Source: an optimization exercise on an open RTL-to-GDS flow (aim: small area). Production flows keep margins and buffers that such runs may drop.
At most, simulation tests tie the RTL to the original design; equivalence was not proved.
The series may have gaps, and a smaller design here may also do less where the tests do not look.
Function not checked in runs 3, 4 and 13: the RTL went through the layout flow alone.
Power figures rest on the tool's default switching activity, not on a simulated workload.

### Track usage over the die, run 1

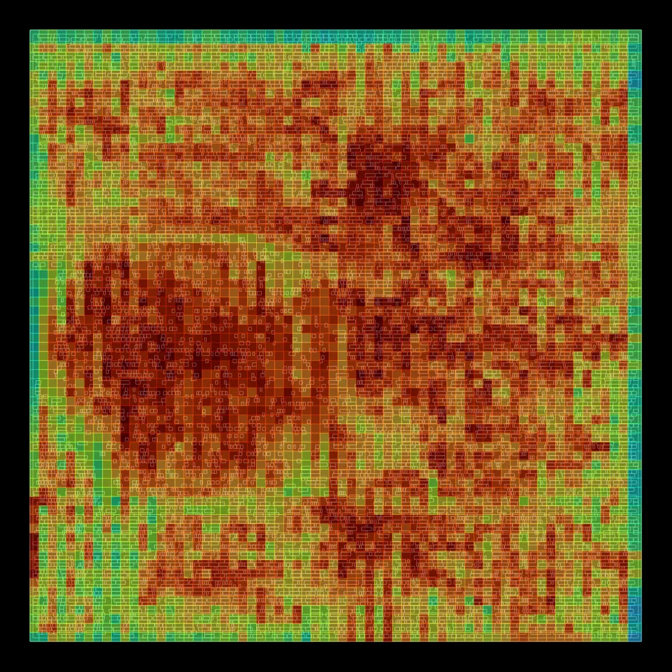
### Register map, names as in the netlist, run 1

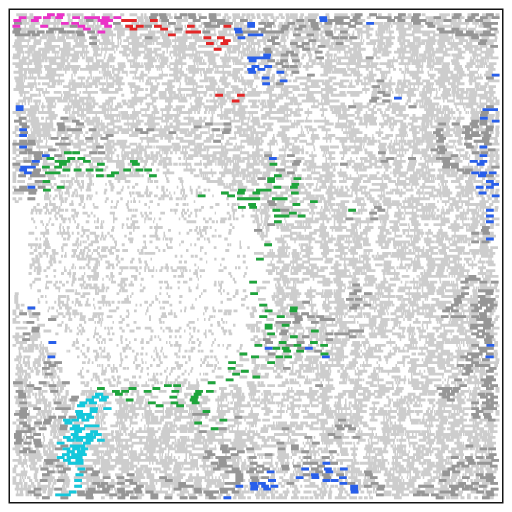
### A small window of the routed layout, run 1

The bar under the picture is 10 µm long. Region (96, 96) to (136, 136) µm. Cells in grey, sequential cells in the stronger grey; small squares are vias.
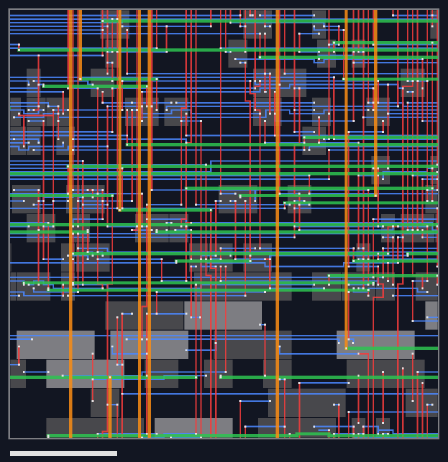
### Wires at chosen ports, followed through buffers, run 1

The bar under the picture is 100 µm long.
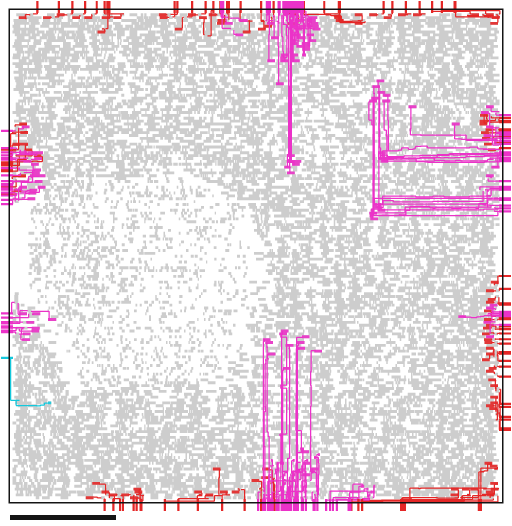
--- flow/design.v: outline only ---
// module prt_scaler_coef: 3324 lines
// module prt_scaler_krnl_mac: 474 lines
// module prt_scaler_fa: 4 lines
// module prt_scaler_krnl: 37 lines
// module prt_scaler_engine: 847 lines
module prt_scaler_engine
#(
    parameter                               P_PPC = 4,           
    parameter                               P_BPC = 8            
)
(
    input wire                              RST_IN,
    input wire                              CLK_IN,
    input wire                              CTL_RUN_IN,
    input wire                              CTL_FS_IN,
    input wire [3:0]                        CTL_MODE_IN,
    input wire [15:0]                       CTL_HWIDTH_IN,
    input wire [15:0]                       CTL_VHEIGHT_IN,
    input wire                              LBF_RDY_IN,
    input wire                              SLW_RDY_IN,
    output wire                             SLW_LRST_OUT,
    output wire                             SLW_LNXT_OUT,
    output wire [1:0]                       SLW_STEP_OUT,
    input wire [(3*5*P_BPC)-1:0]            SLW_DAT0_IN,
    input wire [(3*5*P_BPC)-1:0]            SLW_DAT1_IN,
    output wire [(3*P_PPC*P_BPC)-1:0]       VID_DAT_OUT,
    output wire                             VID_DE_OUT
);
  // ...
==> flow/run.sh <==
#!/bin/bash
# synth_recipe.tcl (not shown) runs the flow's synth.tcl, then flattens the netlist and writes it again
# the make line also repeats each setting of config.mk as NAME=value (left out here)
make -C /OpenROAD-flow-scripts/flow DESIGN_CONFIG=/design/flow/config.mk WORK_HOME=/design/flow/orfs CLKGATE_MAP_FILE= SYNTH_SCRIPT=/design/flow/synth_recipe.tcl finish
==> flow/config.mk <==
export PLATFORM = sky130hd
export DESIGN_NAME = prt_scaler_engine
export DESIGN_NICKNAME = prt_scaler_engine
export VERILOG_FILES = /design/flow/design.v
export SDC_FILE = /design/flow/constraint.sdc
export NUM_CORES = 8
export LEC_CHECK = 0
export CAP_MARGIN = 20
export CORE_MARGIN = 2
export CORE_UTILIZATION = 50
export PLACE_DENSITY = 0.6
export SLEW_MARGIN = 20
export SYNTH_HIERARCHICAL = 1
export SYNTH_MEMORY_MAX_BITS = 65536
==> flow/constraint.sdc <==
create_clock -name core_clock -period 5.0 [get_ports {CLK_IN}]
set_input_delay 1.0000 -clock core_clock [delete_from_list [all_inputs] [get_ports {CLK_IN}]]
set_output_delay 1.0000 -clock core_clock [all_outputs]
set_load 0.01 [all_outputs]
==> flow_summary_export.csv, run 1 <==
group,metric,value,unit
logic_synthesis,ys.warnings.count,20,
cts,clk_path_buf_depth,3,
logic_synthesis,synth_top_area_share,0.480,
worst_setup_path,worstPathArrival,5600,ps
routing,drt_pass1_iterations,8,
logic_synthesis,synth-adder-area-share,0.498,
worst_setup_path,endpoint_kind,"flop",
cts,cts.clk_slew.worst_paths,70,ps
cts,cts_buffers,114,
cells_and_area,nets,13400,
logic_synthesis,synth-main-ff-cell,"dfxtp_1",
logic_synthesis,synth_top_family_by_area,"adder cells",
die,coreArea,0.212,mm²
cts,holdBufCountCts,0,
placed_design,gp_congestion,1.10,
logic_synthesis,synth_cell_type_count,88,
logic_synthesis,syn_inst,10200,
cells_and_area,layout_common_cells,"nand2_1, fa_1, dfxtp_1",
die,dieWidth,466,µm
sta,rsz0062_at_grt,"true",
cells_and_area,drive_gt1_frac,0.130,
sta,min_period,4960,ps
cts,clock_latency,830,ps
grt,grt_pass1_wl,655000,µm
sta,setup_tns,0,ps
cts,cts_tree,"built",
cells_and_area,area_delta_synth_final,13.4,%
cts,post_cts_resize_count,15,
sta,fin_skew,75.3,ps
logic_synthesis,yosys.area.top_type,"fa_1",
worst_setup_path,cp_max_fo,5,
sta,relSlewSlack,0.123,
grt,grt_max_degree,55,
worst_setup_path,cp-start-kind,"flop",
logic_synthesis,syn_nets,13200,
run_status,status,"no timing/DRC/antenna violations",
placed_design,post-dp-hpwl,369000,µm
grt,antenna_found_initial,74,
sta,drv_slew,0,
power,finalPower,42300,µW
logic_synthesis,synth.area.top_cells,"fa_1, dfxtp_1, nand2_1",
sta,hold_violations,0,
logic_synthesis,ys_seq_area_frac,0.201,
sta,postLayoutSetupSlackWorst,39.6,ps
hold_path,min_path_type,"reg2reg",
sta,finalCritPeriodShare,0.992,
cts,cts_max_level,3,
die,dieHeight,466,µm
sta,worst_slew_pin_slew,1280,ps
die,rows,169,
logic_synthesis,synthArstFlopShare,0.000935,
routing,avgViaCountPerCell,6.19,
cts,cts_post_setup_buffers_inserted,0,
logic_synthesis,synth_xor_area_frac,0.00543,
routing,drc_errors,0,
grt,grt-ovfl-total,0,
## Picture notes: 'Track usage over the die'
DR WL/cell: 34.5 µm
utilization after layout: 0.570
M1 GR Usage: 0.539
met2 usage: 0.605
GRT Max-Usage Layer: met2

## Picture notes: 'Register map, names as in the netlist'
colour	signal	placed flops
red	clk_k12_cs	22
cyan	clk_lut_sel	64
blue	clk_slw_dat1	96
green	clk_coef	128
magenta	clk_k22_p	24
not coloured	735
register area: 0.0214 mm²
register fraction of the total cell area: 0.177

## Picture notes: 'A small window of the routed layout'
colour	layer
blue	M1
orange	M4
green	M3
red	M2
most frequent	nand2_1 (8)
cells with their middle in the window	69
sequential cells in the window	6

## Picture notes: 'Wires at chosen ports, followed through buffers'
colour	port	bits	direction	edge	end cells	buffers	wire
cyan	SLW_LNXT_OUT	1	output	left	1	1	88.2 µm
red	VID_DAT_OUT	96	output	32 top, 30 right, 26 bottom, 8 left	96	96	2,730 µm
magenta	SLW_DAT0_IN	120	input	39 bottom, 29 top, 27 right, 25 left	144	120	7,930 µm
# port buffers: 380
I/O pin cnt: 383

## run 1: cell usage after synthesis (10+ instances only)
| library cell | instances |
|---|---|
| xnor2_1 | 50 |
| and3_1 | 24 |
| mux2_2 | 198 |
| nor3_1 | 87 |
| or3b_1 | 14 |
| nand4b_1 | 18 |
| and2_1 | 35 |
| nor2b_1 | 28 |
| or3_1 | 122 |
| o31ai_1 | 12 |
| nand2b_1 | 20 |
| dfxtp_1 | 1068 |
| or4_1 | 28 |
| o2111ai_1 | 24 |
| buf_1 | 12 |
| nand4_1 | 129 |
| nand2_1 | 3201 |
| o211ai_1 | 25 |
| nand3b_1 | 11 |
| or2_2 | 10 |
| clkbuf_1 | 809 |
| a211oi_1 | 19 |
| xor2_1 | 16 |
| a21o_1 | 15 |
| nor2_1 | 178 |
| buf_4 | 266 |
| o22ai_1 | 19 |
| nor3b_1 | 16 |
| nor4b_2 | 99 |
| a31oi_1 | 32 |
| nor4_1 | 43 |
| o21ai_0 | 141 |
| a21boi_0 | 10 |
| inv_1 | 270 |
| mux2i_1 | 63 |
| fa_1 | 2556 |
| ha_1 | 152 |
| buf_2 | 14 |
| nor4b_1 | 25 |
| a21oi_1 | 113 |
| nand3_1 | 121 |
## run 1: per-stage QoR
stage | instances | hold slack [ps]
after global routing | 13400 | 293
after floorplan | 10200 | 310
after global placement | 13100 | 310
final | 13400 | 304
after detailed placement | 13100 | 312
after CTS | 13300 | 268
## run 1: cell type report
type	count	area (µm²)
fill	18100	91100
multi-input combinational	7798	79500
sequential	1069	21400
timing repair buffer	1135	11000
tap	2821	3530
clock buffer	142	3140
inverter	273	1020
clock inverter	70	983
antenna	75	188
## run 1: routing by layer
| layer | up-vias | routed length, µm | track usage |
|---|---|---|---|
| met5 | - | 333 | 0.00417 |
| met4 | 34 | 45400 | 0.333 |
| met3 | 1560 | 62600 | 0.170 |
| met2 | 6215 | 189000 | 0.605 |
| met1 | 42700 | 165000 | 0.539 |
| li1 | 32400 | - | - |
## run 1: power breakdown
group	total, µW	internal (µW)	leakage (µW)	switching (µW)
Clock	9190	5220	0.00200	3970
Sequential	12000	11000	0.00890	1060
Combinational	21100	9550	0.0269	11500
## run 1: worst max-delay path: stages, from the launching register on
cell	delay (ps)
dfxtp_1	610
mux2_2	460
nand2_1	120
fa_1	470
fa_1	470
fa_1	420
fa_1	470
fa_1	420
fa_1	460
fa_1	420
fa_1	430
==> inputs of run 2 (changes only) <==
--- a/flow/config.mk
+++ b/flow/config.mk
@@ -10,2 +10,3 @@
 export CORE_UTILIZATION = 50
+export GPL_TIMING_DRIVEN = 0
 export PLACE_DENSITY = 0.6
### Placement view, run 2

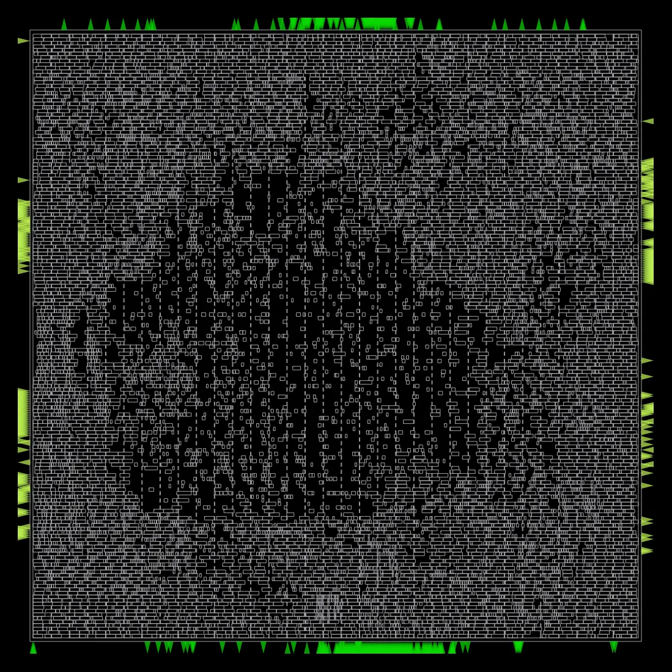
register fraction of the total cell area: 0.177
n_taps: 2,821
# rows: 169
sequential cells: 1,069

### Register map, names as in the netlist, run 2

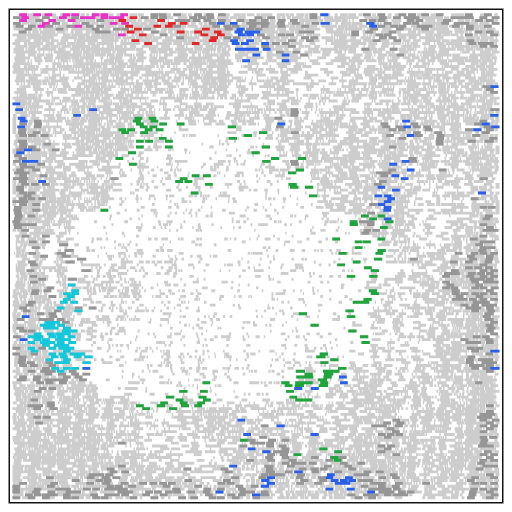
colour	signal	placed flops
magenta	clk_k22_p	24
blue	clk_slw_dat1	96
cyan	clk_lut_sel	64
red	clk_k12_cs	22
green	clk_coef	128
utilization after layout: 0.578
P_seq: 12,300 µW
register area: 0.0216 mm²

### I/O pins on the die edge, run 2

Pins as bars across the die edge, other pins in grey.
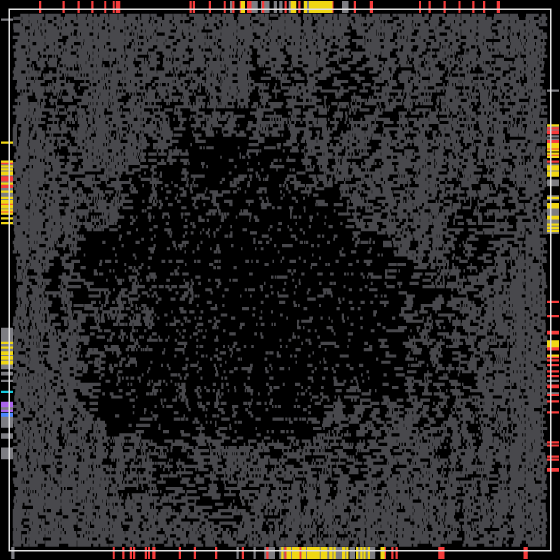
colour	port	pins	direction	edge
blue	SLW_STEP_OUT	2	output	left
purple	CTL_MODE_IN	4	input	left
yellow	SLW_DAT0_IN	120	input	39 bottom, 29 top, 27 right, 25 left
cyan	SLW_LNXT_OUT	1	output	left
red	VID_DAT_OUT	96	output	32 top, 30 right, 26 bottom, 8 left
die height: 466 µm
chip width: 466 µm

### Track usage over the die, run 2

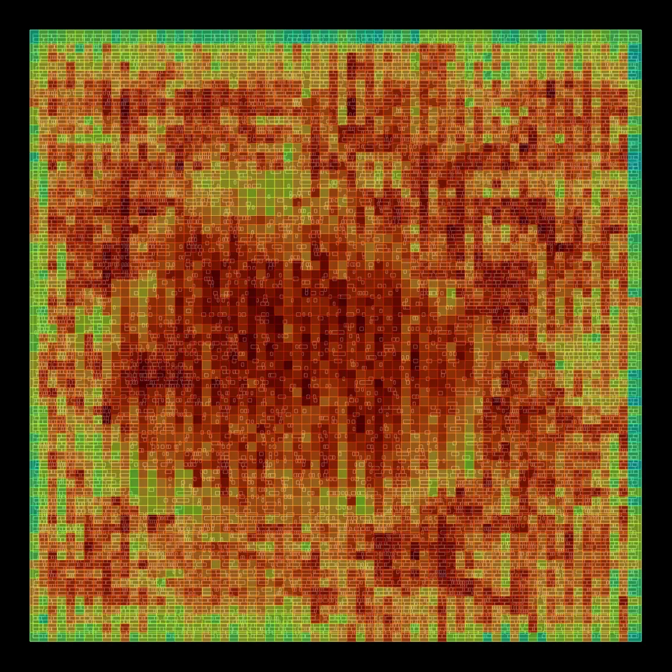
M1 GR Usage: 0.564
met3 global-route usage: 0.176

==> run 2 against run 1 <==
Net effect:
- now fails the layout checks on setup timing
- sequential power is essentially flat
- non-clock buffer count increased by 371
- global-route usage up 3.3 points
- clock power down 2%
- count of clock-buffer cells in the layout increased by 16
- first-iteration DRC count fell by 0.60%
- synthesized cell count unchanged
- wire length rose by 8.7%
==> flow_summary_export.csv, run 2 <==
group,metric,value,unit
sta,postLayoutSetupSlackWorst,-231,ps
worst_setup_path,cp_cell_sequence,"clkbuf_2 > clkbuf_1 > buf_6 > clkbuf_1 > clkbuf_1 > o22ai_1 > a211oi_1 > nand4_1",
placed_design,post-dp-hpwl,408000,µm
sta,min_period,5230,ps
logic_synthesis,syn_nets,13200,
logic_synthesis,yosys.area.top_type,"fa_1",
routing,avgViaCountPerCell,6.25,
placed_design,portBuffers,378,
die,boundaryPins,383,
cells_and_area,drive_gt1_frac,0.163,
routing,wl_per_cell,36.4,µm
logic_synthesis,synth-main-ff-cell,"dfxtp_1",
grt,grt_max_degree,22,
cts,cts.clk_slew.worst_paths,60,ps
sta,setup_viol,39,
run_status,so_faults,"setup timing",
routing,drc_errors,0,
sta,fin_skew,58.9,ps
logic_synthesis,ys.warnings.count,20,
run_status,status,"failed layout checks",
cts,clock_latency,850,ps
cts,holdBufCountCts,0,
sta,relSlewSlack,0.133,
cells_and_area,nets,13800,
logic_synthesis,synth_top_area_share,0.480,
sta,worst_slew_pin_slew,1290,ps
cells_and_area,final_cells,13800,
cells_and_area,fill_cells,17500,
worst_setup_path,cp-start-kind,"flop",
worst_setup_path,cp_common_cell,"clkbuf_1",
logic_synthesis,ys_seq_area_frac,0.201,
sta,rsz0062_at_grt,"true",
-- run 2: cell counts after synthesis --
No cell type changed its count.
-- run 2: kinds of logic (layout without fill, tap and decap cells) --
kind of cell | after synthesis | after routing | share of synthesized area
other | 0 | 117 | 0
AOI/OAI and AO/OA | 514 | 514 | 0.0313
adders and majority gates | 2708 | 2708 | 0.498
buffers and inverters | 1377 | 1996 | 0.0582
and+or+nand+nor | 4248 | 4248 | 0.179
xor gates and xnor gates | 66 | 66 | 0.00543
DFF | 1069 | 1069 | 0.201
muxes | 262 | 262 | 0.0270
-- run 2: through the flow --
stage / setup WS (ps) / hold slack (ps) / power [µW] / utilization / TNS (ps)
after global placement: -4050 / 310 / 36700 / 0.537 / -508150
after CTS: -68.1 / 261 / 47300 / 0.570 / -131
after floorplan: 53.1 / 310 / 30200 / - / 0
after global routing: -97.3 / 290 / 51400 / 0.578 / -778
final: -231 / 282 / 47800 / 0.578 / -2690
after detailed placement: -2060 / 312 / 37800 / 0.541 / -321600
-- run 2: repair_timing --
action	CTS	global route
resized for setup	551	550
buffers inserted	116	40
pin swaps	25	65
endpoints found under the setup margin	417	198
cloned	5	4
-- run 2: report_power, final --
group	switching, µW	leakage [µW]	internal, µW	total [µW]
combinational	12800	0.0273	13700	26500
clock	4020	0.00190	4990	9010
sequential	1340	0.00893	11000	12300
total	18200	0.0381	29600	47800
-- run 2: metal layers --
layer / up-vias / GRT usage / part of all wire
met3: 1802 / 0.176 / 0.13
met4: 32 / 0.365 / 0.099
met5: - / 0 / 0.00089
met2: 6571 / 0.671 / 0.42
li1: 33200 / - / -
met1: 44600 / 0.564 / 0.35
-- run 2: layout make-up --
cell class | instances | area share
antenna | 117 | 0.00239
multi-input combinational | 7798 | 0.661
timing repair buffer | 583 | 0.0475
clock buffer | 158 | 0.0266
buffer | 923 | 0.0424
tap | 2821 | 0.0288
clock inverter | 59 | 0.00579
sequential | 1069 | 0.177
inverter | 273 | 0.00846
-- run 2: critical path, delay by kind of cell (launching register included) --
kind            cells  cell delay (ps)
simple gates        1              270
buf+inv             5             3000
flops               1              550
compound gates      2             1180
--- run 3: outline of the changes from run 2 ---
flow/design.v: 4694 -> 4727 lines; modules unchanged: 2
  prt_scaler_krnl_mac: edited, 474 -> 478 lines
  prt_scaler_krnl: edited, 37 -> 18 lines
  prt_scaler_engine: edited, 847 -> 895 lines
==> module prt_scaler_krnl as of run 3 <==
module prt_scaler_krnl
(
    input wire  [17:0] CS_IN,
    output wire [7:0] PIX_OUT
);
wire a_w1 = ~(CS_IN[0] ^ CS_IN[1]);
wire a_w2 = CS_IN[0] | CS_IN[1];
wire a_w3, a_w4; prt_scaler_fa a_fa1 (.a(CS_IN[2]), .b(CS_IN[3]), .c(a_w2), .s(a_w3), .co(a_w4));
wire a_w5, a_w6; prt_scaler_fa a_fa2 (.a(CS_IN[4]), .b(CS_IN[5]), .c(a_w4), .s(a_w5), .co(a_w6));
wire a_w7, a_w8; prt_scaler_fa a_fa3 (.a(CS_IN[6]), .b(CS_IN[7]), .c(a_w6), .s(a_w7), .co(a_w8));
wire a_w9, a_w10; prt_scaler_fa a_fa4 (.a(CS_IN[8]), .b(CS_IN[9]), .c(a_w8), .s(a_w9), .co(a_w10));
wire a_w11, a_w12; prt_scaler_fa a_fa5 (.a(CS_IN[10]), .b(CS_IN[11]), .c(a_w10), .s(a_w11), .co(a_w12));
wire a_w13, a_w14; prt_scaler_fa a_fa6 (.a(CS_IN[12]), .b(CS_IN[13]), .c(a_w12), .s(a_w13), .co(a_w14));
wire a_w15, a_w16; prt_scaler_fa a_fa7 (.a(CS_IN[14]), .b(CS_IN[15]), .c(a_w14), .s(a_w15), .co(a_w16));
wire a_w17, a_w18; prt_scaler_fa a_fa8 (.a(CS_IN[16]), .b(CS_IN[17]), .c(a_w16), .s(a_w17), .co(a_w18));
wire [9:0] nsum = {a_w18, a_w17, a_w15, a_w13, a_w11, a_w9, a_w7, a_w5, a_w3, a_w1};
assign PIX_OUT = ~(nsum[7:0] & {8{nsum[9] & nsum[8]}});
endmodule
--- a/flow/config.mk
+++ b/flow/config.mk
@@ -9,5 +9,4 @@
 export CORE_MARGIN = 2
 export CORE_UTILIZATION = 50
-export GPL_TIMING_DRIVEN = 0
 export PLACE_DENSITY = 0.6
 export SLEW_MARGIN = 20
### Wires at chosen ports, followed through buffers, run 3

The bar under the picture is 100 µm long.
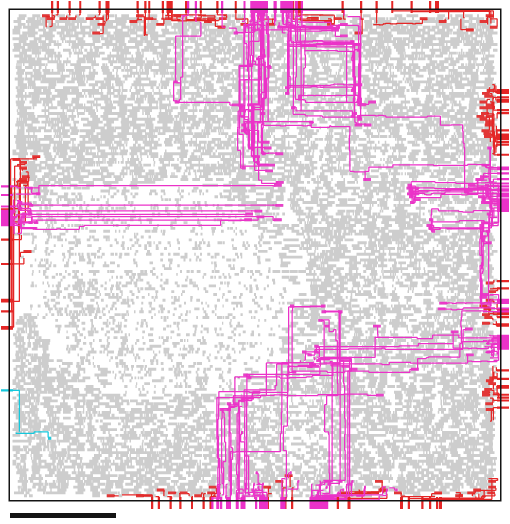
colour	port	bits	direction	edge	end cells	buffers	wire
magenta	SLW_DAT0_IN	120	input	37 bottom, 35 right, 34 top, 14 left	192	120	15,700 µm
cyan	SLW_LNXT_OUT	1	output	left	1	1	84.9 µm
red	VID_DAT_OUT	96	output	32 right, 32 top, 24 bottom, 8 left	96	96	3,470 µm

### Register map, names as in the netlist, run 3

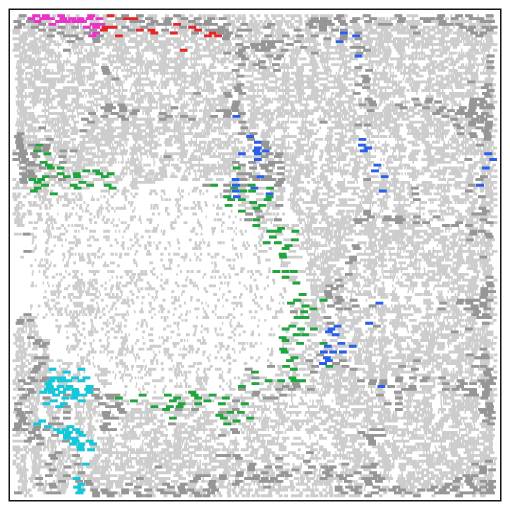
colour	signal	placed flops
magenta	clk_k22_p	24
green	clk_coef	128
red	clk_k12_cs	18
cyan	clk_lut_sel	64
blue	clk_slw_dat1	48
register fraction of the total cell area: 0.187
register area: 0.0224 mm²
utilization after layout: 0.571
P_seq: 12,600 µW

### A small window of the routed layout, run 3

The bar under the picture is 10 µm long. Region (96, 96) to (136, 136) µm. Cells in grey, sequential cells in the stronger grey; small squares are vias.
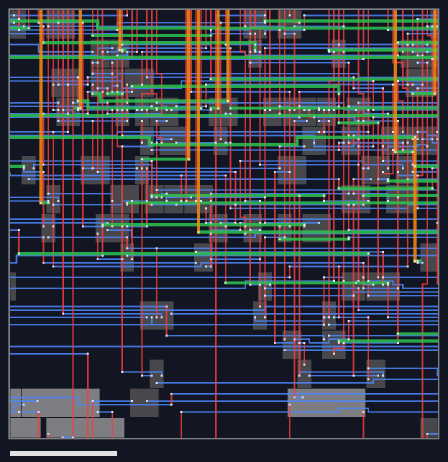
colour	layer
orange	M4
blue	M1
red	M2
green	M3
sequential cells in the window	3
most frequent	buf_4 (12), nor2_1 (10), nand2_1 (9)
cells with their middle in the window	68

### Placement view, run 3

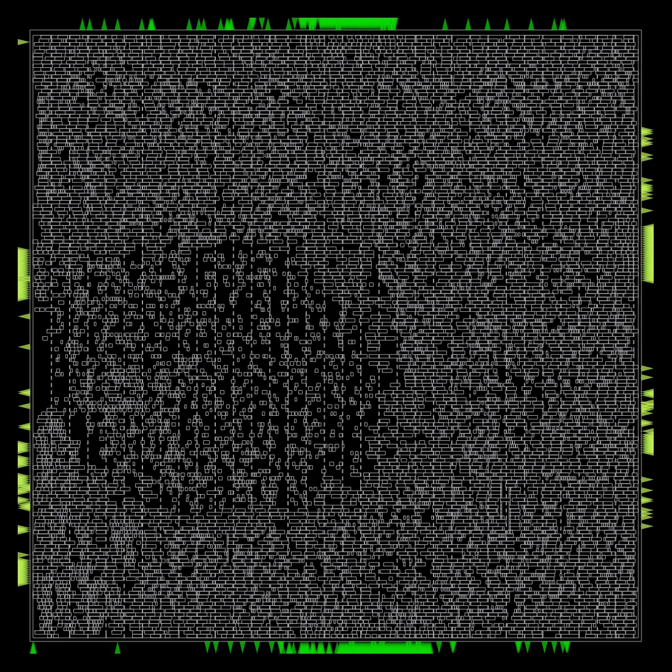
# rows: 168
Post-Layout Cell Count: 13,200
FILL cells: 17,900

==> run 3 against run 2 <==
Net effect:
- fails the layout checks on capacitance limit, slew limit
- final cell count fell by 4.7%
- design area fell by 2.2%
- fmax rose by 7.6%
- first-iteration DRC count fell by 5.0%
- critical endpoint is now clk_k21_cs[3]$_DFF_P_
- setup slack improved by 370 ps
- critical path type unchanged
- clock skew fell by 0.65 ps
- count of clock-buffer cells in the layout fell by 15
- synthesized area fell by 0.79%
- largest power group unchanged
==> flow_summary_export.csv, run 3 <==
group,metric,value,unit
die,dieWidth,464,µm
cts,post_cts_resize_count,0,
sta,min_period,4860,ps
routing,drt-initial-drc-count,9442,
die,boundaryPins,383,
die,start_util,0.504,
run_status,status,"failed layout checks",
flow_run,drv_cap,1,
sta,setup_viol,0,
worst_setup_path,cp-start-kind,"flop",
cells_and_area,nets,13100,
grt,grt_pass1_wl,643000,µm
cts,holdBufCountCts,0,
logic_synthesis,ys_seq_area_frac,0.212,
logic_synthesis,synth_top_area_share,0.486,
sta,worst_slew_pin_slew,2110,ps
routing,wl_per_cell,34.2,µm
sta,setup_tns,0,ps
sta,drv_slew,3,
placed_design,post-dp-hpwl,359000,µm
logic_synthesis,syn_nets,13000,
placed_design,portBuffers,380,
cts,cts.clk_slew.worst_paths,70,ps
grt,track_usage,0.425,
logic_synthesis,synth-main-ff-cell,"dfxtp_1",
sta,fin_skew,58.2,ps
logic_synthesis,synth_area,0.106,mm²
run_status,so_faults,"capacitance limit, slew limit",
cts,cts_post_setup_buffers_inserted,0,
placed_design,pre_cts_ws,205,ps
die,dieHeight,464,µm
routing,drc_errors,0,
logic_synthesis,synth_cell_type_count,89,
worst_setup_path,reg2reg_depth,11,
cells_and_area,drive_gt1_frac,0.124,
sta,relSlewSlack,-0.446,
cts,clock_latency,830,ps
grt,grt_max_degree,49,
worst_setup_path,worstSetupPathType,"reg2reg",
sta,rsz0062_at_grt,"false",
sta,postLayoutSetupSlackWorst,136,ps
routing,avgViaCountPerCell,6.19,
logic_synthesis,yosys.area.top_type,"fa_1",
cells_and_area,final_common_cell,"nand2_1",
logic_synthesis,ys.warnings.count,20,
[run 3: final cells by class]
cell class                 count  area share
multi-input combinational   7691       0.649
sequential                  1117       0.187
timing repair buffer        1084      0.0914
tap                         2805      0.0293
clock buffer                 143      0.0270
clock inverter                80     0.00934
inverter                     175     0.00548
antenna                       63     0.00132
[run 3: cell families (layout without fill, tap and decap cells)]
| group | Yosys count | after routing | synth area share |
|---|---|---|---|
| and+or+nand+nor | 4234 | 4234 | 0.179 |
| muxes | 252 | 252 | 0.0262 |
| other | 0 | 63 | 0 |
| DFF | 1117 | 1117 | 0.212 |
| xor gates and xnor gates | 68 | 68 | 0.00578 |
| AOI/OAI and AO/OA | 500 | 500 | 0.0302 |
| adders and majority gates | 2637 | 2637 | 0.495 |
| buffers and inverters | 1259 | 1482 | 0.0531 |
[run 3: where the power goes]
group,internal [µW],switching [µW],total (µW)
logic,10300,12500,22800
registers,11400,1170,12600
clock network,5750,4080,9830
[run 3: stage by stage]
step / cells / cell area (µm²) / util / total power, µW / hold slack [ps]
2_1_floorplan: 10100 / 106000 / - / 33600 / 310
3_3_place_gp: 12900 / 115000 / 0.550 / 35200 / 310
3_5_place_dp: 12900 / 115000 / 0.550 / 35800 / 312
4_1_cts: 13100 / 120000 / 0.571 / 45800 / 321
5_1_grt: 13100 / 120000 / 0.571 / 49300 / 322
6_report: 13200 / 120000 / 0.571 / 45200 / 320
[run 3: per-layer routing]
metal / global-route usage / routed length, µm
met4: 0.298 / 39600
met1: 0.544 / 164000
met3: 0.145 / 57600
met2: 0.606 / 189000
met5: 0 / 287
[run 3: worst max-delay path, cell delays in order (launching register included)]
cell and delay (ps):
dfxtp_1 600, nand2_1 140, fa_1 630, fa_1 490
fa_1 520, fa_1 450, fa_1 550, fa_1 450
fa_1 540, inv_1 60, ha_1 270, inv_1 40
==> inputs of run 4 (changes only) <==
--- a/flow/config.mk
+++ b/flow/config.mk
@@ -10,2 +10,3 @@
 export CORE_UTILIZATION = 50
+export CTS_BUF_LIST = sky130_fd_sc_hd__clkbuf_4 sky130_fd_sc_hd__clkbuf_8
 export PLACE_DENSITY = 0.6
### Wires at chosen ports, followed through buffers, run 4

The bar under the picture is 100 µm long.
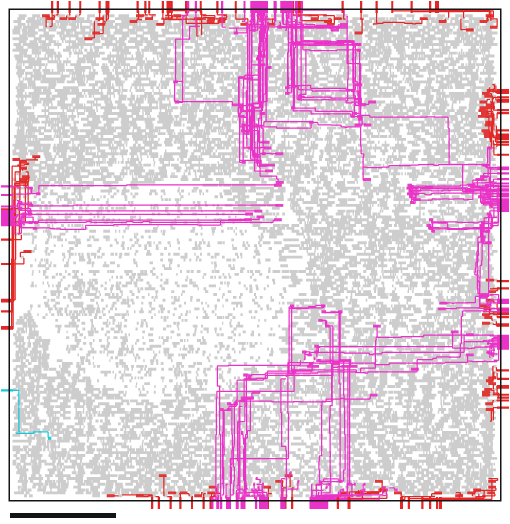
colour	port	bits	direction	edge	end cells	buffers	wire
magenta	SLW_DAT0_IN	120	input	37 bottom, 35 right, 34 top, 14 left	192	120	15,600 µm
cyan	SLW_LNXT_OUT	1	output	left	1	1	84.9 µm
red	VID_DAT_OUT	96	output	32 right, 32 top, 24 bottom, 8 left	96	96	3,480 µm

### Placement view, run 4

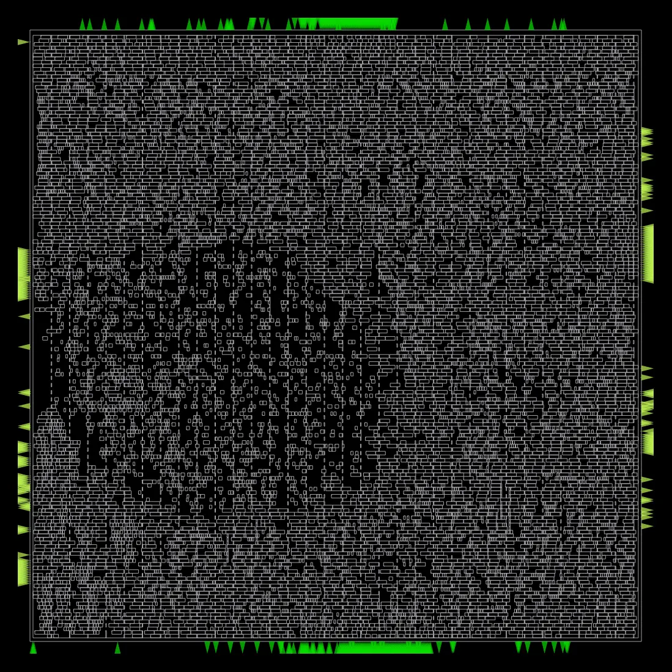
Post-Layout Cell Count: 13,300
sequential cells: 1,117

### Register map, names as in the netlist, run 4

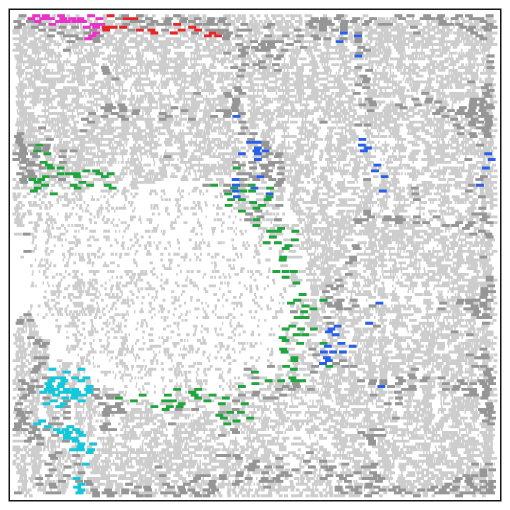
colour	signal	placed flops
blue	clk_slw_dat1	48
green	clk_coef	128
magenta	clk_k22_p	24
cyan	clk_lut_sel	64
red	clk_k12_cs	18
not coloured	835
utilization after layout: 0.573
register fraction of the total cell area: 0.186

### I/O pins on the die edge, run 4

Pins as bars across the die edge, other pins in grey.
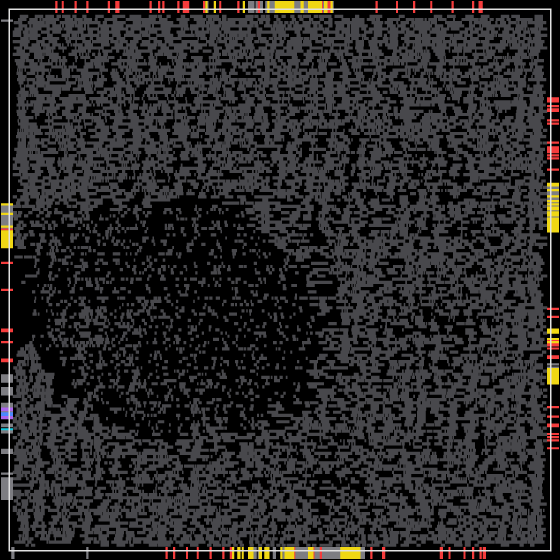
colour	port	pins	direction	edge
purple	CTL_MODE_IN	4	input	left
red	VID_DAT_OUT	96	output	32 right, 32 top, 24 bottom, 8 left
cyan	SLW_LNXT_OUT	1	output	left
blue	SLW_STEP_OUT	2	output	left
yellow	SLW_DAT0_IN	120	input	37 bottom, 35 right, 34 top, 14 left
all pins by edge	119 bottom, 105 top, 80 right, 79 left
chip width: 464 µm
die height: 464 µm

==> run 4 against run 3 <==
Net effect:
- now clean on timing, DRC and antenna
- fmax grew 0.59%
- critical endpoint is now clk_k01_cs[3]$_DFF_P_
- sequential power is essentially flat
- clock power grew 4%
- wire length grew 0.11%
- core utilization grew 0.20 points
- critical path type unchanged
- highest routed layer unchanged
==> flow_summary_export.csv, run 4 <==
group,metric,value,unit
run_status,status,"no timing/DRC/antenna violations",
sta,worst_slew_pin_slew,1340,ps
sta,rsz0062_at_grt,"false",
logic_synthesis,synth_cell_type_count,89,
power,finalPower,45500,µW
placed_design,portBuffers,380,
logic_synthesis,ys.warnings.count,20,
grt,track_usage,0.426,
cts,holdBufCountCts,0,
cts,post_cts_resize_count,0,
die,boundaryPins,383,
sta,fin_hold_ws,155,ps
cells_and_area,final_common_cell,"nand2_1",
sta,drv_slew,0,
flow_run,drv_cap,0,
sta,fin_skew,86.5,ps
cells_and_area,ff_latch_area,0.0224,mm²
routing,wl,450000,µm
cells_and_area,drive_gt1_frac,0.136,
cells_and_area,nets,13200,
grt,grt_max_degree,49,
routing,drc_errors,0,
logic_synthesis,synth_top_area_share,0.486,
cells_and_area,fill_cells,17900,
placed_design,post-dp-hpwl,359000,µm
logic_synthesis,synth_area,0.106,mm²
die,start_util,0.504,
sta,relSlewSlack,0.0780,
cts,cts.clk_slew.worst_paths,60,ps
cts,clock_latency,1030,ps
cells_and_area,area_delta_synth_final,13.8,%
sta,setup_viol,0,
routing,avgViaCountPerCell,6.15,
power,p_int,27700,µW
cts,cts_post_setup_buffers_inserted,0,
worst_setup_path,reg2reg_slack,170,ps
routing,drt-initial-drc-count,9320,
sta,min_period,4830,ps
power,p_clk_frac,0.223,
grt,grt_pass1_wl,644000,µm
logic_synthesis,synth-main-ff-cell,"dfxtp_1",
logic_synthesis,yosys.area.top_type,"fa_1",
logic_synthesis,ys_seq_area_frac,0.212,
routing,wl_per_cell,33.8,µm
worst_setup_path,cp-start-kind,"flop",
## run 4: cell families (layout without fill, tap and decap cells)
logic type / after synthesis / after routing / share of synthesized area
AOI/OAI and AO/OA: 500 / 500 / 0.0302
adders and majority gates: 2637 / 2637 / 0.495
xor gates and xnor gates: 68 / 68 / 0.00578
buffers and inverters: 1259 / 1611 / 0.0531
other: 0 / 81 / 0
and+or+nand+nor: 4234 / 4234 / 0.179
muxes: 252 / 252 / 0.0262
DFF: 1117 / 1117 / 0.212
## run 4: power groups by stage
stage	Sequential, µW	Clock (µW)	Combinational (µW)
floorplan	12400	0	21100
global placement	12700	0	22500
detailed placement	12800	0	23000
CTS	12600	10300	23100
global route	12800	10700	26100
finish	12600	10200	22800
## run 4: worst max-delay path, cell delays in order, from the launching register on
cell	delay (ps)
dfxtp_1	360
buf_12	230
nand2_1	110
fa_1	470
fa_1	480
fa_1	440
fa_1	400
fa_1	400
fa_1	480
fa_1	480
fa_1	490
inv_1	40
ha_1	260
inv_1	40
## run 4: final cells by class
class	instances	share of cell area
Timing Repair Buffer	1084	0.0910
Tap cell	2805	0.0292
Inverter	175	0.00546
Sequential cell	1117	0.186
Antenna cell	81	0.00169
Clock inverter	80	0.0106
Multi-Input combinational cell	7691	0.647
Clock buffer	272	0.0287
## run 4: metrics by stage
step           utilization  instance area [µm²]  std cells  setup slack, ps
3_5_place_dp         0.550               115000      12900              205
5_1_grt              0.573               120000      13300             4.90
4_1_cts              0.572               120000      13200              159
3_3_place_gp         0.550               115000      12900              202
2_1_floorplan            -               106000      10100              388
6_report             0.573               120000      13300              165
## run 4: metal layers
| layer | track usage | wire length (µm) |
|---|---|---|
| met1 | 0.543 | 166000 |
| met2 | 0.609 | 189000 |
| met3 | 0.150 | 56000 |
| met4 | 0.291 | 38500 |
| met5 | 0 | 226 |
==> inputs of run 5 (changes only) <==
--- a/flow/design.v
+++ b/flow/design.v
@@ -3825,5 +3825,5 @@
 wire a_w15, a_w16; prt_scaler_fa a_fa7 (.a(CS_IN[14]), .b(CS_IN[15]), .c(a_w14), .s(a_w15), .co(a_w16));
-wire a_w17, a_w18; prt_scaler_fa a_fa8 (.a(CS_IN[16]), .b(CS_IN[17]), .c(a_w16), .s(a_w17), .co(a_w18));
-wire [9:0] nsum = {a_w18, a_w17, a_w15, a_w13, a_w11, a_w9, a_w7, a_w5, a_w3, a_w1};
-assign PIX_OUT = ~(nsum[7:0] & {8{nsum[9] & nsum[8]}});
+wire [7:0] nsum = {a_w15, a_w13, a_w11, a_w9, a_w7, a_w5, a_w3, a_w1};
+wire nover = CS_IN[16] & CS_IN[17] & a_w16;
+assign PIX_OUT = ~(nsum & {8{nover}});
 endmodule
--- a/flow/config.mk
+++ b/flow/config.mk
@@ -7,8 +7,7 @@
 export LEC_CHECK = 0
-export CAP_MARGIN = 20
+export CAP_MARGIN = 30
 export CORE_MARGIN = 2
-export CORE_UTILIZATION = 50
-export CTS_BUF_LIST = sky130_fd_sc_hd__clkbuf_4 sky130_fd_sc_hd__clkbuf_8
-export PLACE_DENSITY = 0.6
-export SLEW_MARGIN = 20
+export CORE_UTILIZATION = 60
+export PLACE_DENSITY = 0.7
+export SLEW_MARGIN = 30
 export SYNTH_HIERARCHICAL = 1
### Placement view, run 5

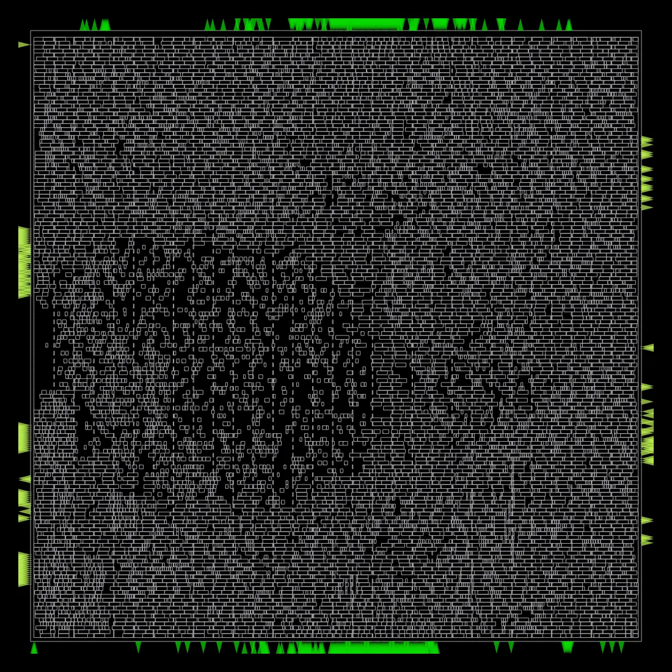
Core ar.: 0.174 mm²
FILL cells: 12,800
Post-Layout Cell Count: 12,600
# rows: 153
n_taps: 2,325

### A small window of the routed layout, run 5

The bar under the picture is 10 µm long. Region (86, 86) to (126, 126) µm. Cells in grey, sequential cells in the stronger grey; small squares are vias.
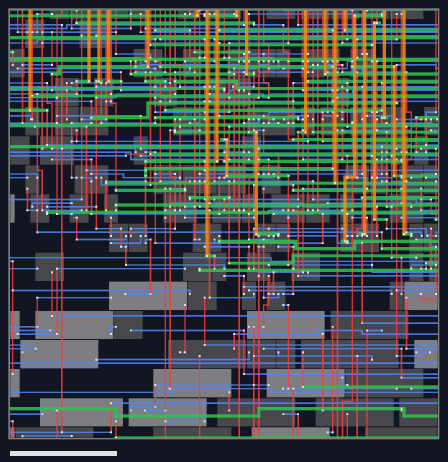
colour	layer
blue	M1
green	M3
orange	M4
red	M2
most frequent	nand2_1 (12), buf_4 (10), nor2_1 (9)
sequential cells in the window	8
cells with their middle in the window	91

### Wires at chosen ports, followed through buffers, run 5

The bar under the picture is 100 µm long.
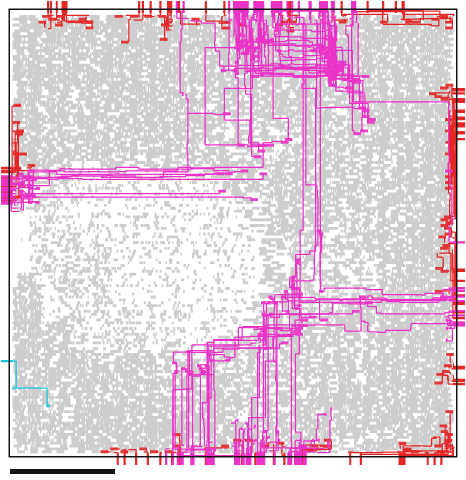
colour	port	bits	direction	edge	end cells	buffers	wire
magenta	SLW_DAT0_IN	120	input	52 top, 43 bottom, 15 left, 10 right	192	120	15,900 µm
cyan	SLW_LNXT_OUT	1	output	left	1	1	81.4 µm
red	VID_DAT_OUT	96	output	32 top, 29 right, 27 bottom, 8 left	96	96	3,690 µm

### I/O pins on the die edge, run 5

Pins as bars across the die edge, other pins in grey.
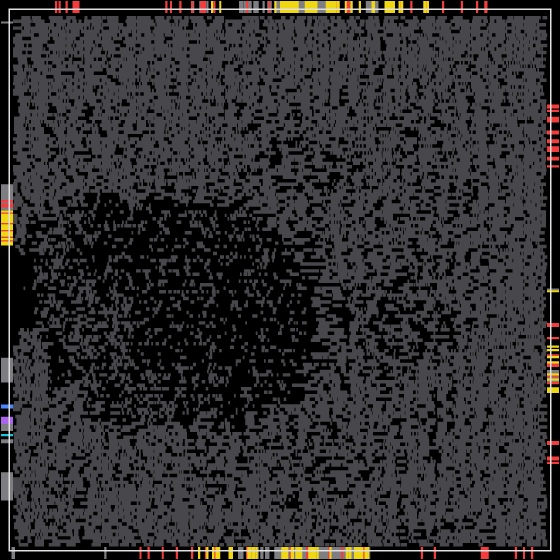
colour	port	pins	direction	edge
cyan	SLW_LNXT_OUT	1	output	left
blue	SLW_STEP_OUT	2	output	left
yellow	SLW_DAT0_IN	120	input	52 top, 43 bottom, 15 left, 10 right
red	VID_DAT_OUT	96	output	32 top, 29 right, 27 bottom, 8 left
purple	CTL_MODE_IN	4	input	left
die height: 424 µm
chip width: 424 µm

==> run 5 against run 4 <==
Net effect:
- core utilization up 10 points
- flip-flop and latch count unchanged
- synthesized area about the same
- wire length down 2.6%
- register-to-register slack worse by 70 ps
- critical path depth down 2
- worst hold slack better by 110 ps
- largest cell class unchanged
==> flow_summary_export.csv, run 5 <==
group,metric,value,unit
sta,worst_slew_pin_slew,1160,ps
placed_design,post-dp-hpwl,340000,µm
routing,wl,438000,µm
logic_synthesis,synth_cell_type_count,89,
worst_setup_path,crit_slowest_cell,"dfxtp_1",
logic_synthesis,synth-main-ff-cell,"dfxtp_1",
placed_design,portBuffers,380,
grt,track_usage,0.498,
logic_synthesis,synthArstFlopShare,0.000895,
logic_synthesis,synth_area,0.106,mm²
cts,clock_latency,830,ps
flow_run,drv_cap,0,
cts,post_cts_resize_count,0,
sta,setup_viol,0,
worst_setup_path,cp.buffers_inverters,2,
worst_setup_path,cp_num_cells,11,
routing,drt-initial-drc-count,11300,
routing,antenna_left,0,
grt,grt_pass1_wl,630000,µm
cts,holdBufCountCts,0,
logic_synthesis,ys_seq_area_frac,0.212,
routing,wl_per_cell,34.7,µm
routing,avgViaCountPerCell,6.68,
worst_setup_path,critPathTopFamily,"adder cells",
die,boundaryPins,383,
logic_synthesis,netlist_top_cells_count,"nand2_1, fa_1, dfxtp_1, clkbuf_1, buf_4",
worst_setup_path,cp_common_cell,"fa_1",
logic_synthesis,synth_top_area_share,0.484,
cells_and_area,finish.utilization,0.678,
worst_setup_path,cp_cell_sequence,"nand2_1 > fa_1 > fa_1 > fa_1 > fa_1 > fa_1 > fa_1 > fa_1 > inv_1 > ha_1 > inv_1",
power,p_int,27000,µW
sta,fin_skew,76.7,ps
grt,grt_max_degree,49,
worst_setup_path,reg2reg_slack,90,ps
sta,min_period,4910,ps
grt,grt-ovfl-total,0,
placed_design,pre_cts_ws,197,ps
run_status,status,"no timing/DRC/antenna violations",
sta,fin_hold_ws,268,ps
sta,postLayoutSetupSlackWorst,93.3,ps
cts,cts.clk_slew.worst_paths,70,ps
cells_and_area,drive_gt1_frac,0.116,
power,combPwrFrac,0.513,
die,start_util,0.606,
sta,relSlewSlack,0.221,
cts,cts_buffers,117,
routing,drc_errors,0,
worst_setup_path,cpPeakStageDelay,750,ps
placed_design,dp_cells,12300,
logic_synthesis,yosys.area.top_type,"fa_1",
logic_synthesis,syn_nets,13000,
cts,cts_post_setup_buffers_inserted,0,
worst_setup_path,cp-start-kind,"flop",
cells_and_area,area_delta_synth_final,11.9,%
cells_and_area,final_common_cell,"nand2_1",
logic_synthesis,ys.warnings.count,20,
cells_and_area,nets,13000,
sta,drv_slew,0,
-- run 5: cell families (layout without fill, tap and decap cells) --
kind of cell / after synthesis / in the layout / synth area share
simple gates: 4234 / 4234 / 0.180
fa+ha+maj: 2625 / 2625 / 0.493
compound gates: 500 / 500 / 0.0302
mux: 252 / 252 / 0.0262
buf+inv: 1271 / 1392 / 0.0537
xor+xnor: 68 / 68 / 0.00578
flops: 1117 / 1117 / 0.212
other cells: 0 / 136 / 0
-- run 5: area by class of cell --
class / count / area, µm²
Sequential cell: 1117 / 22400
Clock buffer: 152 / 3290
Inverter: 175 / 657
Clock inverter: 67 / 783
Timing Repair Buffer: 998 / 10200
Tap cell: 2325 / 2910
Multi-Input combinational cell: 7679 / 77700
Antenna cell: 136 / 340
Fill cell: 12800 / 56200
-- run 5: per-layer routing --
layer  wire, µm  share of wire  vias to the layer above  track usage
met5        258        0.00059                        -      0.00134
met2     179000           0.41                     7816        0.684
met1     143000           0.33                    42500        0.600
li1           -              -                    31800            -
met3      68300           0.16                     2357        0.222
met4      47800           0.11                       34        0.420
-- run 5: through the flow --
step | TNS (ps) | cell area [µm²] | total power, µW
4_1_cts | 0 | 118000 | 45000
5_1_grt | -0.635 | 118000 | 48600
3_3_place_gp | 0 | 114000 | 34600
6_report | 0 | 118000 | 45000
2_1_floorplan | 0 | 106000 | 33600
3_5_place_dp | 0 | 114000 | 35500
-- run 5: power by group through the flow --
stage               Clock [µW]  Sequential (µW)  Combinational, µW
floorplan                    0            12400              21100
global route              9670            12800              26100
CTS                       9310            12600              23100
global placement             0            12700              21900
finish                    9240            12600              23100
detailed placement           0            12800              22700
==> inputs of run 6 (changes only) <==
--- a/flow/config.mk
+++ b/flow/config.mk
@@ -10,2 +10,4 @@
 export CORE_UTILIZATION = 60
+export CTS_CLUSTER_DIAMETER = 90
+export CTS_CLUSTER_SIZE = 24
 export PLACE_DENSITY = 0.7
### Placement view, run 6

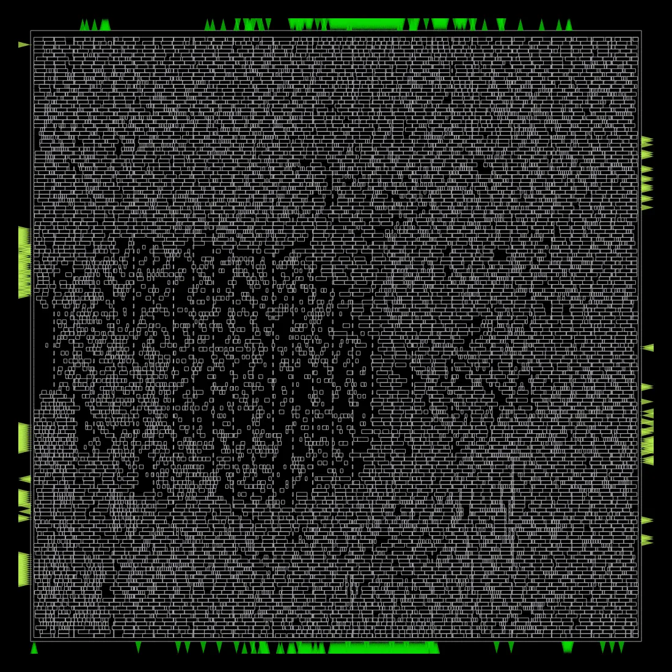
utilization after layout: 0.668
register fraction of the total cell area: 0.192
Post-Layout Cell Count: 12,500
FILL cells: 13,000

### Track usage over the die, run 6

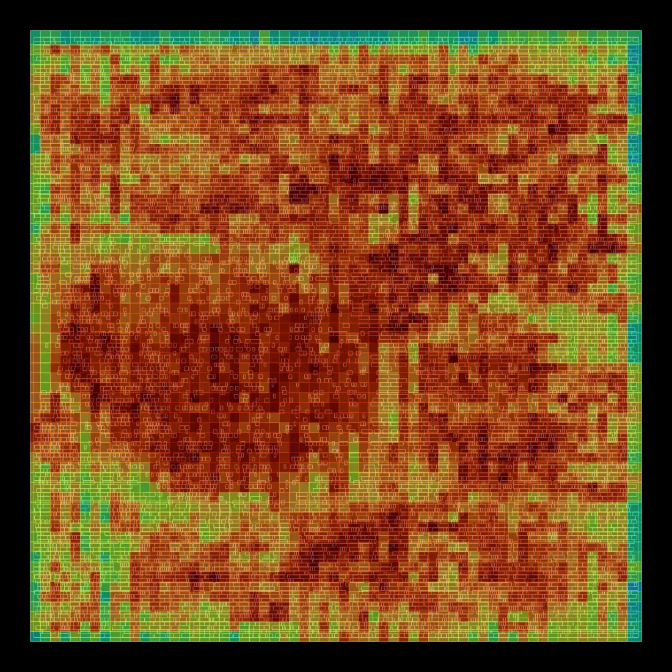
DR WL/cell: 34.7 µm
Tot GR Track Use: 0.492
M1 GR Usage: 0.601
met3 global-route usage: 0.213

### Wires at chosen ports, followed through buffers, run 6

The bar under the picture is 100 µm long.
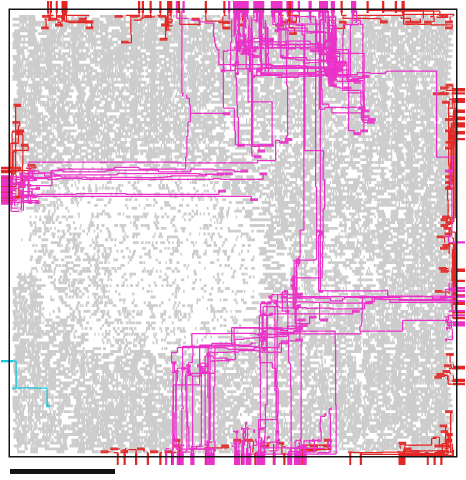
colour	port	bits	direction	edge	end cells	buffers	wire
red	VID_DAT_OUT	96	output	32 top, 29 right, 27 bottom, 8 left	96	96	3,600 µm
magenta	SLW_DAT0_IN	120	input	52 top, 43 bottom, 15 left, 10 right	192	120	15,900 µm
cyan	SLW_LNXT_OUT	1	output	left	1	1	81.4 µm

### A small window of the routed layout, run 6

The bar under the picture is 10 µm long. Region (86, 86) to (126, 126) µm. Cells in grey, sequential cells in the stronger grey; small squares are vias.
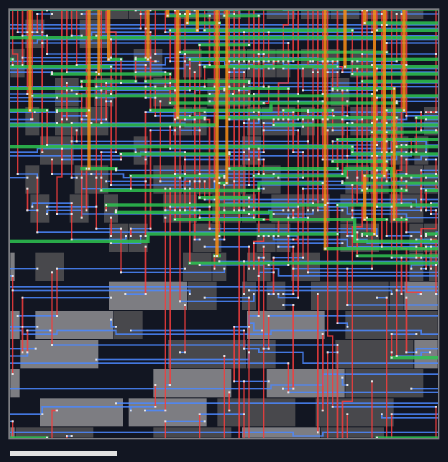
colour	layer
red	M2
orange	M4
blue	M1
green	M3
cells with their middle in the window	91
sequential cells in the window	8
most frequent	nand2_1 (12), buf_4 (10), nor2_1 (9)

==> run 6 against run 5 <==
Net effect:
- still clean on timing, DRC and antenna
- total power shrank 6.3%
- die area is the same
- synthesized area is the same
- clock skew shrank 9.5 ps
- sequential share of layout area grew 0.27 points
- sequential power is essentially flat
- largest cell class unchanged
- highest routed layer unchanged
==> flow_summary_export.csv, run 6 <==
group,metric,value,unit
logic_synthesis,yosys.area.top_type,"fa_1",
die,coreArea,0.174,mm²
sta,setup_viol,0,
placed_design,pre_cts_ws,197,ps
sta,setup_tns,0,ps
sta,relSlewSlack,0.141,
logic_synthesis,synth-main-ff-cell,"dfxtp_1",
grt,grt-ovfl-total,0,
cts,holdBufCountCts,0,
sta,fin_hold_ws,292,ps
worst_setup_path,cp_common_cell,"fa_1",
run_status,status,"no timing/DRC/antenna violations",
logic_synthesis,syn_nets,13000,
logic_synthesis,synth_cell_type_count,89,
die,dieHeight,424,µm
routing,avgViaCountPerCell,6.68,
cells_and_area,final_common_cell,"nand2_1",
cells_and_area,nets,13000,
logic_synthesis,ys.warnings.count,20,
sta,postLayoutSetupSlackWorst,70.0,ps
routing,wl,434000,µm
logic_synthesis,netlist_top_cells_count,"nand2_1, fa_1, dfxtp_1, clkbuf_1, buf_4",
placed_design,portBuffers,380,
placed_design,placed_area,0.114,mm²
die,rows,153,
routing,drc_errors,0,
grt,grt_max_degree,49,
sta,worst_slew_pin_slew,1260,ps
worst_setup_path,cpPeakStageDelay,760,ps
die,start_util,0.606,
cells_and_area,area_delta_synth_final,10.4,%
cells_and_area,drive_gt1_frac,0.107,
sta,drv_slew,0,
placed_design,post-dp-hpwl,340000,µm
worst_setup_path,reg2reg_slack,70,ps
[run 6: cell counts after synthesis]
No cell type changed its count.
[run 6: cell type report]
| class | instances | area [µm²] | area share |
|---|---|---|---|
| multi-input cells | 7679 | 77700 | 0.667 |
| flip-flops and latches | 1117 | 22400 | 0.192 |
| repair buffers | 998 | 10200 | 0.0873 |
| well taps | 2325 | 2910 | 0.0250 |
| clock buffers | 80 | 1880 | 0.0162 |
| inverters | 175 | 657 | 0.00563 |
| clock inverters | 36 | 554 | 0.00475 |
| diodes | 118 | 295 | 0.00253 |
[run 6: layer usage]
| metal | routed length, µm | global-route usage |
|---|---|---|
| met2 | 177000 | 0.676 |
| met5 | 253 | 0.00108 |
| met4 | 45800 | 0.401 |
| met3 | 68800 | 0.213 |
| met1 | 142000 | 0.601 |
[run 6: worst max-delay path: cells and delay by family (launching register included)]
kind	cells	cell delay, ps
adders and majority gates	8	3790
buffers and inverters	2	90
DFF	1	760
and+or+nand+nor	1	170
[run 6: per-stage QoR]
stage               utilization  total power, µW
CTS                       0.667            42200
floorplan                     -            33600
global placement          0.652            34600
detailed placement        0.653            35500
finish                    0.668            42100
global route              0.668            45800
[run 6: kinds of logic (layout without fill, tap and decap cells)]
logic type	count (synthesis)	in the layout	synth area share
mux	252	252	0.0262
fa+ha+maj	2625	2625	0.493
simple gates	4234	4234	0.180
other cells	0	118	0
compound gates	500	500	0.0302
buf+inv	1271	1289	0.0537
xor+xnor	68	68	0.00578
flops	1117	1117	0.212
[run 6: where the power goes]
group / leakage, µW / internal [µW] / switching, µW
Clock: 0.00118 / 2930 / 3720
Combinational: 0.0245 / 10400 / 12500
Sequential: 0.00932 / 11400 / 1200
Total: 0.0350 / 24700 / 17400
==> inputs of run 7 (changes only) <==
--- a/flow/config.mk
+++ b/flow/config.mk
@@ -9,6 +9,6 @@
 export CORE_MARGIN = 2
-export CORE_UTILIZATION = 60
-export CTS_CLUSTER_DIAMETER = 90
-export CTS_CLUSTER_SIZE = 24
-export PLACE_DENSITY = 0.7
+export CORE_UTILIZATION = 50
+export CTS_CLUSTER_DIAMETER = 80
+export CTS_CLUSTER_SIZE = 20
+export PLACE_DENSITY = 0.6
 export SLEW_MARGIN = 30
### A small window of the routed layout, run 7

The bar under the picture is 10 µm long. Region (96, 96) to (136, 136) µm. Cells in grey, sequential cells in the stronger grey; small squares are vias.
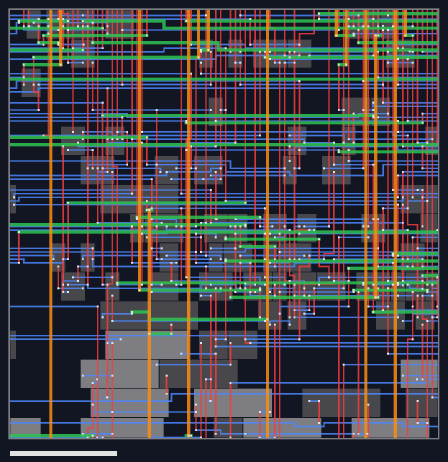
colour	layer
orange	M4
blue	M1
red	M2
green	M3
sequential cells in the window	7
most frequent	nand2_1 (9), buf_4 (9), nor2_1 (7)
cells with their middle in the window	74

### Wires at chosen ports, followed through buffers, run 7

The bar under the picture is 100 µm long.
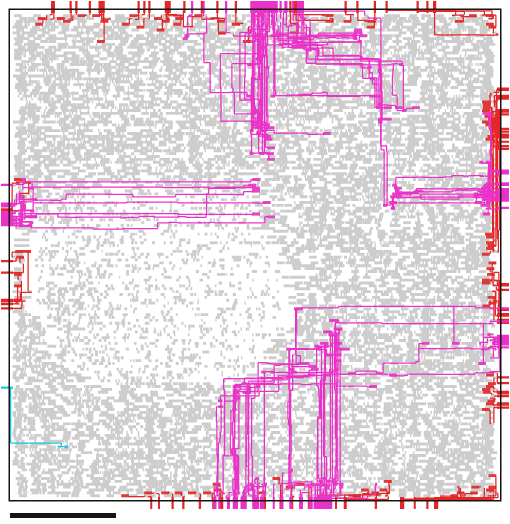
colour	port	bits	direction	edge	end cells	buffers	wire
cyan	SLW_LNXT_OUT	1	output	left	1	1	111 µm
magenta	SLW_DAT0_IN	120	input	46 bottom, 35 top, 25 right, 14 left	192	120	15,500 µm
red	VID_DAT_OUT	96	output	32 right, 32 top, 24 bottom, 8 left	96	96	3,550 µm

### I/O pins on the die edge, run 7

Pins as bars across the die edge, other pins in grey.
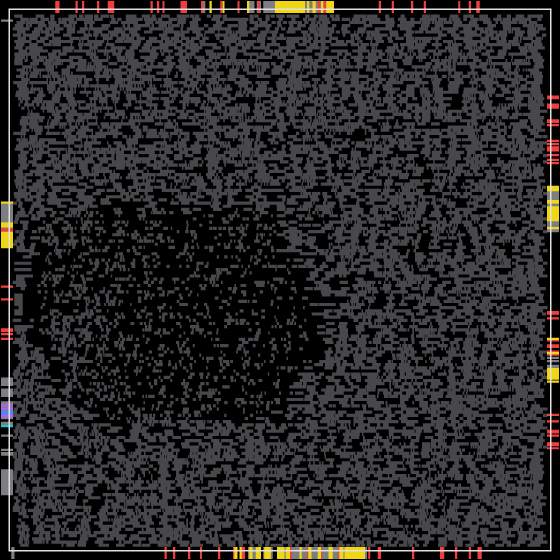
colour	port	pins	direction	edge
blue	SLW_STEP_OUT	2	output	left
purple	CTL_MODE_IN	4	input	left
yellow	SLW_DAT0_IN	120	input	46 bottom, 35 top, 25 right, 14 left
red	VID_DAT_OUT	96	output	32 right, 32 top, 24 bottom, 8 left
cyan	SLW_LNXT_OUT	1	output	left
die height: 464 µm
chip width: 464 µm

### Track usage over the die, run 7

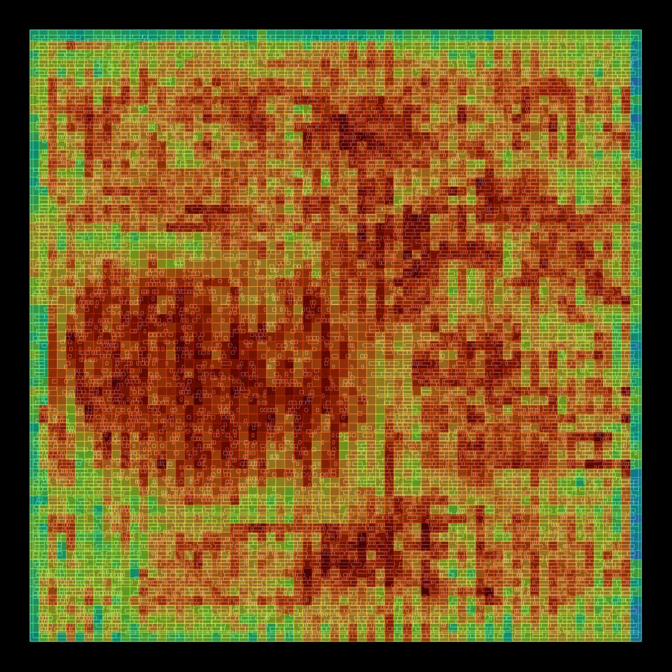
Tot GR Track Use: 0.420
DR WL/cell: 33.9 µm

==> run 7 against run 6 <==
Net effect:
- non-clock buffer count grew 113
- via count shrank 2.7%
- count of clock-buffer cells in the layout grew 15
- fmax grew 1.6%
- clock power grew 14%
- largest power group unchanged
==> flow_summary_export.csv, run 7 <==
group,metric,value,unit
cells_and_area,fill_cells,18300,
die,rows,168,
routing,drt_pass1_iterations,6,
sta,relSlewSlack,0.257,
power,p_clk_frac,0.176,
power,swShare,0.407,
cells_and_area,drive_gt1_frac,0.120,
power,combPwrFrac,0.533,
power,p_int,25500,µW
cells_and_area,area_delta_synth_final,12.3,%
sta,setup_viol,0,
grt,grt_max_degree,49,
routing,drc_errors,0,
grt,grt-ovfl-total,0,
power,worst_ir_drop_vdd,425,µV
logic_synthesis,syn_nets,13000,
hold_path,min_path_type,"reg2reg",
routing,wl,446000,µm
logic_synthesis,synth-main-ff-cell,"dfxtp_1",
logic_synthesis,synthArstFlopShare,0.000895,
grt,antenna_found_initial,63,
cells_and_area,ff_latch_area,0.0224,mm²
cells_and_area,final_common_cell,"nand2_1",
die,coreArea,0.210,mm²
logic_synthesis,ys.warnings.count,20,
logic_synthesis,synth_top_area_share,0.484,
cts,cts-root-buf,"clkbuf_16",
logic_synthesis,synth_cell_type_count,89,
worst_setup_path,reg2reg_slack,150,ps
placed_design,portBuffers,380,
hold_path,whs_path_depth,0,
die,start_util,0.504,
placed_design,placed_area,0.115,mm²
sta,drv_slew,0,
power,finalPower,43000,µW
run_status,status,"no timing/DRC/antenna violations",
cells_and_area,nets,13100,
cts,holdBufCountCts,0,
power,seqPwrFrac,0.291,
cts,cts_tree,"built",
routing,avgViaCountPerCell,6.20,
sta,hold_violations,0,
cells_and_area,multiInputGateArea,0.0777,mm²
logic_synthesis,netlist_top_cells_count,"nand2_1, fa_1, dfxtp_1, clkbuf_1, buf_4",
sta,worst_slew_pin_slew,1100,ps
logic_synthesis,yosys.area.top_type,"fa_1",
sta,setup_tns,0,ps
placed_design,post-dp-hpwl,358000,µm
power,power.net_switching,17500,µW
## run 7: cell families (layout without fill, tap and decap cells)
kind of cell	Yosys count	count (layout)	share of synthesized area
AND/OR/NAND/NOR	4234	4234	0.180
adder cells (fa/ha/maj)	2625	2625	0.493
buffers and inverters	1271	1429	0.0537
flip-flops	1117	1117	0.212
AO/OA/AOI/OAI	500	500	0.0302
multiplexers	252	252	0.0262
XOR/XNOR	68	68	0.00578
other	0	98	0
## run 7: power groups by stage
stage / combinational [µW] / clock, µW / sequential (µW)
final: 22900 / 7580 / 12500
after global routing: 26400 / 8050 / 12700
after CTS: 23300 / 7740 / 12500
after detailed placement: 23100 / 0 / 12700
after global placement: 22800 / 0 / 12700
after floorplan: 21100 / 0 / 12400
## run 7: stage by stage
| step | worst slack (ps) | util | hold WS (ps) | cells |
|---|---|---|---|---|
| final | 150 | 0.565 | 296 | 13100 |
| after global routing | 4.26 | 0.565 | 311 | 13100 |
| after CTS | 185 | 0.564 | 306 | 13000 |
| after detailed placement | 182 | 0.550 | 312 | 12900 |
| after global placement | 185 | 0.550 | 309 | 12900 |
| after floorplan | 388 | - | 310 | 10100 |
## run 7: worst max-delay path, cell delays in order, from the launching register on
cell     delay, ps
dfxtp_1        660
buf_4          250
nand2_1         80
fa_1           400
fa_1           570
fa_1           460
fa_1           430
fa_1           570
fa_1           440
fa_1           550
inv_1           40
ha_1           260
inv_1           30
## run 7: layer usage
layer	GRT usage	wire (µm)	up-vias
met5	0.00156	220	-
met4	0.310	39400	30
met3	0.126	55400	1425
met2	0.594	187000	5910
met1	0.548	164000	42200
li1	-	-	31900
## run 7: layout make-up
class / count / area share
multi-input cells: 7679 / 0.655
flip-flops and latches: 1117 / 0.189
repair buffers: 1111 / 0.0937
well taps: 2805 / 0.0296
clock buffers: 95 / 0.0192
clock inverters: 48 / 0.00571
inverters: 175 / 0.00554
diodes: 98 / 0.00207
==> inputs of run 8 (changes only) <==
==> flow/flow/run.sh (new file) <==
#!/bin/bash
# The standard layout, with every input and output port buffered by the smallest plain
# buffer (sky130_fd_sc_hd__buf_1) instead of the delay buffer buffer_ports picks by default.
set -euo pipefail
export BUFFER_PORTS_ARGS="-buffer_cell sky130_fd_sc_hd__buf_1"
bash standard.sh > standard.log 2>&1
==> flow/standard.sh (new file) <==
#!/bin/bash
# synth_recipe.tcl (not shown) runs the flow's synth.tcl, then flattens the netlist and writes it again
# the make line also repeats each setting of config.mk as NAME=value (left out here)
make -C /OpenROAD-flow-scripts/flow DESIGN_CONFIG=/design/flow/config.mk WORK_HOME=/design/flow/orfs CLKGATE_MAP_FILE= SYNTH_SCRIPT=/design/flow/synth_recipe.tcl "${@:-finish}"
removed: flow/run.sh
### A small window of the routed layout, run 8

The bar under the picture is 10 µm long. Region (96, 96) to (136, 136) µm. Cells in grey, sequential cells in the stronger grey; small squares are vias.
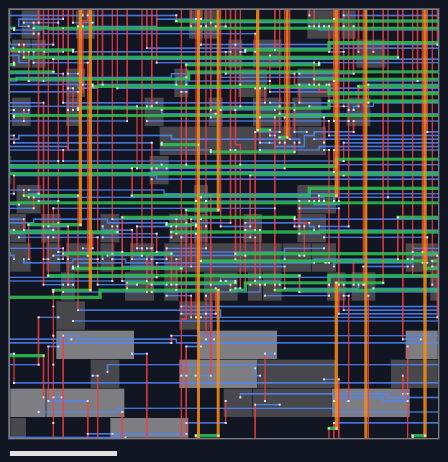
colour	layer
orange	M4
blue	M1
green	M3
red	M2
cells with their middle in the window	67
sequential cells in the window	6
most frequent	nand2_1 (8), buf_4 (8)

### Register map, names as in the netlist, run 8

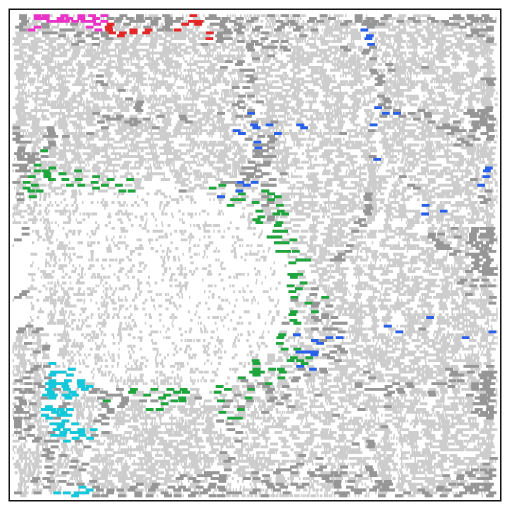
colour	signal	placed flops
cyan	clk_lut_sel	64
red	clk_k12_cs	18
green	clk_coef	128
magenta	clk_k22_p	24
blue	clk_slw_dat1	48
utilization after layout: 0.552
register area: 0.0224 mm²
register fraction of the total cell area: 0.193

### I/O pins on the die edge, run 8

Pins as bars across the die edge, other pins in grey.
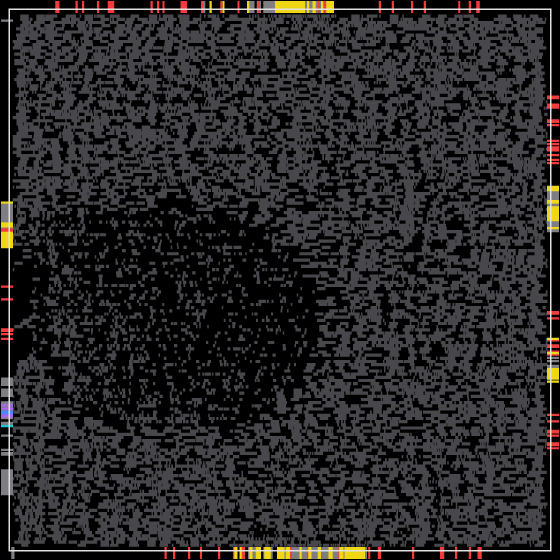
colour	port	pins	direction	edge
yellow	SLW_DAT0_IN	120	input	46 bottom, 35 top, 25 right, 14 left
red	VID_DAT_OUT	96	output	32 right, 32 top, 24 bottom, 8 left
cyan	SLW_LNXT_OUT	1	output	left
purple	CTL_MODE_IN	4	input	left
blue	SLW_STEP_OUT	2	output	left
all pins by edge	124 bottom, 104 top, 80 left, 75 right

### Track usage over the die, run 8

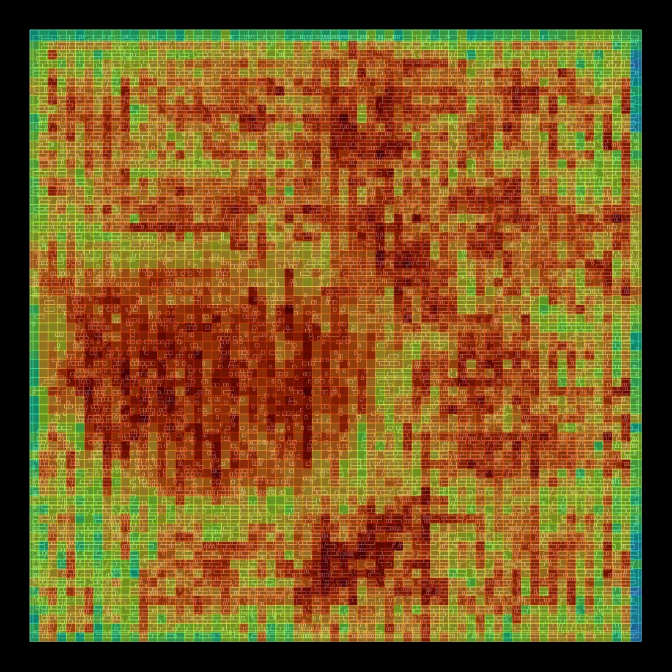
met2 usage: 0.603
met3 global-route usage: 0.141

==> run 8 against run 7 <==
Net effect:
- clock skew shrank 6.8 ps
- fmax grew 0.46%
- combinational power shrank 4%
- final cell count shrank 0.37%
- core utilization shrank 1.3 points
- first-iteration DRC count shrank 1.3%
- critical path type unchanged
==> flow_summary_export.csv, run 8 <==
group,metric,value,unit
hold_path,min_path_type,"in2reg",
routing,wl,449000,µm
worst_setup_path,worstPathArrival,5520,ps
grt,antenna_found_initial,76,
sta,setup_tns,0,ps
placed_design,placed_area,0.112,mm²
sta,worst_slew_pin_slew,1170,ps
power,worst_ir_drop_vdd,568,µV
cts,cts_tree,"built",
logic_synthesis,netlist_top_cells_count,"nand2_1, fa_1, dfxtp_1, clkbuf_1, buf_4",
cells_and_area,nets,13000,
die,boundaryPins,383,
routing,drt_pass1_iterations,6,
die,dieWidth,464,µm
cells_and_area,final_common_cell,"nand2_1",
placed_design,portBuffers,380,
cells_and_area,area_delta_synth_final,9.69,%
sta,drv_slew,0,
logic_synthesis,ys.warnings.count,20,
sta,relSlewSlack,0.220,
placed_design,dp_cells,12800,
logic_synthesis,yosys.area.top_type,"fa_1",
cts,cts-root-buf,"clkbuf_16",
routing,drc_errors,0,
routing,avgViaCountPerCell,6.21,
sta,hold_violations,0,
grt,track_usage,0.424,
sta,fin_hold_ws,305,ps
cts,cts.clk_slew.worst_paths,80,ps
routing,wl_per_cell,34.4,µm
grt,grt_max_degree,49,
cts,cts_post_setup_buffers_inserted,0,
logic_synthesis,synth-main-ff-cell,"dfxtp_1",
sta,setup_viol,0,
logic_synthesis,syn_nets,13000,
die,rows,168,
die,dieHeight,464,µm
worst_setup_path,reg2reg_slack,170,ps
run_status,status,"no timing/DRC/antenna violations",
logic_synthesis,ys_ff_latch,1117,
die,start_util,0.504,
logic_synthesis,synth_cell_type_count,89,
cells_and_area,fill_cells,18400,
die,coreArea,0.210,mm²
cells_and_area,final_cells,13100,
logic_synthesis,synth_edf_count,0,
cells_and_area,layout_common_cells,"nand2_1, fa_1, dfxtp_1",
grt,grt-ovfl-total,0,
placed_design,post-dp-hpwl,360000,µm
hold_path,whs_path_depth,1,
[run 8: cell families (layout without fill, tap and decap cells)]
family | Yosys count | count (layout) | share of synthesized area
adders and majority gates | 2625 | 2625 | 0.493
xor gates and xnor gates | 68 | 68 | 0.00578
DFF | 1117 | 1117 | 0.212
AOI/OAI and AO/OA | 500 | 500 | 0.0302
other | 0 | 115 | 0
buffers and inverters | 1271 | 1363 | 0.0537
muxes | 252 | 252 | 0.0262
and+or+nand+nor | 4234 | 4234 | 0.180
[run 8: report_power, final]
group,internal [µW],switching (µW)
clock,3750,4050
combinational,9660,12400
sequential,11400,1140
total,24800,17600
[run 8: what timing repair did]
| action | in CTS | in global routing |
|---|---|---|
| endpoints found under the hold margin | 1 | 0 |
| hold buffers | 1 | 0 |
| resized for setup | 0 | 0 |
[run 8: layout make-up]
type | instances | area, µm² | share of cell area
clock inverter | 55 | 800 | 0.00690
inverter | 175 | 657 | 0.00567
clock buffer | 97 | 2320 | 0.0200
antenna | 115 | 288 | 0.00248
timing repair buffer | 1036 | 8170 | 0.0705
sequential | 1117 | 22400 | 0.193
tap | 2805 | 3510 | 0.0303
multi-input combinational | 7679 | 77700 | 0.671
[run 8: worst max-delay path, stage by stage, from the launching register on]
cell and delay, ps:
dfxtp_1 750, nand2_1 170, fa_1 560, fa_1 440, fa_1 520, fa_1 430, fa_1 510, fa_1 440
fa_1 540, inv_1 40, ha_1 280, inv_1 40
[run 8: per-layer routing]
metal  part of all wire  up-vias  track usage  wire (µm)
met5            0.00049        -            0        219
met4              0.084       34        0.291      37900
met3               0.13     1318        0.141      56200
met2               0.42     5934        0.603     189000
met1               0.37    42300        0.549     166000
li1                   -    31700            -          -
[run 8: stage by stage]
stage / worst slack, ps / power, µW / util
after floorplan: 388 / 33600 / -
after global placement: 244 / 34600 / 0.536
after detailed placement: 224 / 35000 / 0.536
after CTS: 226 / 42900 / 0.551
after global routing: 74.4 / 46500 / 0.552
final: 172 / 42400 / 0.552
==> inputs of run 9 (changes only) <==
--- a/flow/config.mk
+++ b/flow/config.mk
@@ -9,6 +9,6 @@
 export CORE_MARGIN = 2
-export CORE_UTILIZATION = 50
-export CTS_CLUSTER_DIAMETER = 80
-export CTS_CLUSTER_SIZE = 20
-export PLACE_DENSITY = 0.6
+export CORE_UTILIZATION = 60
+export CTS_CLUSTER_DIAMETER = 90
+export CTS_CLUSTER_SIZE = 24
+export PLACE_DENSITY = 0.7
 export SLEW_MARGIN = 30
### Register map, names as in the netlist, run 9

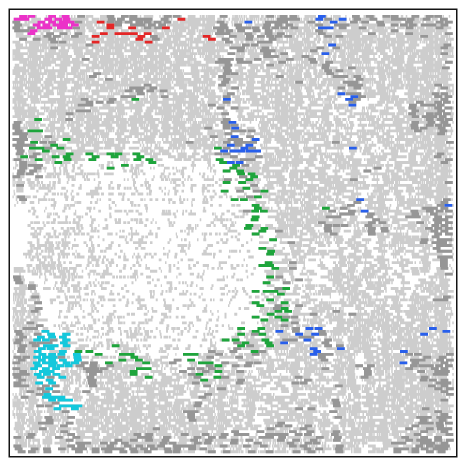
colour	signal	placed flops
magenta	clk_k22_p	24
cyan	clk_lut_sel	64
green	clk_coef	128
blue	clk_slw_dat1	48
red	clk_k12_cs	18
not coloured	835
register area: 0.0224 mm²
register fraction of the total cell area: 0.195
utilization after layout: 0.659

### Placement view, run 9

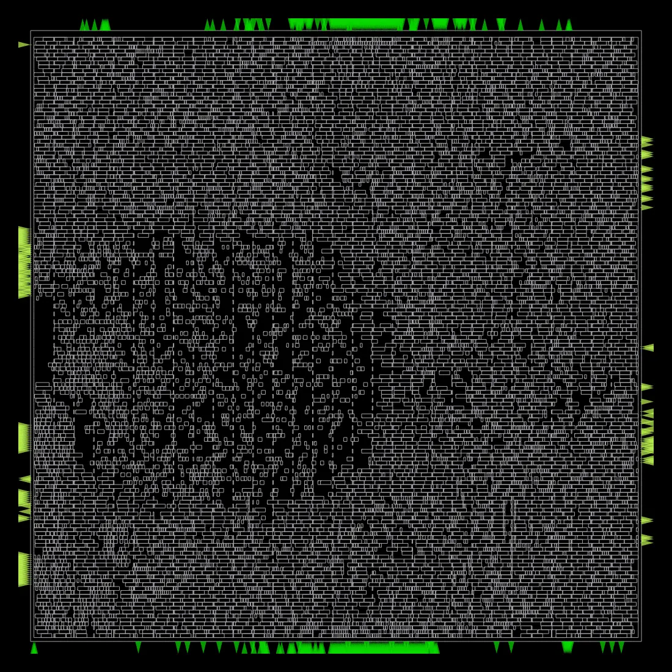
Post-Layout Cell Count: 12,600
FILL cells: 13,200

### A small window of the routed layout, run 9

The bar under the picture is 10 µm long. Region (86, 86) to (126, 126) µm. Cells in grey, sequential cells in the stronger grey; small squares are vias.
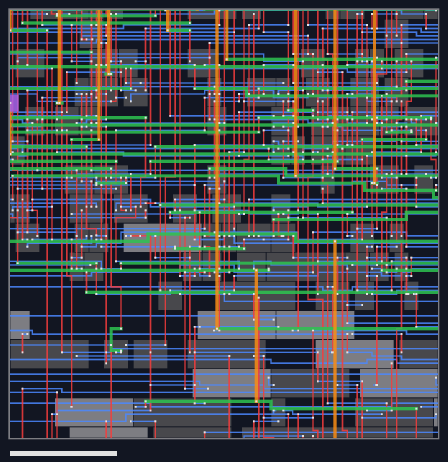
colour	layer
red	M2
green	M3
orange	M4
blue	M1
purple	M5
cells with their middle in the window	84
most frequent	nand2_1 (9), buf_4 (9)
sequential cells in the window	7

### I/O pins on the die edge, run 9

Pins as bars across the die edge, other pins in grey.
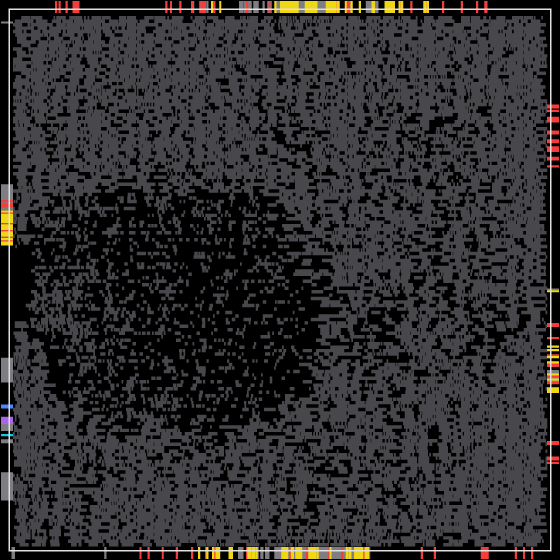
colour	port	pins	direction	edge
red	VID_DAT_OUT	96	output	32 top, 29 right, 27 bottom, 8 left
cyan	SLW_LNXT_OUT	1	output	left
yellow	SLW_DAT0_IN	120	input	52 top, 43 bottom, 15 left, 10 right
blue	SLW_STEP_OUT	2	output	left
purple	CTL_MODE_IN	4	input	left
all pins by edge	130 bottom, 130 top, 79 left, 44 right
die height: 424 µm
chip width: 424 µm

==> run 9 against run 8 <==
Net effect:
- sequential share of layout area up 0.17 points
- largest cell class unchanged
- synthesized cell count is the same
- worst hold slack lost 260 ps
- fmax down 1.8%
- setup slack got worse by 89 ps
- final cell count shrank 3.5%
- count of clock-buffer cells in the layout down 21
- critical path type unchanged
- wire length decreased by 1.9%
- clock power is 16% lower
- die area decreased by 17%
==> flow_summary_export.csv, run 9 <==
group,metric,value,unit
die,start_util,0.606,
logic_synthesis,ys_ff_latch,1117,
routing,avgViaCountPerCell,6.68,
grt,grt-ovfl-total,0,
cts,holdBufCountCts,0,
logic_synthesis,ys.warnings.count,20,
sta,setup_tns,0,ps
sta,worst_slew_pin_slew,1210,ps
power,seqPwrFrac,0.301,
cts,cts.clk_slew.worst_paths,100,ps
cells_and_area,layout_common_cells,"nand2_1, fa_1, dfxtp_1",
die,boundaryPins,383,
power,swShare,0.422,
power,p_int,24200,µW
cts,cts_tree,"built",
run_status,status,"no timing/DRC/antenna violations",
power,combPwrFrac,0.542,
grt,antenna_found_initial,85,
worst_setup_path,reg2reg_slack,80,ps
grt,grt_max_degree,49,
power,worst_ir_drop_vdd,392,µV
power,p_clk_frac,0.157,
routing,drt_pass1_iterations,8,
logic_synthesis,syn_nets,13000,
power,power.net_switching,17700,µW
logic_synthesis,synth-main-ff-cell,"dfxtp_1",
placed_design,placed_area,0.112,mm²
cts,post_cts_resize_count,0,
sta,setup_viol,0,
routing,wl_per_cell,34.9,µm
cells_and_area,final_common_cell,"nand2_1",
sta,hold_violations,0,
worst_setup_path,worstPathArrival,5570,ps
die,coreArea,0.174,mm²
routing,wl,441000,µm
sta,drv_slew,0,
placed_design,post-dp-hpwl,347000,µm
hold_path,min_path_type,"in2async",
cells_and_area,area_delta_synth_final,8.76,%
power,finalPower,41900,µW
logic_synthesis,synth_edf_count,0,
routing,drc_errors,0,
placed_design,portBuffers,380,
logic_synthesis,netlist_top_cells_count,"nand2_1, fa_1, dfxtp_1, clkbuf_1, buf_4",
die,rows,153,
cells_and_area,nets,13000,
[run 9: cell counts after synthesis]
No cell type changed its count.
[run 9: stage by stage]
stage / setup WS (ps) / hold WS, ps / std cells
after floorplan: 388 / 310 / 10100
after global placement: 45.6 / 309 / 12400
after detailed placement: 154 / 312 / 12400
after CTS: 70.3 / 11.0 / 12500
after global routing: 11.4 / 29.7 / 12600
final: 83.1 / 47.8 / 12600
[run 9: layout make-up]
type / count / area (µm²) / area share
multi-input combinational: 7679 / 77700 / 0.677
sequential: 1117 / 22400 / 0.195
timing repair buffer: 1093 / 8520 / 0.0741
tap: 2325 / 2910 / 0.0253
clock buffer: 76 / 1810 / 0.0158
inverter: 175 / 657 / 0.00572
clock inverter: 36 / 556 / 0.00484
antenna: 119 / 298 / 0.00259
[run 9: kinds of logic after synthesis]
group                    count (synthesis)  synth area share
flip-flops                            1117             0.212
AO/OA/AOI/OAI                          500            0.0302
adder cells (fa/ha/maj)               2625             0.493
buffers and inverters                 1271            0.0537
XOR/XNOR                                68           0.00578
multiplexers                           252            0.0262
AND/OR/NAND/NOR                       4234             0.180
[run 9: layer usage]
| layer | vias to the layer above | global-route usage | share of wire |
|---|---|---|---|
| li1 | 31800 | - | - |
| met1 | 42600 | 0.613 | 0.33 |
| met2 | 7662 | 0.697 | 0.41 |
| met3 | 2290 | 0.204 | 0.15 |
| met4 | 36 | 0.411 | 0.11 |
| met5 | - | 0.00726 | 0.00062 |
[run 9: critical path, stage by stage, from the launching register on]
cell     delay [ps]
dfxtp_1         590
nand2_1         170
fa_1            550
fa_1            590
fa_1            440
fa_1            540
fa_1            460
fa_1            480
fa_1            550
inv_1            50
ha_1            300
inv_1            60
[run 9: power groups by stage]
stage	sequential [µW]	clock (µW)	combinational (µW)
2_1_floorplan	12400	0	21100
3_3_place_gp	12700	0	21200
4_1_cts	12600	6620	22700
6_report	12600	6570	22700
3_5_place_dp	12800	0	22200
5_1_grt	12800	6900	25800
==> inputs of run 10 (changes only) <==
--- a/flow/config.mk
+++ b/flow/config.mk
@@ -7,9 +7,9 @@
 export LEC_CHECK = 0
-export CAP_MARGIN = 30
+export CAP_MARGIN = 25
 export CORE_MARGIN = 2
 export CORE_UTILIZATION = 60
-export CTS_CLUSTER_DIAMETER = 90
-export CTS_CLUSTER_SIZE = 24
+export CTS_CLUSTER_DIAMETER = 110
+export CTS_CLUSTER_SIZE = 28
 export PLACE_DENSITY = 0.7
-export SLEW_MARGIN = 30
+export SLEW_MARGIN = 25
 export SYNTH_HIERARCHICAL = 1
### Placement view, run 10

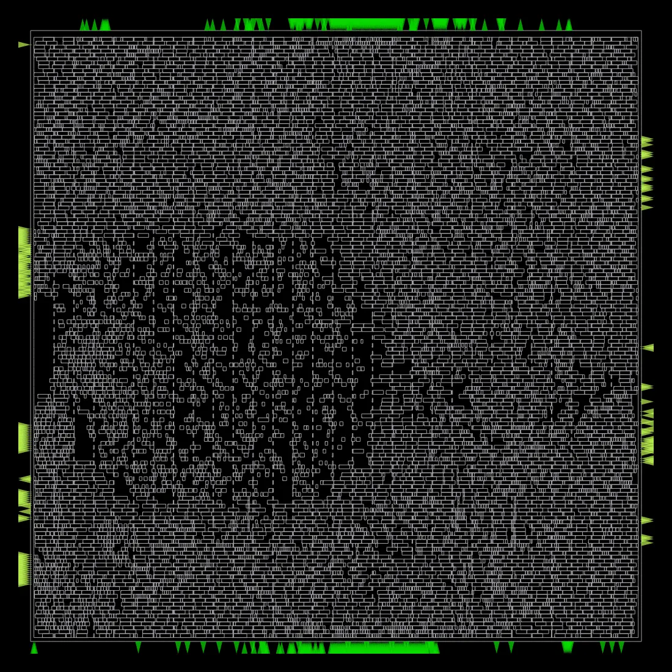
register fraction of the total cell area: 0.196
FILL cells: 13,300
utilization after layout: 0.655
Post-Layout Cell Count: 12,600

### I/O pins on the die edge, run 10

Pins as bars across the die edge, other pins in grey.
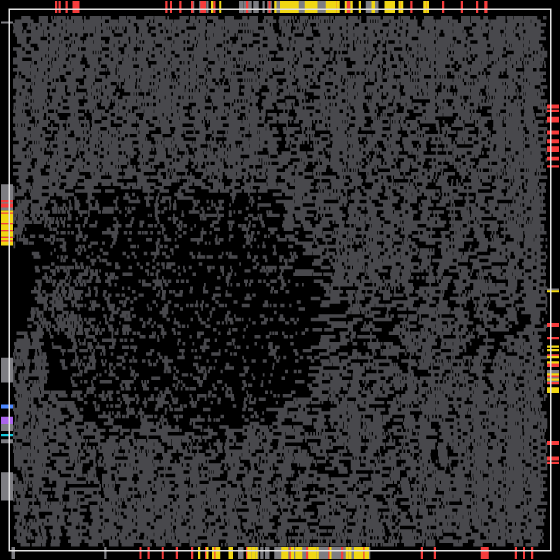
colour	port	pins	direction	edge
blue	SLW_STEP_OUT	2	output	left
cyan	SLW_LNXT_OUT	1	output	left
yellow	SLW_DAT0_IN	120	input	52 top, 43 bottom, 15 left, 10 right
purple	CTL_MODE_IN	4	input	left
red	VID_DAT_OUT	96	output	32 top, 29 right, 27 bottom, 8 left

### Wires at chosen ports, followed through buffers, run 10

The bar under the picture is 100 µm long.
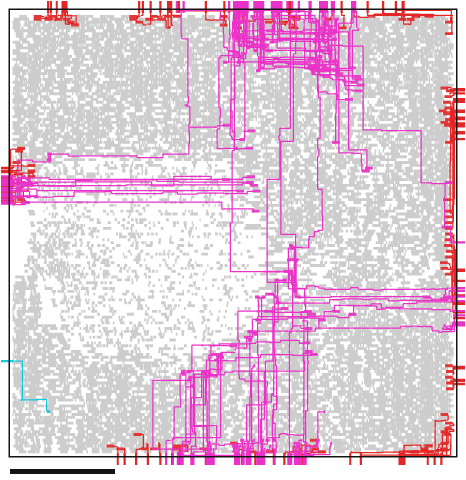
colour	port	bits	direction	edge	end cells	buffers	wire
magenta	SLW_DAT0_IN	120	input	52 top, 43 bottom, 15 left, 10 right	192	121	14,800 µm
cyan	SLW_LNXT_OUT	1	output	left	1	1	84.7 µm
red	VID_DAT_OUT	96	output	32 top, 29 right, 27 bottom, 8 left	96	96	3,160 µm

### Track usage over the die, run 10

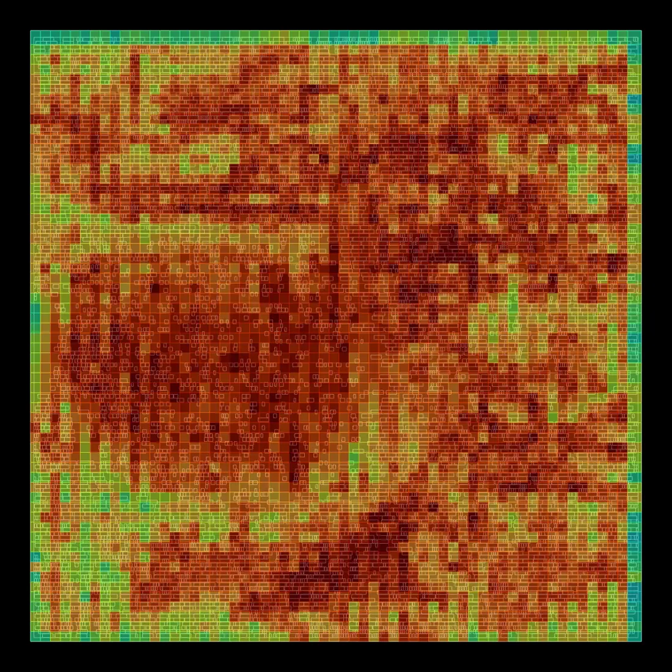
Tot GR Track Use: 0.498
M1 GR Usage: 0.606
DR WL/cell: 34.8 µm
met3 global-route usage: 0.205
met2 usage: 0.695

==> run 10 against run 9 <==
Net effect:
- synthesized area unchanged
- clock skew increased by 28 ps
- die area unchanged
- sequential power about the same
- global-route usage decreased by 0.34 points
- fmax increased by 0.94%
- highest routed layer unchanged
- count of clock-buffer cells in the layout decreased by 20
- non-clock buffer count increased by 1
- setup slack improved by 46 ps
- register-to-register slack improved by 50 ps
- wire length decreased by 0.44%
==> flow_summary_export.csv, run 10 <==
group,metric,value,unit
run_status,status,"no timing/DRC/antenna violations",
sta,drv_slew,0,
grt,antenna_found_initial,83,
routing,wl,439000,µm
sta,hold_violations,0,
logic_synthesis,synth-main-ff-cell,"dfxtp_1",
routing,num_vias,84000,
die,start_util,0.606,
routing,avgViaCountPerCell,6.66,
die,coreArea,0.174,mm²
placed_design,post-dp-hpwl,347000,µm
worst_setup_path,endpoint_kind,"flop",
cells_and_area,nets,13000,
power,swShare,0.424,
cells_and_area,final_common_cell,"nand2_1",
die,boundaryPins,383,
cells_and_area,area_delta_synth_final,8.10,%
worst_setup_path,worstSetupPathType,"reg2reg",
cts,cts.clk_slew.worst_paths,120,ps
power,seqPwrFrac,0.311,
logic_synthesis,syn_nets,13000,
power,power.net_switching,17200,µW
cells_and_area,layout_common_cells,"nand2_1, fa_1, dfxtp_1",
sta,setup_tns,0,ps
power,p_clk_frac,0.133,
logic_synthesis,ys.warnings.count,20,
routing,drc_errors,0,
sta,finalCritPeriodShare,0.974,
cts,cts_max_level,2,
worst_setup_path,reg2reg_slack,130,ps
grt,grt_pass1_vias,91000,
power,worst_ir_drop_vdd,412,µV
grt,grt-ovfl-total,0,
die,rows,153,
sta,setup_viol,0,
cts,cts_tree,"built",
logic_synthesis,ys_ff_latch,1117,
placed_design,portBuffers,380,
logic_synthesis,netlist_top_cells_count,"nand2_1, fa_1, dfxtp_1, clkbuf_1, buf_4",
hold_path,min_path_type,"in2async",
power,combPwrFrac,0.556,
cts,cts_buffers,52,
sta,rsz0062_at_grt,"false",
sta,worst_slew_pin_slew,1280,ps
die,dieWidth,424,µm
grt,grt_max_degree,49,
worst_setup_path,worstPathArrival,5540,ps
power,p_int,23400,µW
routing,drt_pass1_iterations,10,
## run 10: cell counts after synthesis
Identical to the previous run, type by type.
## run 10: critical path: stages, from the launching register on
cell and delay [ps]:
dfxtp_1 650, nand2_1 150, fa_1 540, fa_1 500, fa_1 500, fa_1 560, fa_1 430, fa_1 480
fa_1 550, inv_1 50, ha_1 290, inv_1 50
## run 10: layer usage
| metal | vias to the layer above | track usage | wire (µm) |
|---|---|---|---|
| met1 | 42500 | 0.606 | 146000 |
| met4 | 34 | 0.406 | 46000 |
| met3 | 2166 | 0.205 | 65200 |
| li1 | 31700 | - | - |
| met5 | - | 0.00618 | 240 |
| met2 | 7517 | 0.695 | 181000 |
## run 10: layout make-up
type	instances	area, µm²
inverter	175	657
multi-input combinational	7679	77700
fill	13300	60200
timing repair buffer	1094	8540
clock buffer	56	1350
sequential	1117	22400
tap	2325	2910
antenna	134	335
clock inverter	21	304
## run 10: cell families (layout without fill, tap and decap cells)
kind of cell / count (synthesis) / count (layout) / synth area share
and+or+nand+nor: 4234 / 4234 / 0.180
AOI/OAI and AO/OA: 500 / 500 / 0.0302
muxes: 252 / 252 / 0.0262
other: 0 / 134 / 0
buffers and inverters: 1271 / 1346 / 0.0537
DFF: 1117 / 1117 / 0.212
adders and majority gates: 2625 / 2625 / 0.493
xor gates and xnor gates: 68 / 68 / 0.00578
## run 10: repair_timing
action	in CTS	in global routing
gates resized for setup	0	1
setup buffers	0	0
endpoints found under the setup margin	0	2
hold buffers	0	0
endpoints found under the hold margin	0	0
## run 10: power by group through the flow
stage	clock network [µW]	registers, µW	logic, µW
2_1_floorplan	0	12400	21100
3_3_place_gp	0	12700	21200
3_5_place_dp	0	12800	22300
4_1_cts	5450	12600	22500
5_1_grt	5720	12800	25600
6_report	5420	12600	22600
## run 10: stage by stage
step | total power (µW) | area [µm²] | worst slack (ps) | cells | hold WS, ps
2_1_floorplan | 33600 | 106000 | 388 | 10100 | 310
3_3_place_gp | 33900 | 112000 | 45.6 | 12400 | 309
3_5_place_dp | 35100 | 112000 | 160 | 12400 | 312
4_1_cts | 40600 | 114000 | 159 | 12500 | 6.58
5_1_grt | 44100 | 114000 | 20.3 | 12600 | 43.1
6_report | 40600 | 114000 | 129 | 12600 | 48.9
==> inputs of run 11 (changes only) <==
--- a/flow/config.mk
+++ b/flow/config.mk
@@ -9,6 +9,6 @@
 export CORE_MARGIN = 2
-export CORE_UTILIZATION = 60
-export CTS_CLUSTER_DIAMETER = 110
-export CTS_CLUSTER_SIZE = 28
-export PLACE_DENSITY = 0.7
+export CORE_UTILIZATION = 65
+export CTS_CLUSTER_DIAMETER = 100
+export CTS_CLUSTER_SIZE = 26
+export PLACE_DENSITY = 0.75
 export SLEW_MARGIN = 25
### Placement view, run 11

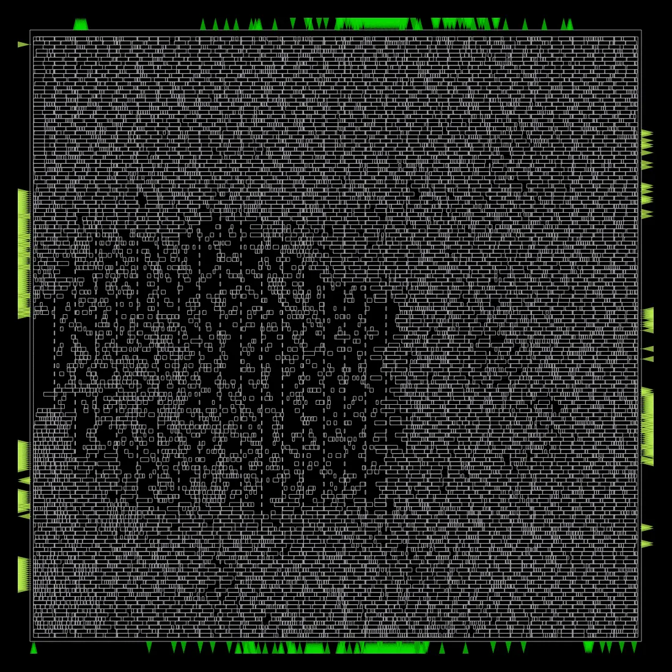
# rows: 147
n_taps: 2,160
utilization after layout: 0.704

### Wires at chosen ports, followed through buffers, run 11

The bar under the picture is 100 µm long.
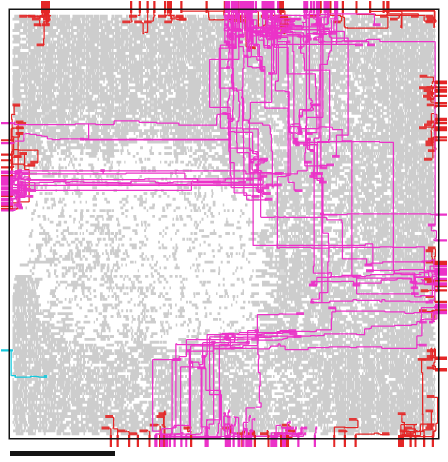
colour	port	bits	direction	edge	end cells	buffers	wire
cyan	SLW_LNXT_OUT	1	output	left	1	1	58.6 µm
magenta	SLW_DAT0_IN	120	input	49 top, 35 bottom, 20 left, 16 right	192	128	15,700 µm
red	VID_DAT_OUT	96	output	32 top, 28 right, 28 bottom, 8 left	96	96	2,630 µm

### I/O pins on the die edge, run 11

Pins as bars across the die edge, other pins in grey.
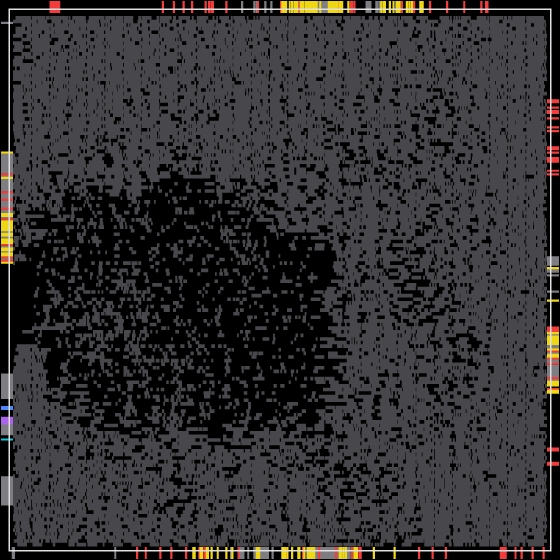
colour	port	pins	direction	edge
purple	CTL_MODE_IN	4	input	left
yellow	SLW_DAT0_IN	120	input	49 top, 35 bottom, 20 left, 16 right
red	VID_DAT_OUT	96	output	32 top, 28 right, 28 bottom, 8 left
cyan	SLW_LNXT_OUT	1	output	left
blue	SLW_STEP_OUT	2	output	left
all pins by edge	107 bottom, 106 left, 103 top, 67 right
chip width: 407 µm
die height: 407 µm

### Register map, names as in the netlist, run 11

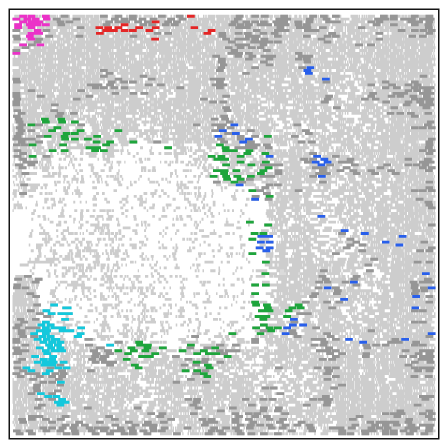
colour	signal	placed flops
green	clk_coef	128
magenta	clk_k22_p	24
red	clk_k12_cs	18
blue	clk_slw_dat1	48
cyan	clk_lut_sel	64
not coloured	835
register fraction of the total cell area: 0.198
P_seq: 12,800 µW
register area: 0.0224 mm²

==> run 11 against run 10 <==
Net effect:
- the layout now fails its checks (setup timing)
- global-route usage up 7.9 points
- largest power group unchanged
- highest routed layer unchanged
- register-to-register slack got worse by 150 ps
- core utilization up 4.9 points
- critical path type unchanged
- sequential power is essentially flat
- count of clock-buffer cells in the layout grew 6
- worst hold slack got worse by 3.7 ps
- clock skew down 4.2 ps
==> flow_summary_export.csv, run 11 <==
group,metric,value,unit
sta,finalCritPeriodShare,1.00,
grt,grt_max_degree,49,
logic_synthesis,ys_ff_latch,1117,
logic_synthesis,synth.area.top_cells,"fa_1, dfxtp_1, nand2_1",
cells_and_area,layout_common_cells,"nand2_1, fa_1, dfxtp_1",
cells_and_area,final_cells,12300,
sta,min_period,5020,ps
routing,drc_errors,0,
routing,wl_per_cell,38.3,µm
worst_setup_path,worstPathArrival,5740,ps
power,worst_ir_drop_vdd,556,µV
grt,grt_pass1_vias,95900,
sta,hold_violations,0,
worst_setup_path,reg2reg_slack,-20,ps
worst_setup_path,worstSetupPathType,"reg2reg",
routing,drt_pass1_iterations,11,
cells_and_area,nets,12900,
power,p_leak,0.0335,µW
placed_design,portBuffers,380,
routing,avgViaCountPerCell,7.18,
cts,cts.clk_slew.worst_paths,100,ps
worst_setup_path,endpoint_kind,"flop",
die,start_util,0.656,
run_status,so_faults,"setup timing",
sta,fin_hold_ws,45.3,ps
placed_design,post-dp-hpwl,358000,µm
placed_design,placed_area,0.111,mm²
grt,track_usage,0.577,
sta,worst_slew_pin_slew,1230,ps
logic_synthesis,ys.warnings.count,20,
routing,wl,472000,µm
sta,setup_tns,-19.5,ps
grt,grt-ovfl-total,0,
die,boundaryPins,383,
placed_design,dp_cells,12100,
cells_and_area,final_area,0.113,mm²
routing,num_vias,88300,
sta,rsz0062_at_grt,"true",
sta,postLayoutSetupSlackWorst,-19.5,ps
cts,cts_tree,"built",
hold_path,min_path_type,"in2async",
cells_and_area,final_common_cell,"nand2_1",
cts,cts_max_level,2,
logic_synthesis,netlist_top_cells_count,"nand2_1, fa_1, dfxtp_1, clkbuf_1, buf_4",
routing,drt-initial-drc-count,14000,
cells_and_area,area_delta_synth_final,7.21,%
run_status,status,"failed layout checks",
cts,cts_buffers,55,
logic_synthesis,synth-main-ff-cell,"dfxtp_1",
grt,antenna_found_initial,93,
cts,holdBufCountCts,0,
logic_synthesis,syn_nets,13000,
sta,setup_viol,1,
die,coreArea,0.161,mm²
logic_synthesis,yosys.area.top_type,"fa_1",
sta,drv_slew,0,
cts,cts.sinks,1117,
grt,grt_pass1_wl,670000,µm
placed_design,pre_cts_ws,137,ps
run 11: cell counts after synthesis:
Identical to the previous run, type by type.
run 11: critical path, stage by stage (launching register included):
cell and delay (ps):
dfxtp_1 570, nand2_1 150, fa_1 470, fa_1 690
fa_1 520, fa_1 500, fa_1 530, fa_1 440
fa_1 580, inv_1 90, ha_1 320, inv_1 50
run 11: power by group:
part           switching (µW)  internal, µW
registers                1340         11400
logic                   13700         10200
clock network            3370          2250
run 11: logic make-up (layout without fill, tap and decap cells):
kind of cell,count (synthesis),after routing,share of synthesized area
AOI/OAI and AO/OA,500,500,0.0302
xor gates and xnor gates,68,68,0.00578
adders and majority gates,2625,2625,0.493
buffers and inverters,1271,1242,0.0537
DFF,1117,1117,0.212
muxes,252,252,0.0262
other,0,103,0
and+or+nand+nor,4234,4234,0.180
run 11: layout make-up:
type                       count  area, µm²
tap                         2160       2700
multi-input combinational   7679      77700
timing repair buffer         988       7780
inverter                     175        657
clock buffer                  62       1430
antenna                      103        258
clock inverter                17        313
fill                       10700      47700
sequential                  1117      22400
run 11: routing by layer:
layer | global-route usage | wire length (µm) | up-vias
met2 | 0.774 | 187000 | 9793
met1 | 0.653 | 142000 | 43200
li1 | - | - | 31500
met5 | 0.0259 | 723 | -
met3 | 0.307 | 81800 | 3731
met4 | 0.536 | 60000 | 50
run 11: what timing repair did:
action | CTS | global route
buffers inserted | 0 | 0
endpoints found under the setup margin | 0 | 12
resized for setup | 0 | 11
run 11: through the flow:
step	power, µW	utilization
6_report	42200	0.704
5_1_grt	45000	0.703
4_1_cts	41500	0.702
3_5_place_dp	35600	0.691
3_3_place_gp	33500	0.691
2_1_floorplan	33600	-
==> inputs of run 12 (changes only) <==
==> flow/flow/run.sh (replaced) <==
#!/bin/bash
# The standard layout, with every input and output port buffered by the smallest plain
# buffer (sky130_fd_sc_hd__buf_1) instead of the delay buffer buffer_ports picks by default,
# and ORFS's power recovery (downsizing of gates with positive slack) after global routing.
set -euo pipefail
export BUFFER_PORTS_ARGS="-buffer_cell sky130_fd_sc_hd__buf_1"
export RECOVER_POWER=100
bash standard.sh > standard.log 2>&1
--- a/flow/config.mk
+++ b/flow/config.mk
@@ -7,9 +7,9 @@
 export LEC_CHECK = 0
-export CAP_MARGIN = 25
+export CAP_MARGIN = 30
 export CORE_MARGIN = 2
-export CORE_UTILIZATION = 65
-export CTS_CLUSTER_DIAMETER = 100
-export CTS_CLUSTER_SIZE = 26
-export PLACE_DENSITY = 0.75
-export SLEW_MARGIN = 25
+export CORE_UTILIZATION = 50
+export CTS_CLUSTER_DIAMETER = 80
+export CTS_CLUSTER_SIZE = 20
+export PLACE_DENSITY = 0.6
+export SLEW_MARGIN = 30
 export SYNTH_HIERARCHICAL = 1
### Register map, names as in the netlist, run 12

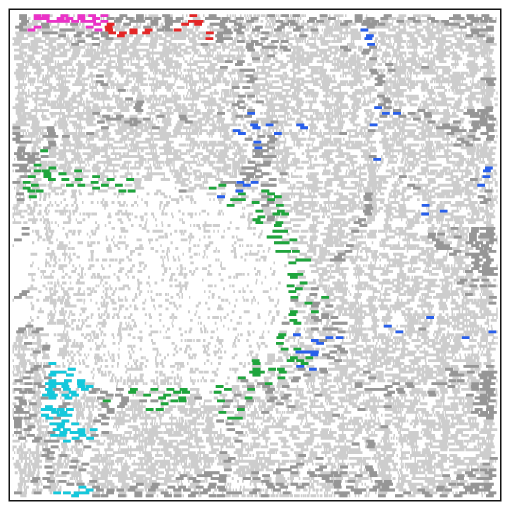
colour	signal	placed flops
cyan	clk_lut_sel	64
blue	clk_slw_dat1	48
magenta	clk_k22_p	24
red	clk_k12_cs	18
green	clk_coef	128
register fraction of the total cell area: 0.194
P_seq: 12,600 µW
register area: 0.0224 mm²
utilization after layout: 0.551

### A small window of the routed layout, run 12

The bar under the picture is 10 µm long. Region (96, 96) to (136, 136) µm. Cells in grey, sequential cells in the stronger grey; small squares are vias.
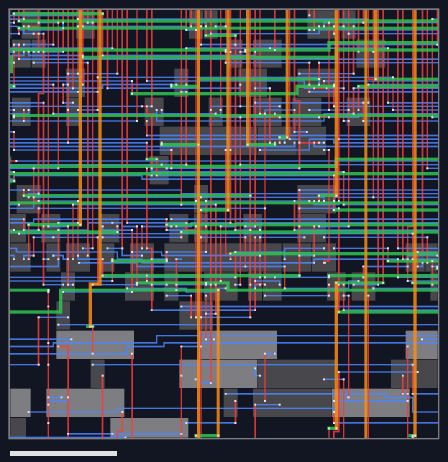
colour	layer
blue	M1
orange	M4
green	M3
red	M2
cells with their middle in the window	67
sequential cells in the window	6
most frequent	nand2_1 (8), nor2_1 (7), a21oi_1 (7)

### Wires at chosen ports, followed through buffers, run 12

The bar under the picture is 100 µm long.
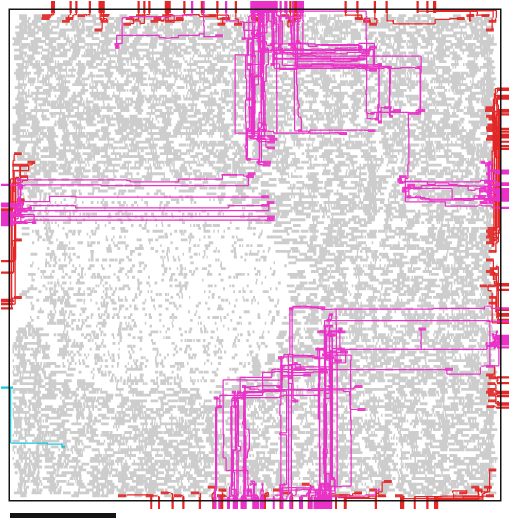
colour	port	bits	direction	edge	end cells	buffers	wire
red	VID_DAT_OUT	96	output	32 right, 32 top, 24 bottom, 8 left	96	96	3,670 µm
magenta	SLW_DAT0_IN	120	input	46 bottom, 35 top, 25 right, 14 left	192	120	15,900 µm
cyan	SLW_LNXT_OUT	1	output	left	1	1	105 µm

### Placement view, run 12

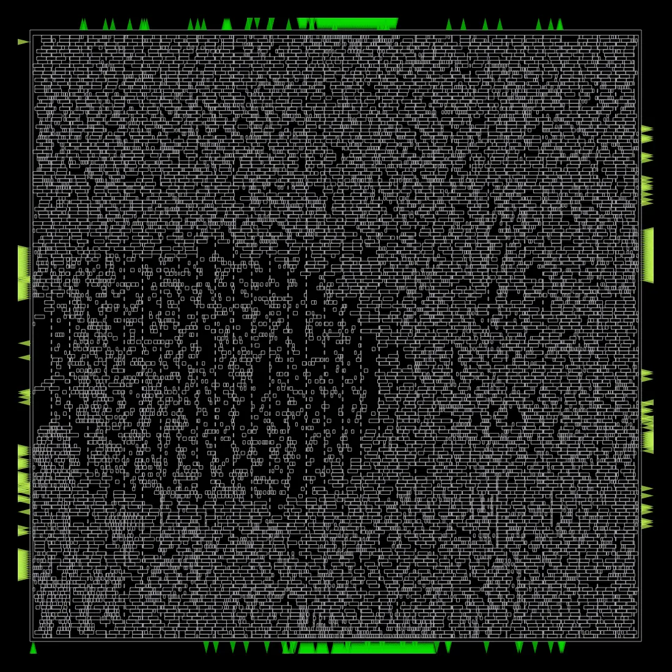
# rows: 168
FILL cells: 18,500
Post-Layout Cell Count: 13,100
n_taps: 2,805

==> run 12 against run 11 <==
Net effect:
- fails the layout checks on capacitance limit, slew limit, setup timing
- final cell count is 6.5% higher
- setup slack got worse by 38 ps
- highest routed layer unchanged
- clock power up 39%
- synthesized area stayed put
- count of clock-buffer cells in the layout grew 35
- global-route usage down 15 points
- largest cell class unchanged
- wire length down 4.6%
- sequential power is essentially flat
- register-to-register slack worse by 40 ps
- critical path depth did not move
- flip-flop and latch count did not move
==> flow_summary_export.csv, run 12 <==
group,metric,value,unit
logic_synthesis,synth-main-ff-cell,"dfxtp_1",
sta,setup_viol,1,
grt,antenna_found_initial,88,
sta,worst_slew_pin_slew,3450,ps
power,worst_ir_drop_vdd,569,µV
logic_synthesis,synth.area.top_cells,"fa_1, dfxtp_1, nand2_1",
logic_synthesis,syn_nets,13000,
cts,cts.sinks,1117,
cells_and_area,nets,13000,
routing,num_vias,81400,
cells_and_area,area_delta_synth_final,9.39,%
sta,min_period,5060,ps
logic_synthesis,ys.warnings.count,20,
cells_and_area,final_area,0.116,mm²
cts,cts_post_setup_buffers_inserted,0,
grt,grt_max_degree,49,
power,p_leak,0.0343,µW
sta,rsz0062_at_grt,"false",
routing,drt_pass1_iterations,6,
logic_synthesis,ys_ff_latch,1117,
grt,track_usage,0.424,
routing,wl_per_cell,34.3,µm
flow_run,drv_cap,11,
worst_setup_path,worstPathArrival,5750,ps
die,start_util,0.504,
hold_path,min_path_type,"in2reg",
sta,drv_slew,262,
sta,hold_violations,0,
run_status,so_faults,"capacitance limit, slew limit, setup timing",
sta,fin_hold_ws,304,ps
cells_and_area,final_common_cell,"nand2_1",
worst_setup_path,worstSetupPathType,"reg2reg",
sta,postLayoutSetupSlackWorst,-57.2,ps
routing,wl,450000,µm
cts,cts_tree,"built",
die,dieHeight,464,µm
placed_design,portBuffers,380,
cts,cts_buffers,90,
sta,finalCritPeriodShare,1.01,
placed_design,post-dp-hpwl,360000,µm
logic_synthesis,netlist_top_cells_count,"nand2_1, fa_1, dfxtp_1, clkbuf_1, buf_4",
run_status,status,"failed layout checks",
worst_setup_path,reg2reg_slack,-60,ps
## run 12: final cells by class
class,instances,area [µm²]
clock buffer,97,2320
sequential,1117,22400
fill,18500,94200
inverter,175,657
antenna,132,330
multi-input combinational,7679,77600
timing repair buffer,1036,7970
tap,2805,3510
clock inverter,55,800
## run 12: cells by family (layout without fill, tap and decap cells)
logic type / count (synthesis) / count (layout) / share of synthesized area
simple gates: 4234 / 4234 / 0.180
fa+ha+maj: 2625 / 2625 / 0.493
buf+inv: 1271 / 1363 / 0.0537
flops: 1117 / 1117 / 0.212
compound gates: 500 / 500 / 0.0302
mux: 252 / 252 / 0.0262
xor+xnor: 68 / 68 / 0.00578
other cells: 0 / 132 / 0
## run 12: critical path, stage by stage, from the launching register on
cell,delay (ps)
dfxtp_1,770
clkinv_1,200
clkbuf_1,770
buf_4,380
a211oi_1,100
buf_4,220
nand2_1,280
o221ai_1,290
nor4b_1,930
mux2i_1,420
nand4_1,340
clkbuf_4,250
## run 12: routing by layer
metal / GRT usage / vias to the layer above / share of wire
li1: - / 31700 / -
met1: 0.549 / 42300 / 0.37
met2: 0.603 / 5869 / 0.42
met3: 0.141 / 1388 / 0.13
met4: 0.291 / 38 / 0.087
met5: 0 / - / 0.00059
## run 12: repair_timing
| item | CTS | global route |
|---|---|---|
| hold buffers | 1 | 0 |
| gates resized for setup | 0 | 0 |
| endpoints found under the hold margin | 1 | 0 |
## run 12: power by group
part	switching (µW)	internal, µW
combinational	12300	9570
sequential	1130	11400
clock	4030	3750
## run 12: per-stage QoR
| stage | utilization | power, µW | setup WS, ps | std cells | TNS [ps] |
|---|---|---|---|---|---|
| finish | 0.551 | 42200 | -57.2 | 13100 | -57.2 |
| global route | 0.550 | 46300 | 55.7 | 13100 | 0 |
| CTS | 0.551 | 42900 | 226 | 13000 | 0 |
| detailed placement | 0.536 | 35000 | 224 | 12800 | 0 |
| global placement | 0.536 | 34600 | 244 | 12800 | 0 |
| floorplan | - | 33600 | 388 | 10100 | 0 |
--- run 13: outline of the changes from run 12 ---
flow/design.v: 4727 -> 2998 lines; modules unchanged: 1
  prt_scaler_krnl_mac: edited, 478 -> 500 lines
  prt_scaler_engine: edited, 895 -> 2490 lines
  removed: prt_scaler_coef, prt_scaler_krnl
==> flow/run.sh (new file) <==
#!/bin/bash
# synth_recipe.tcl (not shown) runs the flow's synth.tcl, then flattens the netlist and writes it again
# the make line also repeats each setting of config.mk as NAME=value (left out here)
make -C /OpenROAD-flow-scripts/flow DESIGN_CONFIG=/design/flow/config.mk WORK_HOME=/design/flow/orfs CLKGATE_MAP_FILE= SYNTH_SCRIPT=/design/flow/synth_recipe.tcl finish
==> flow/config.mk (replaced) <==
export PLATFORM = sky130hd
export DESIGN_NAME = prt_scaler_engine
export DESIGN_NICKNAME = prt_scaler_engine
export VERILOG_FILES = /design/flow/design.v
export SDC_FILE = /design/flow/constraint.sdc
export NUM_CORES = 8
export LEC_CHECK = 0
export CAP_MARGIN = 40
export CORE_MARGIN = 2
export CORE_UTILIZATION = 30
export PLACE_DENSITY = 0.4
export SLEW_MARGIN = 40
export SYNTH_HIERARCHICAL = 1
export SYNTH_MEMORY_MAX_BITS = 65536
removed: flow/flow/run.sh
removed: flow/standard.sh
### I/O pins on the die edge, run 13

Pins as bars across the die edge, other pins in grey.
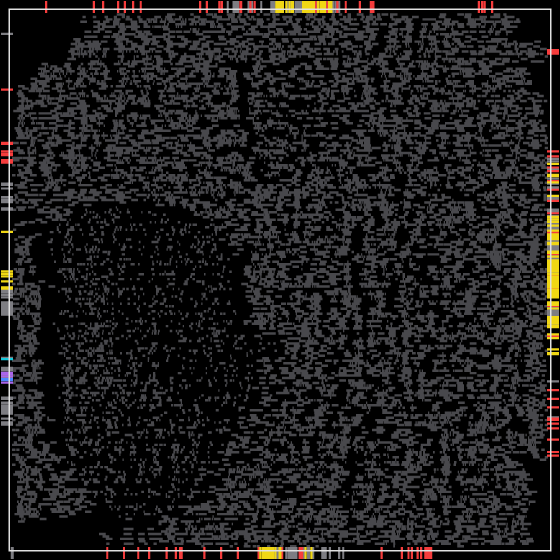
colour	port	pins	direction	edge
red	VID_DAT_OUT	96	output	30 bottom, 30 right, 27 top, 9 left
purple	CTL_MODE_IN	4	input	left
blue	SLW_STEP_OUT	2	output	left
yellow	SLW_DAT0_IN	120	input	65 right, 31 top, 17 bottom, 7 left
cyan	SLW_LNXT_OUT	1	output	left
chip width: 594 µm
die height: 594 µm

### Placement view, run 13

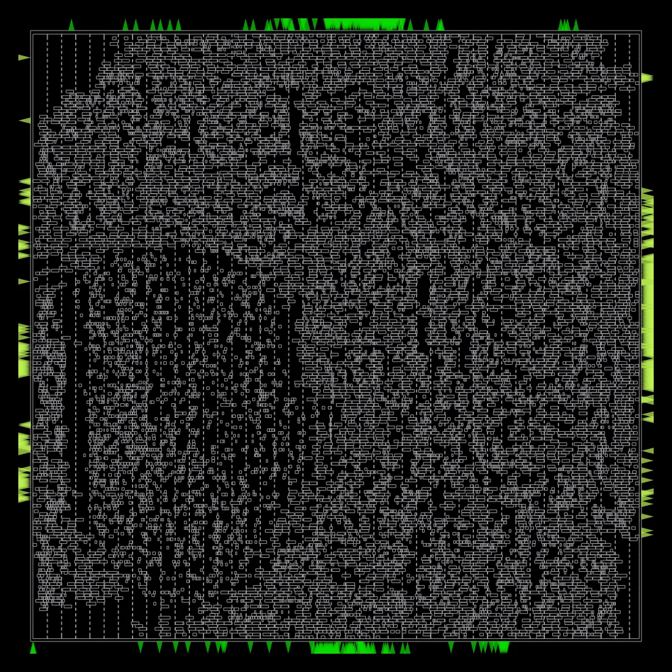
sequential cells: 997
# rows: 216

### Metal 1, run 13

The bar under the picture is 200 µm long. Supply wires on this layer in grey. Cells faint in the background.
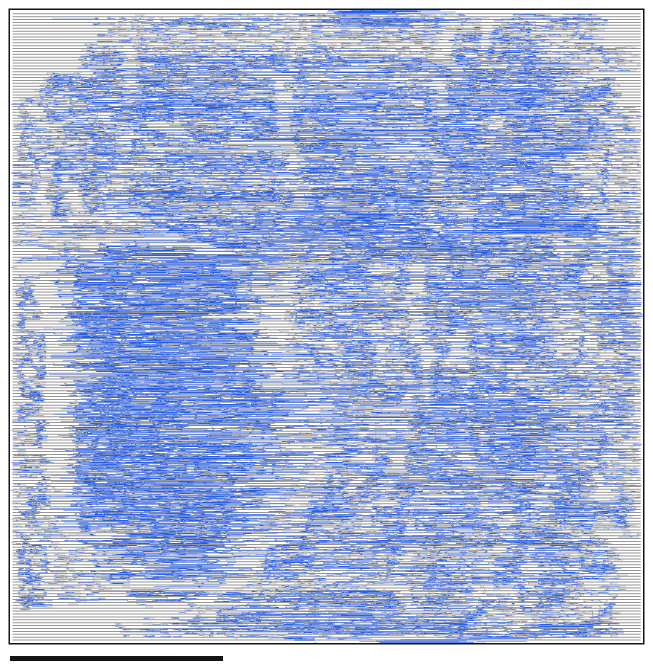
nets with wire on the layer	13,110
main direction	horizontal
M1 GR Usage: 0.424
Post-Route WL: 588,000 µm
Vias: 87,600

### A small window of the routed layout, run 13

The bar under the picture is 10 µm long. Region (128, 128) to (168, 168) µm. Cells in grey, sequential cells in the stronger grey; small squares are vias.
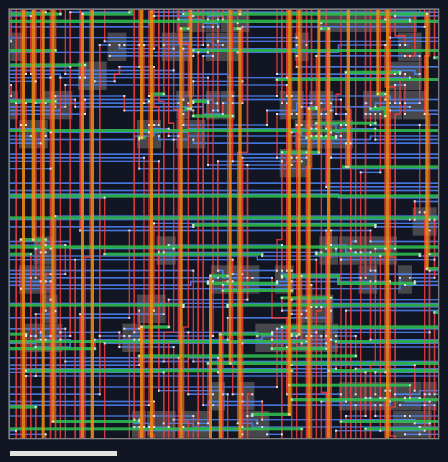
colour	layer
green	M3
red	M2
orange	M4
blue	M1
most frequent	buf_4 (11), o21ai_0 (9), nor2_1 (7)
cells with their middle in the window	58
sequential cells in the window	0

==> run 13 against run 12 <==
Net effect:
- fails the layout checks on setup timing
- synthesized cell count up 3.1%
- sequential power shrank 11%
- total power up 12%
- sequential share of layout area fell by 4.6 points
- non-clock buffer count up 1289
- design area up 18%
- critical path type unchanged
- largest power group unchanged
==> flow_summary_export.csv, run 13 <==
group,metric,value,unit
cells_and_area,nets,14700,
sta,postLayoutSetupSlackWorst,-690,ps
worst_setup_path,reg2reg_slack,-690,ps
routing,top_layer_used,"met5",
routing,drt_pass1_iterations,6,
logic_synthesis,synth_compound_area_frac,0.0345,
logic_synthesis,ys_ff_latch,997,
cts,cts_tree,"built",
grt,grt.busiest_layer,"met2",
logic_synthesis,synth.area.top_cells,"fa_1, dfxtp_1, nand2_1",
cts,cts_buffers,124,
logic_synthesis,synth-main-ff-cell,"dfxtp_1",
cells_and_area,finish.utilization,0.395,
worst_setup_path,worstSetupPathType,"reg2reg",
cells_and_area,area_delta_synth_final,31.0,%
cells_and_area,fill_cells,33900,
power,worst_ir_drop_vdd,568,µV
logic_synthesis,synth-adder-area-share,0.492,
routing,dr_wl_met3,43300,µm
run_status,so_faults,"setup timing",
sta,hold_violations,0,
sta,setup_viol,42,
grt,track_usage,0.333,
power,seqPwrFrac,0.236,
sta,setup_tns,-14630,ps
run_status,status,"failed layout checks",
logic_synthesis,netlist_top_cells_count,"nand2_1, fa_1, dfxtp_1, clkbuf_1, nor2_1",
logic_synthesis,synth_mux_area_frac,0.0254,
power,swShare,0.402,
logic_synthesis,yosys.area_share.simple,0.195,
hold_path,min_path_type,"in2async",
worst_setup_path,cpPeakStageDelay,550,ps
logic_synthesis,synth_top_family_by_area,"adder cells",
cells_and_area,final_area,0.137,mm²
[run 13: worst max-delay path: cells and delay by family (launching register included)]
family	cells	cell delay [ps]
fa+ha+maj	9	4320
buf+inv	3	480
flops	1	360
compound gates	1	250
mux	1	120
simple gates	1	60
[run 13: logic make-up (layout without fill, tap and decap cells)]
kind of cell	count (synthesis)	after routing
adder cells (fa/ha/maj)	2609	2609
buffers and inverters	1277	2807
AO/OA/AOI/OAI	594	594
other	0	44
AND/OR/NAND/NOR	4561	4561
flip-flops	997	997
multiplexers	241	241
XOR/XNOR	97	97
[run 13: metrics by stage]
stage,total power [µW],std cells,hold WS [ps]
2_1_floorplan,33000,10400,310
4_1_cts,47900,16400,185
3_3_place_gp,37400,16100,310
5_1_grt,51500,16500,200
3_5_place_dp,37400,16100,312
6_report,47500,16500,221
[run 13: area by class of cell]
| class | instances | area (µm²) | share of cell area |
|---|---|---|---|
| repair buffers | 2325 | 24000 | 0.176 |
| clock buffers | 161 | 3460 | 0.0253 |
| multi-input cells | 8102 | 81400 | 0.596 |
| clock inverters | 70 | 850 | 0.00622 |
| well taps | 4578 | 5730 | 0.0419 |
| flip-flops and latches | 997 | 20100 | 0.147 |
| diodes | 44 | 110 | 0.000806 |
| inverters | 251 | 942 | 0.00689 |
[run 13: repair_timing]
action,CTS,global route
resized for setup,485,329
setup endpoints to repair,96,83
cloned,10,4
setup buffers,73,50
pin swaps,87,131
[run 13: power groups by stage]
| stage | Combinational [µW] | Sequential (µW) | Clock (µW) |
|---|---|---|---|
| 2_1_floorplan | 21800 | 11200 | 0 |
| 3_3_place_gp | 26000 | 11400 | 0 |
| 3_5_place_dp | 26000 | 11400 | 0 |
| 4_1_cts | 26800 | 11300 | 9840 |
| 5_1_grt | 30000 | 11400 | 10100 |
| 6_report | 26700 | 11200 | 9560 |

==> layout pictures side by side <==
Wires at chosen ports, followed through buffers.
panel A
The bar under the picture is 200 µm long.
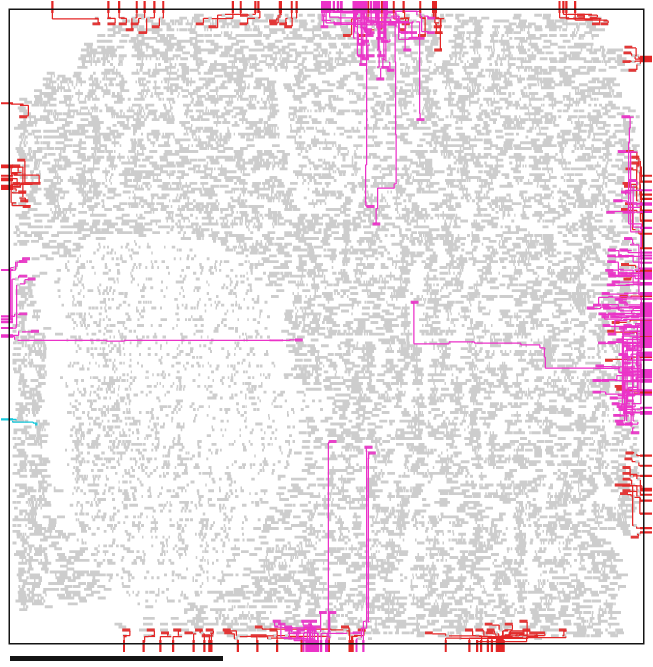
panel B
The bar under the picture is 100 µm long.
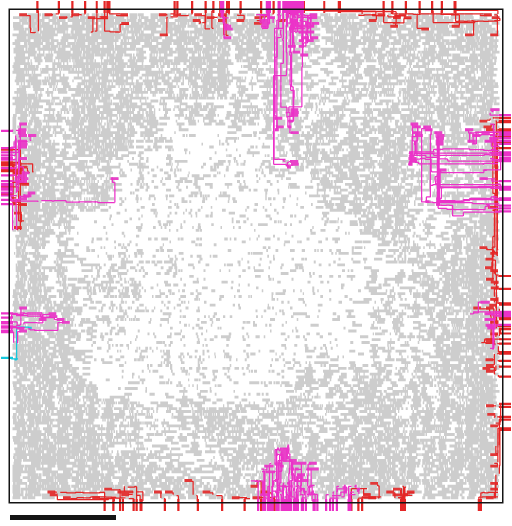
panel C
The bar under the picture is 100 µm long.
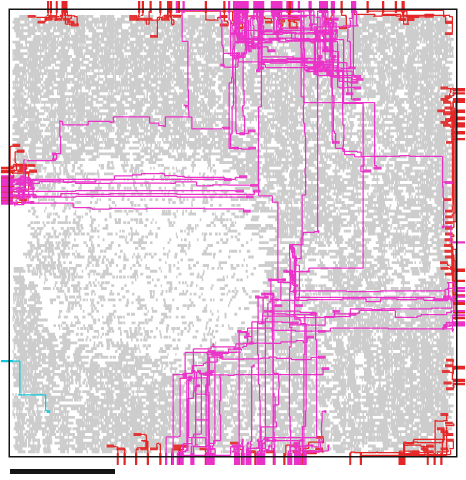
For run 9, see panel C.
For run 13, see panel A.
For run 2, see panel B.
- largest die: panel A
- smallest die: panel C


==> gallery <==
Track usage over the die.
image #1
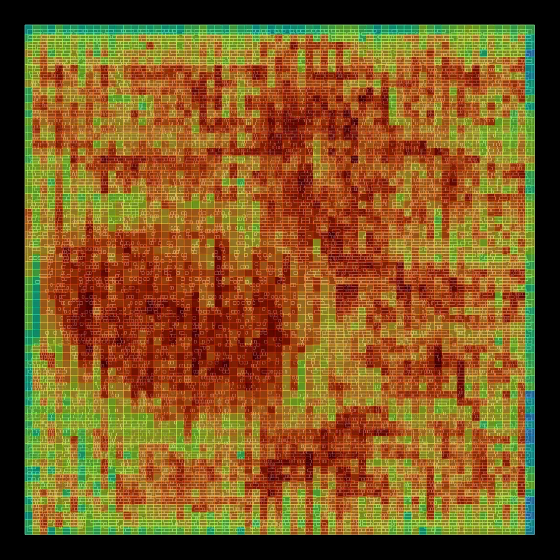
image #2
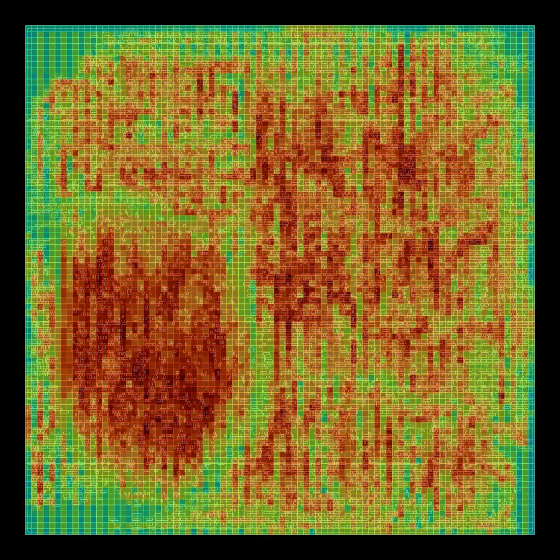
image #3
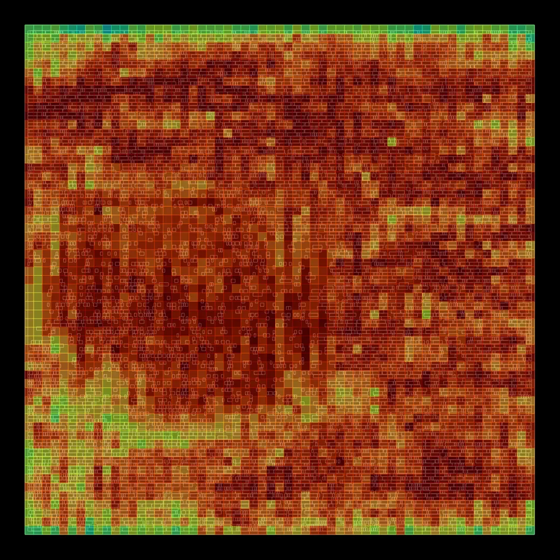
image #4
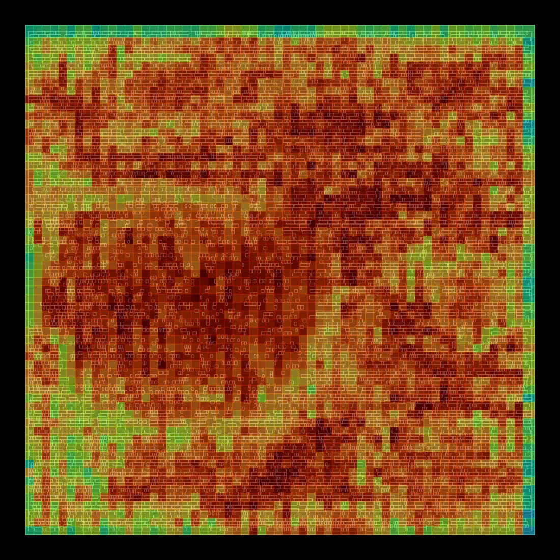
Image #1 is run 4.
Image #4 is run 9.
Image #2 is run 13.
Image #3 is run 11.
- lowest track usage: image #2
- lowest utilization: image #2

## port drivers added, routing unchanged
No port has a modelled driver above. Below, the same layouts with a new extraction and two added sets of constraints. Step 1 (the two cells are an assumption about what drives the block):
set clk [get_ports {CLK_IN}]
set_driving_cell -lib_cell sky130_fd_sc_hd__clkbuf_16 $clk
set_driving_cell -lib_cell sky130_fd_sc_hd__buf_2 [delete_from_list [all_inputs] $clk]
Step 2 adds t to the input delays and takes it off the output delays; t is the mean of the earliest and latest rising clock arrival at the registers after step 1. Input paths then give back, and output paths get back, about the clock's delay inside the block. a / b / c = no drivers / after step 1 / after step 2; a / b = the first two.
run | shift t [ns] | setup WS [ns] | hold WS [ns] | worst setup path after step 2 | slew at the worst register clock pin (ns) | pins driven straight from the clock port
run 1 | 0.895 | 0.040 / 0.040 / 0.040 | 0.304 / 0.255 / 0.304 | register to register | 0.09 / 0.09 | 1
run 2 | 0.919 | -0.231 / -0.231 / -0.231 | 0.282 / 0.230 / 0.282 | register to register | 0.08 / 0.08 | 1
run 3 | 0.898 | 0.136 / 0.136 / 0.136 | 0.320 / 0.283 / 0.320 | register to register | 0.08 / 0.08 | 1
run 4 | 1.075 | 0.165 / 0.165 / 0.165 | 0.155 / 0.097 / 0.283 | register to register | 0.08 / 0.08 | 1
run 5 | 0.894 | 0.093 / 0.093 / 0.093 | 0.268 / 0.263 / 0.268 | register to register | 0.08 / 0.08 | 1
run 6 | 0.867 | 0.070 / 0.070 / 0.070 | 0.292 / 0.292 / 0.292 | register to register | 0.10 / 0.10 | 1
run 7 | 0.853 | 0.150 / 0.150 / 0.150 | 0.296 / 0.296 / 0.296 | register to register | 0.09 / 0.09 | 1
run 8 | 0.889 | 0.172 / 0.172 / 0.172 | 0.305 / 0.224 / 0.321 | register to register | 0.09 / 0.09 | 1
run 9 | 0.847 | 0.083 / 0.083 / 0.083 | 0.048 / -0.025 / 0.309 | register to register | 0.11 / 0.11 | 1
run 10 | 0.863 | 0.129 / 0.129 / 0.129 | 0.049 / -0.029 / 0.319 | register to register | 0.12 / 0.12 | 1
run 11 | 0.887 | -0.019 / -0.019 / -0.019 | 0.045 / -0.025 / 0.318 | register to register | 0.12 / 0.12 | 1
run 12 | 0.881 | -0.057 / -0.057 / -0.057 | 0.304 / 0.226 / 0.316 | register to register | 0.09 / 0.09 | 1
run 13 | 1.015 | -0.690 / -0.690 / -0.690 | 0.221 / 0.135 / 0.298 | register to register | 0.08 / 0.08 | 1
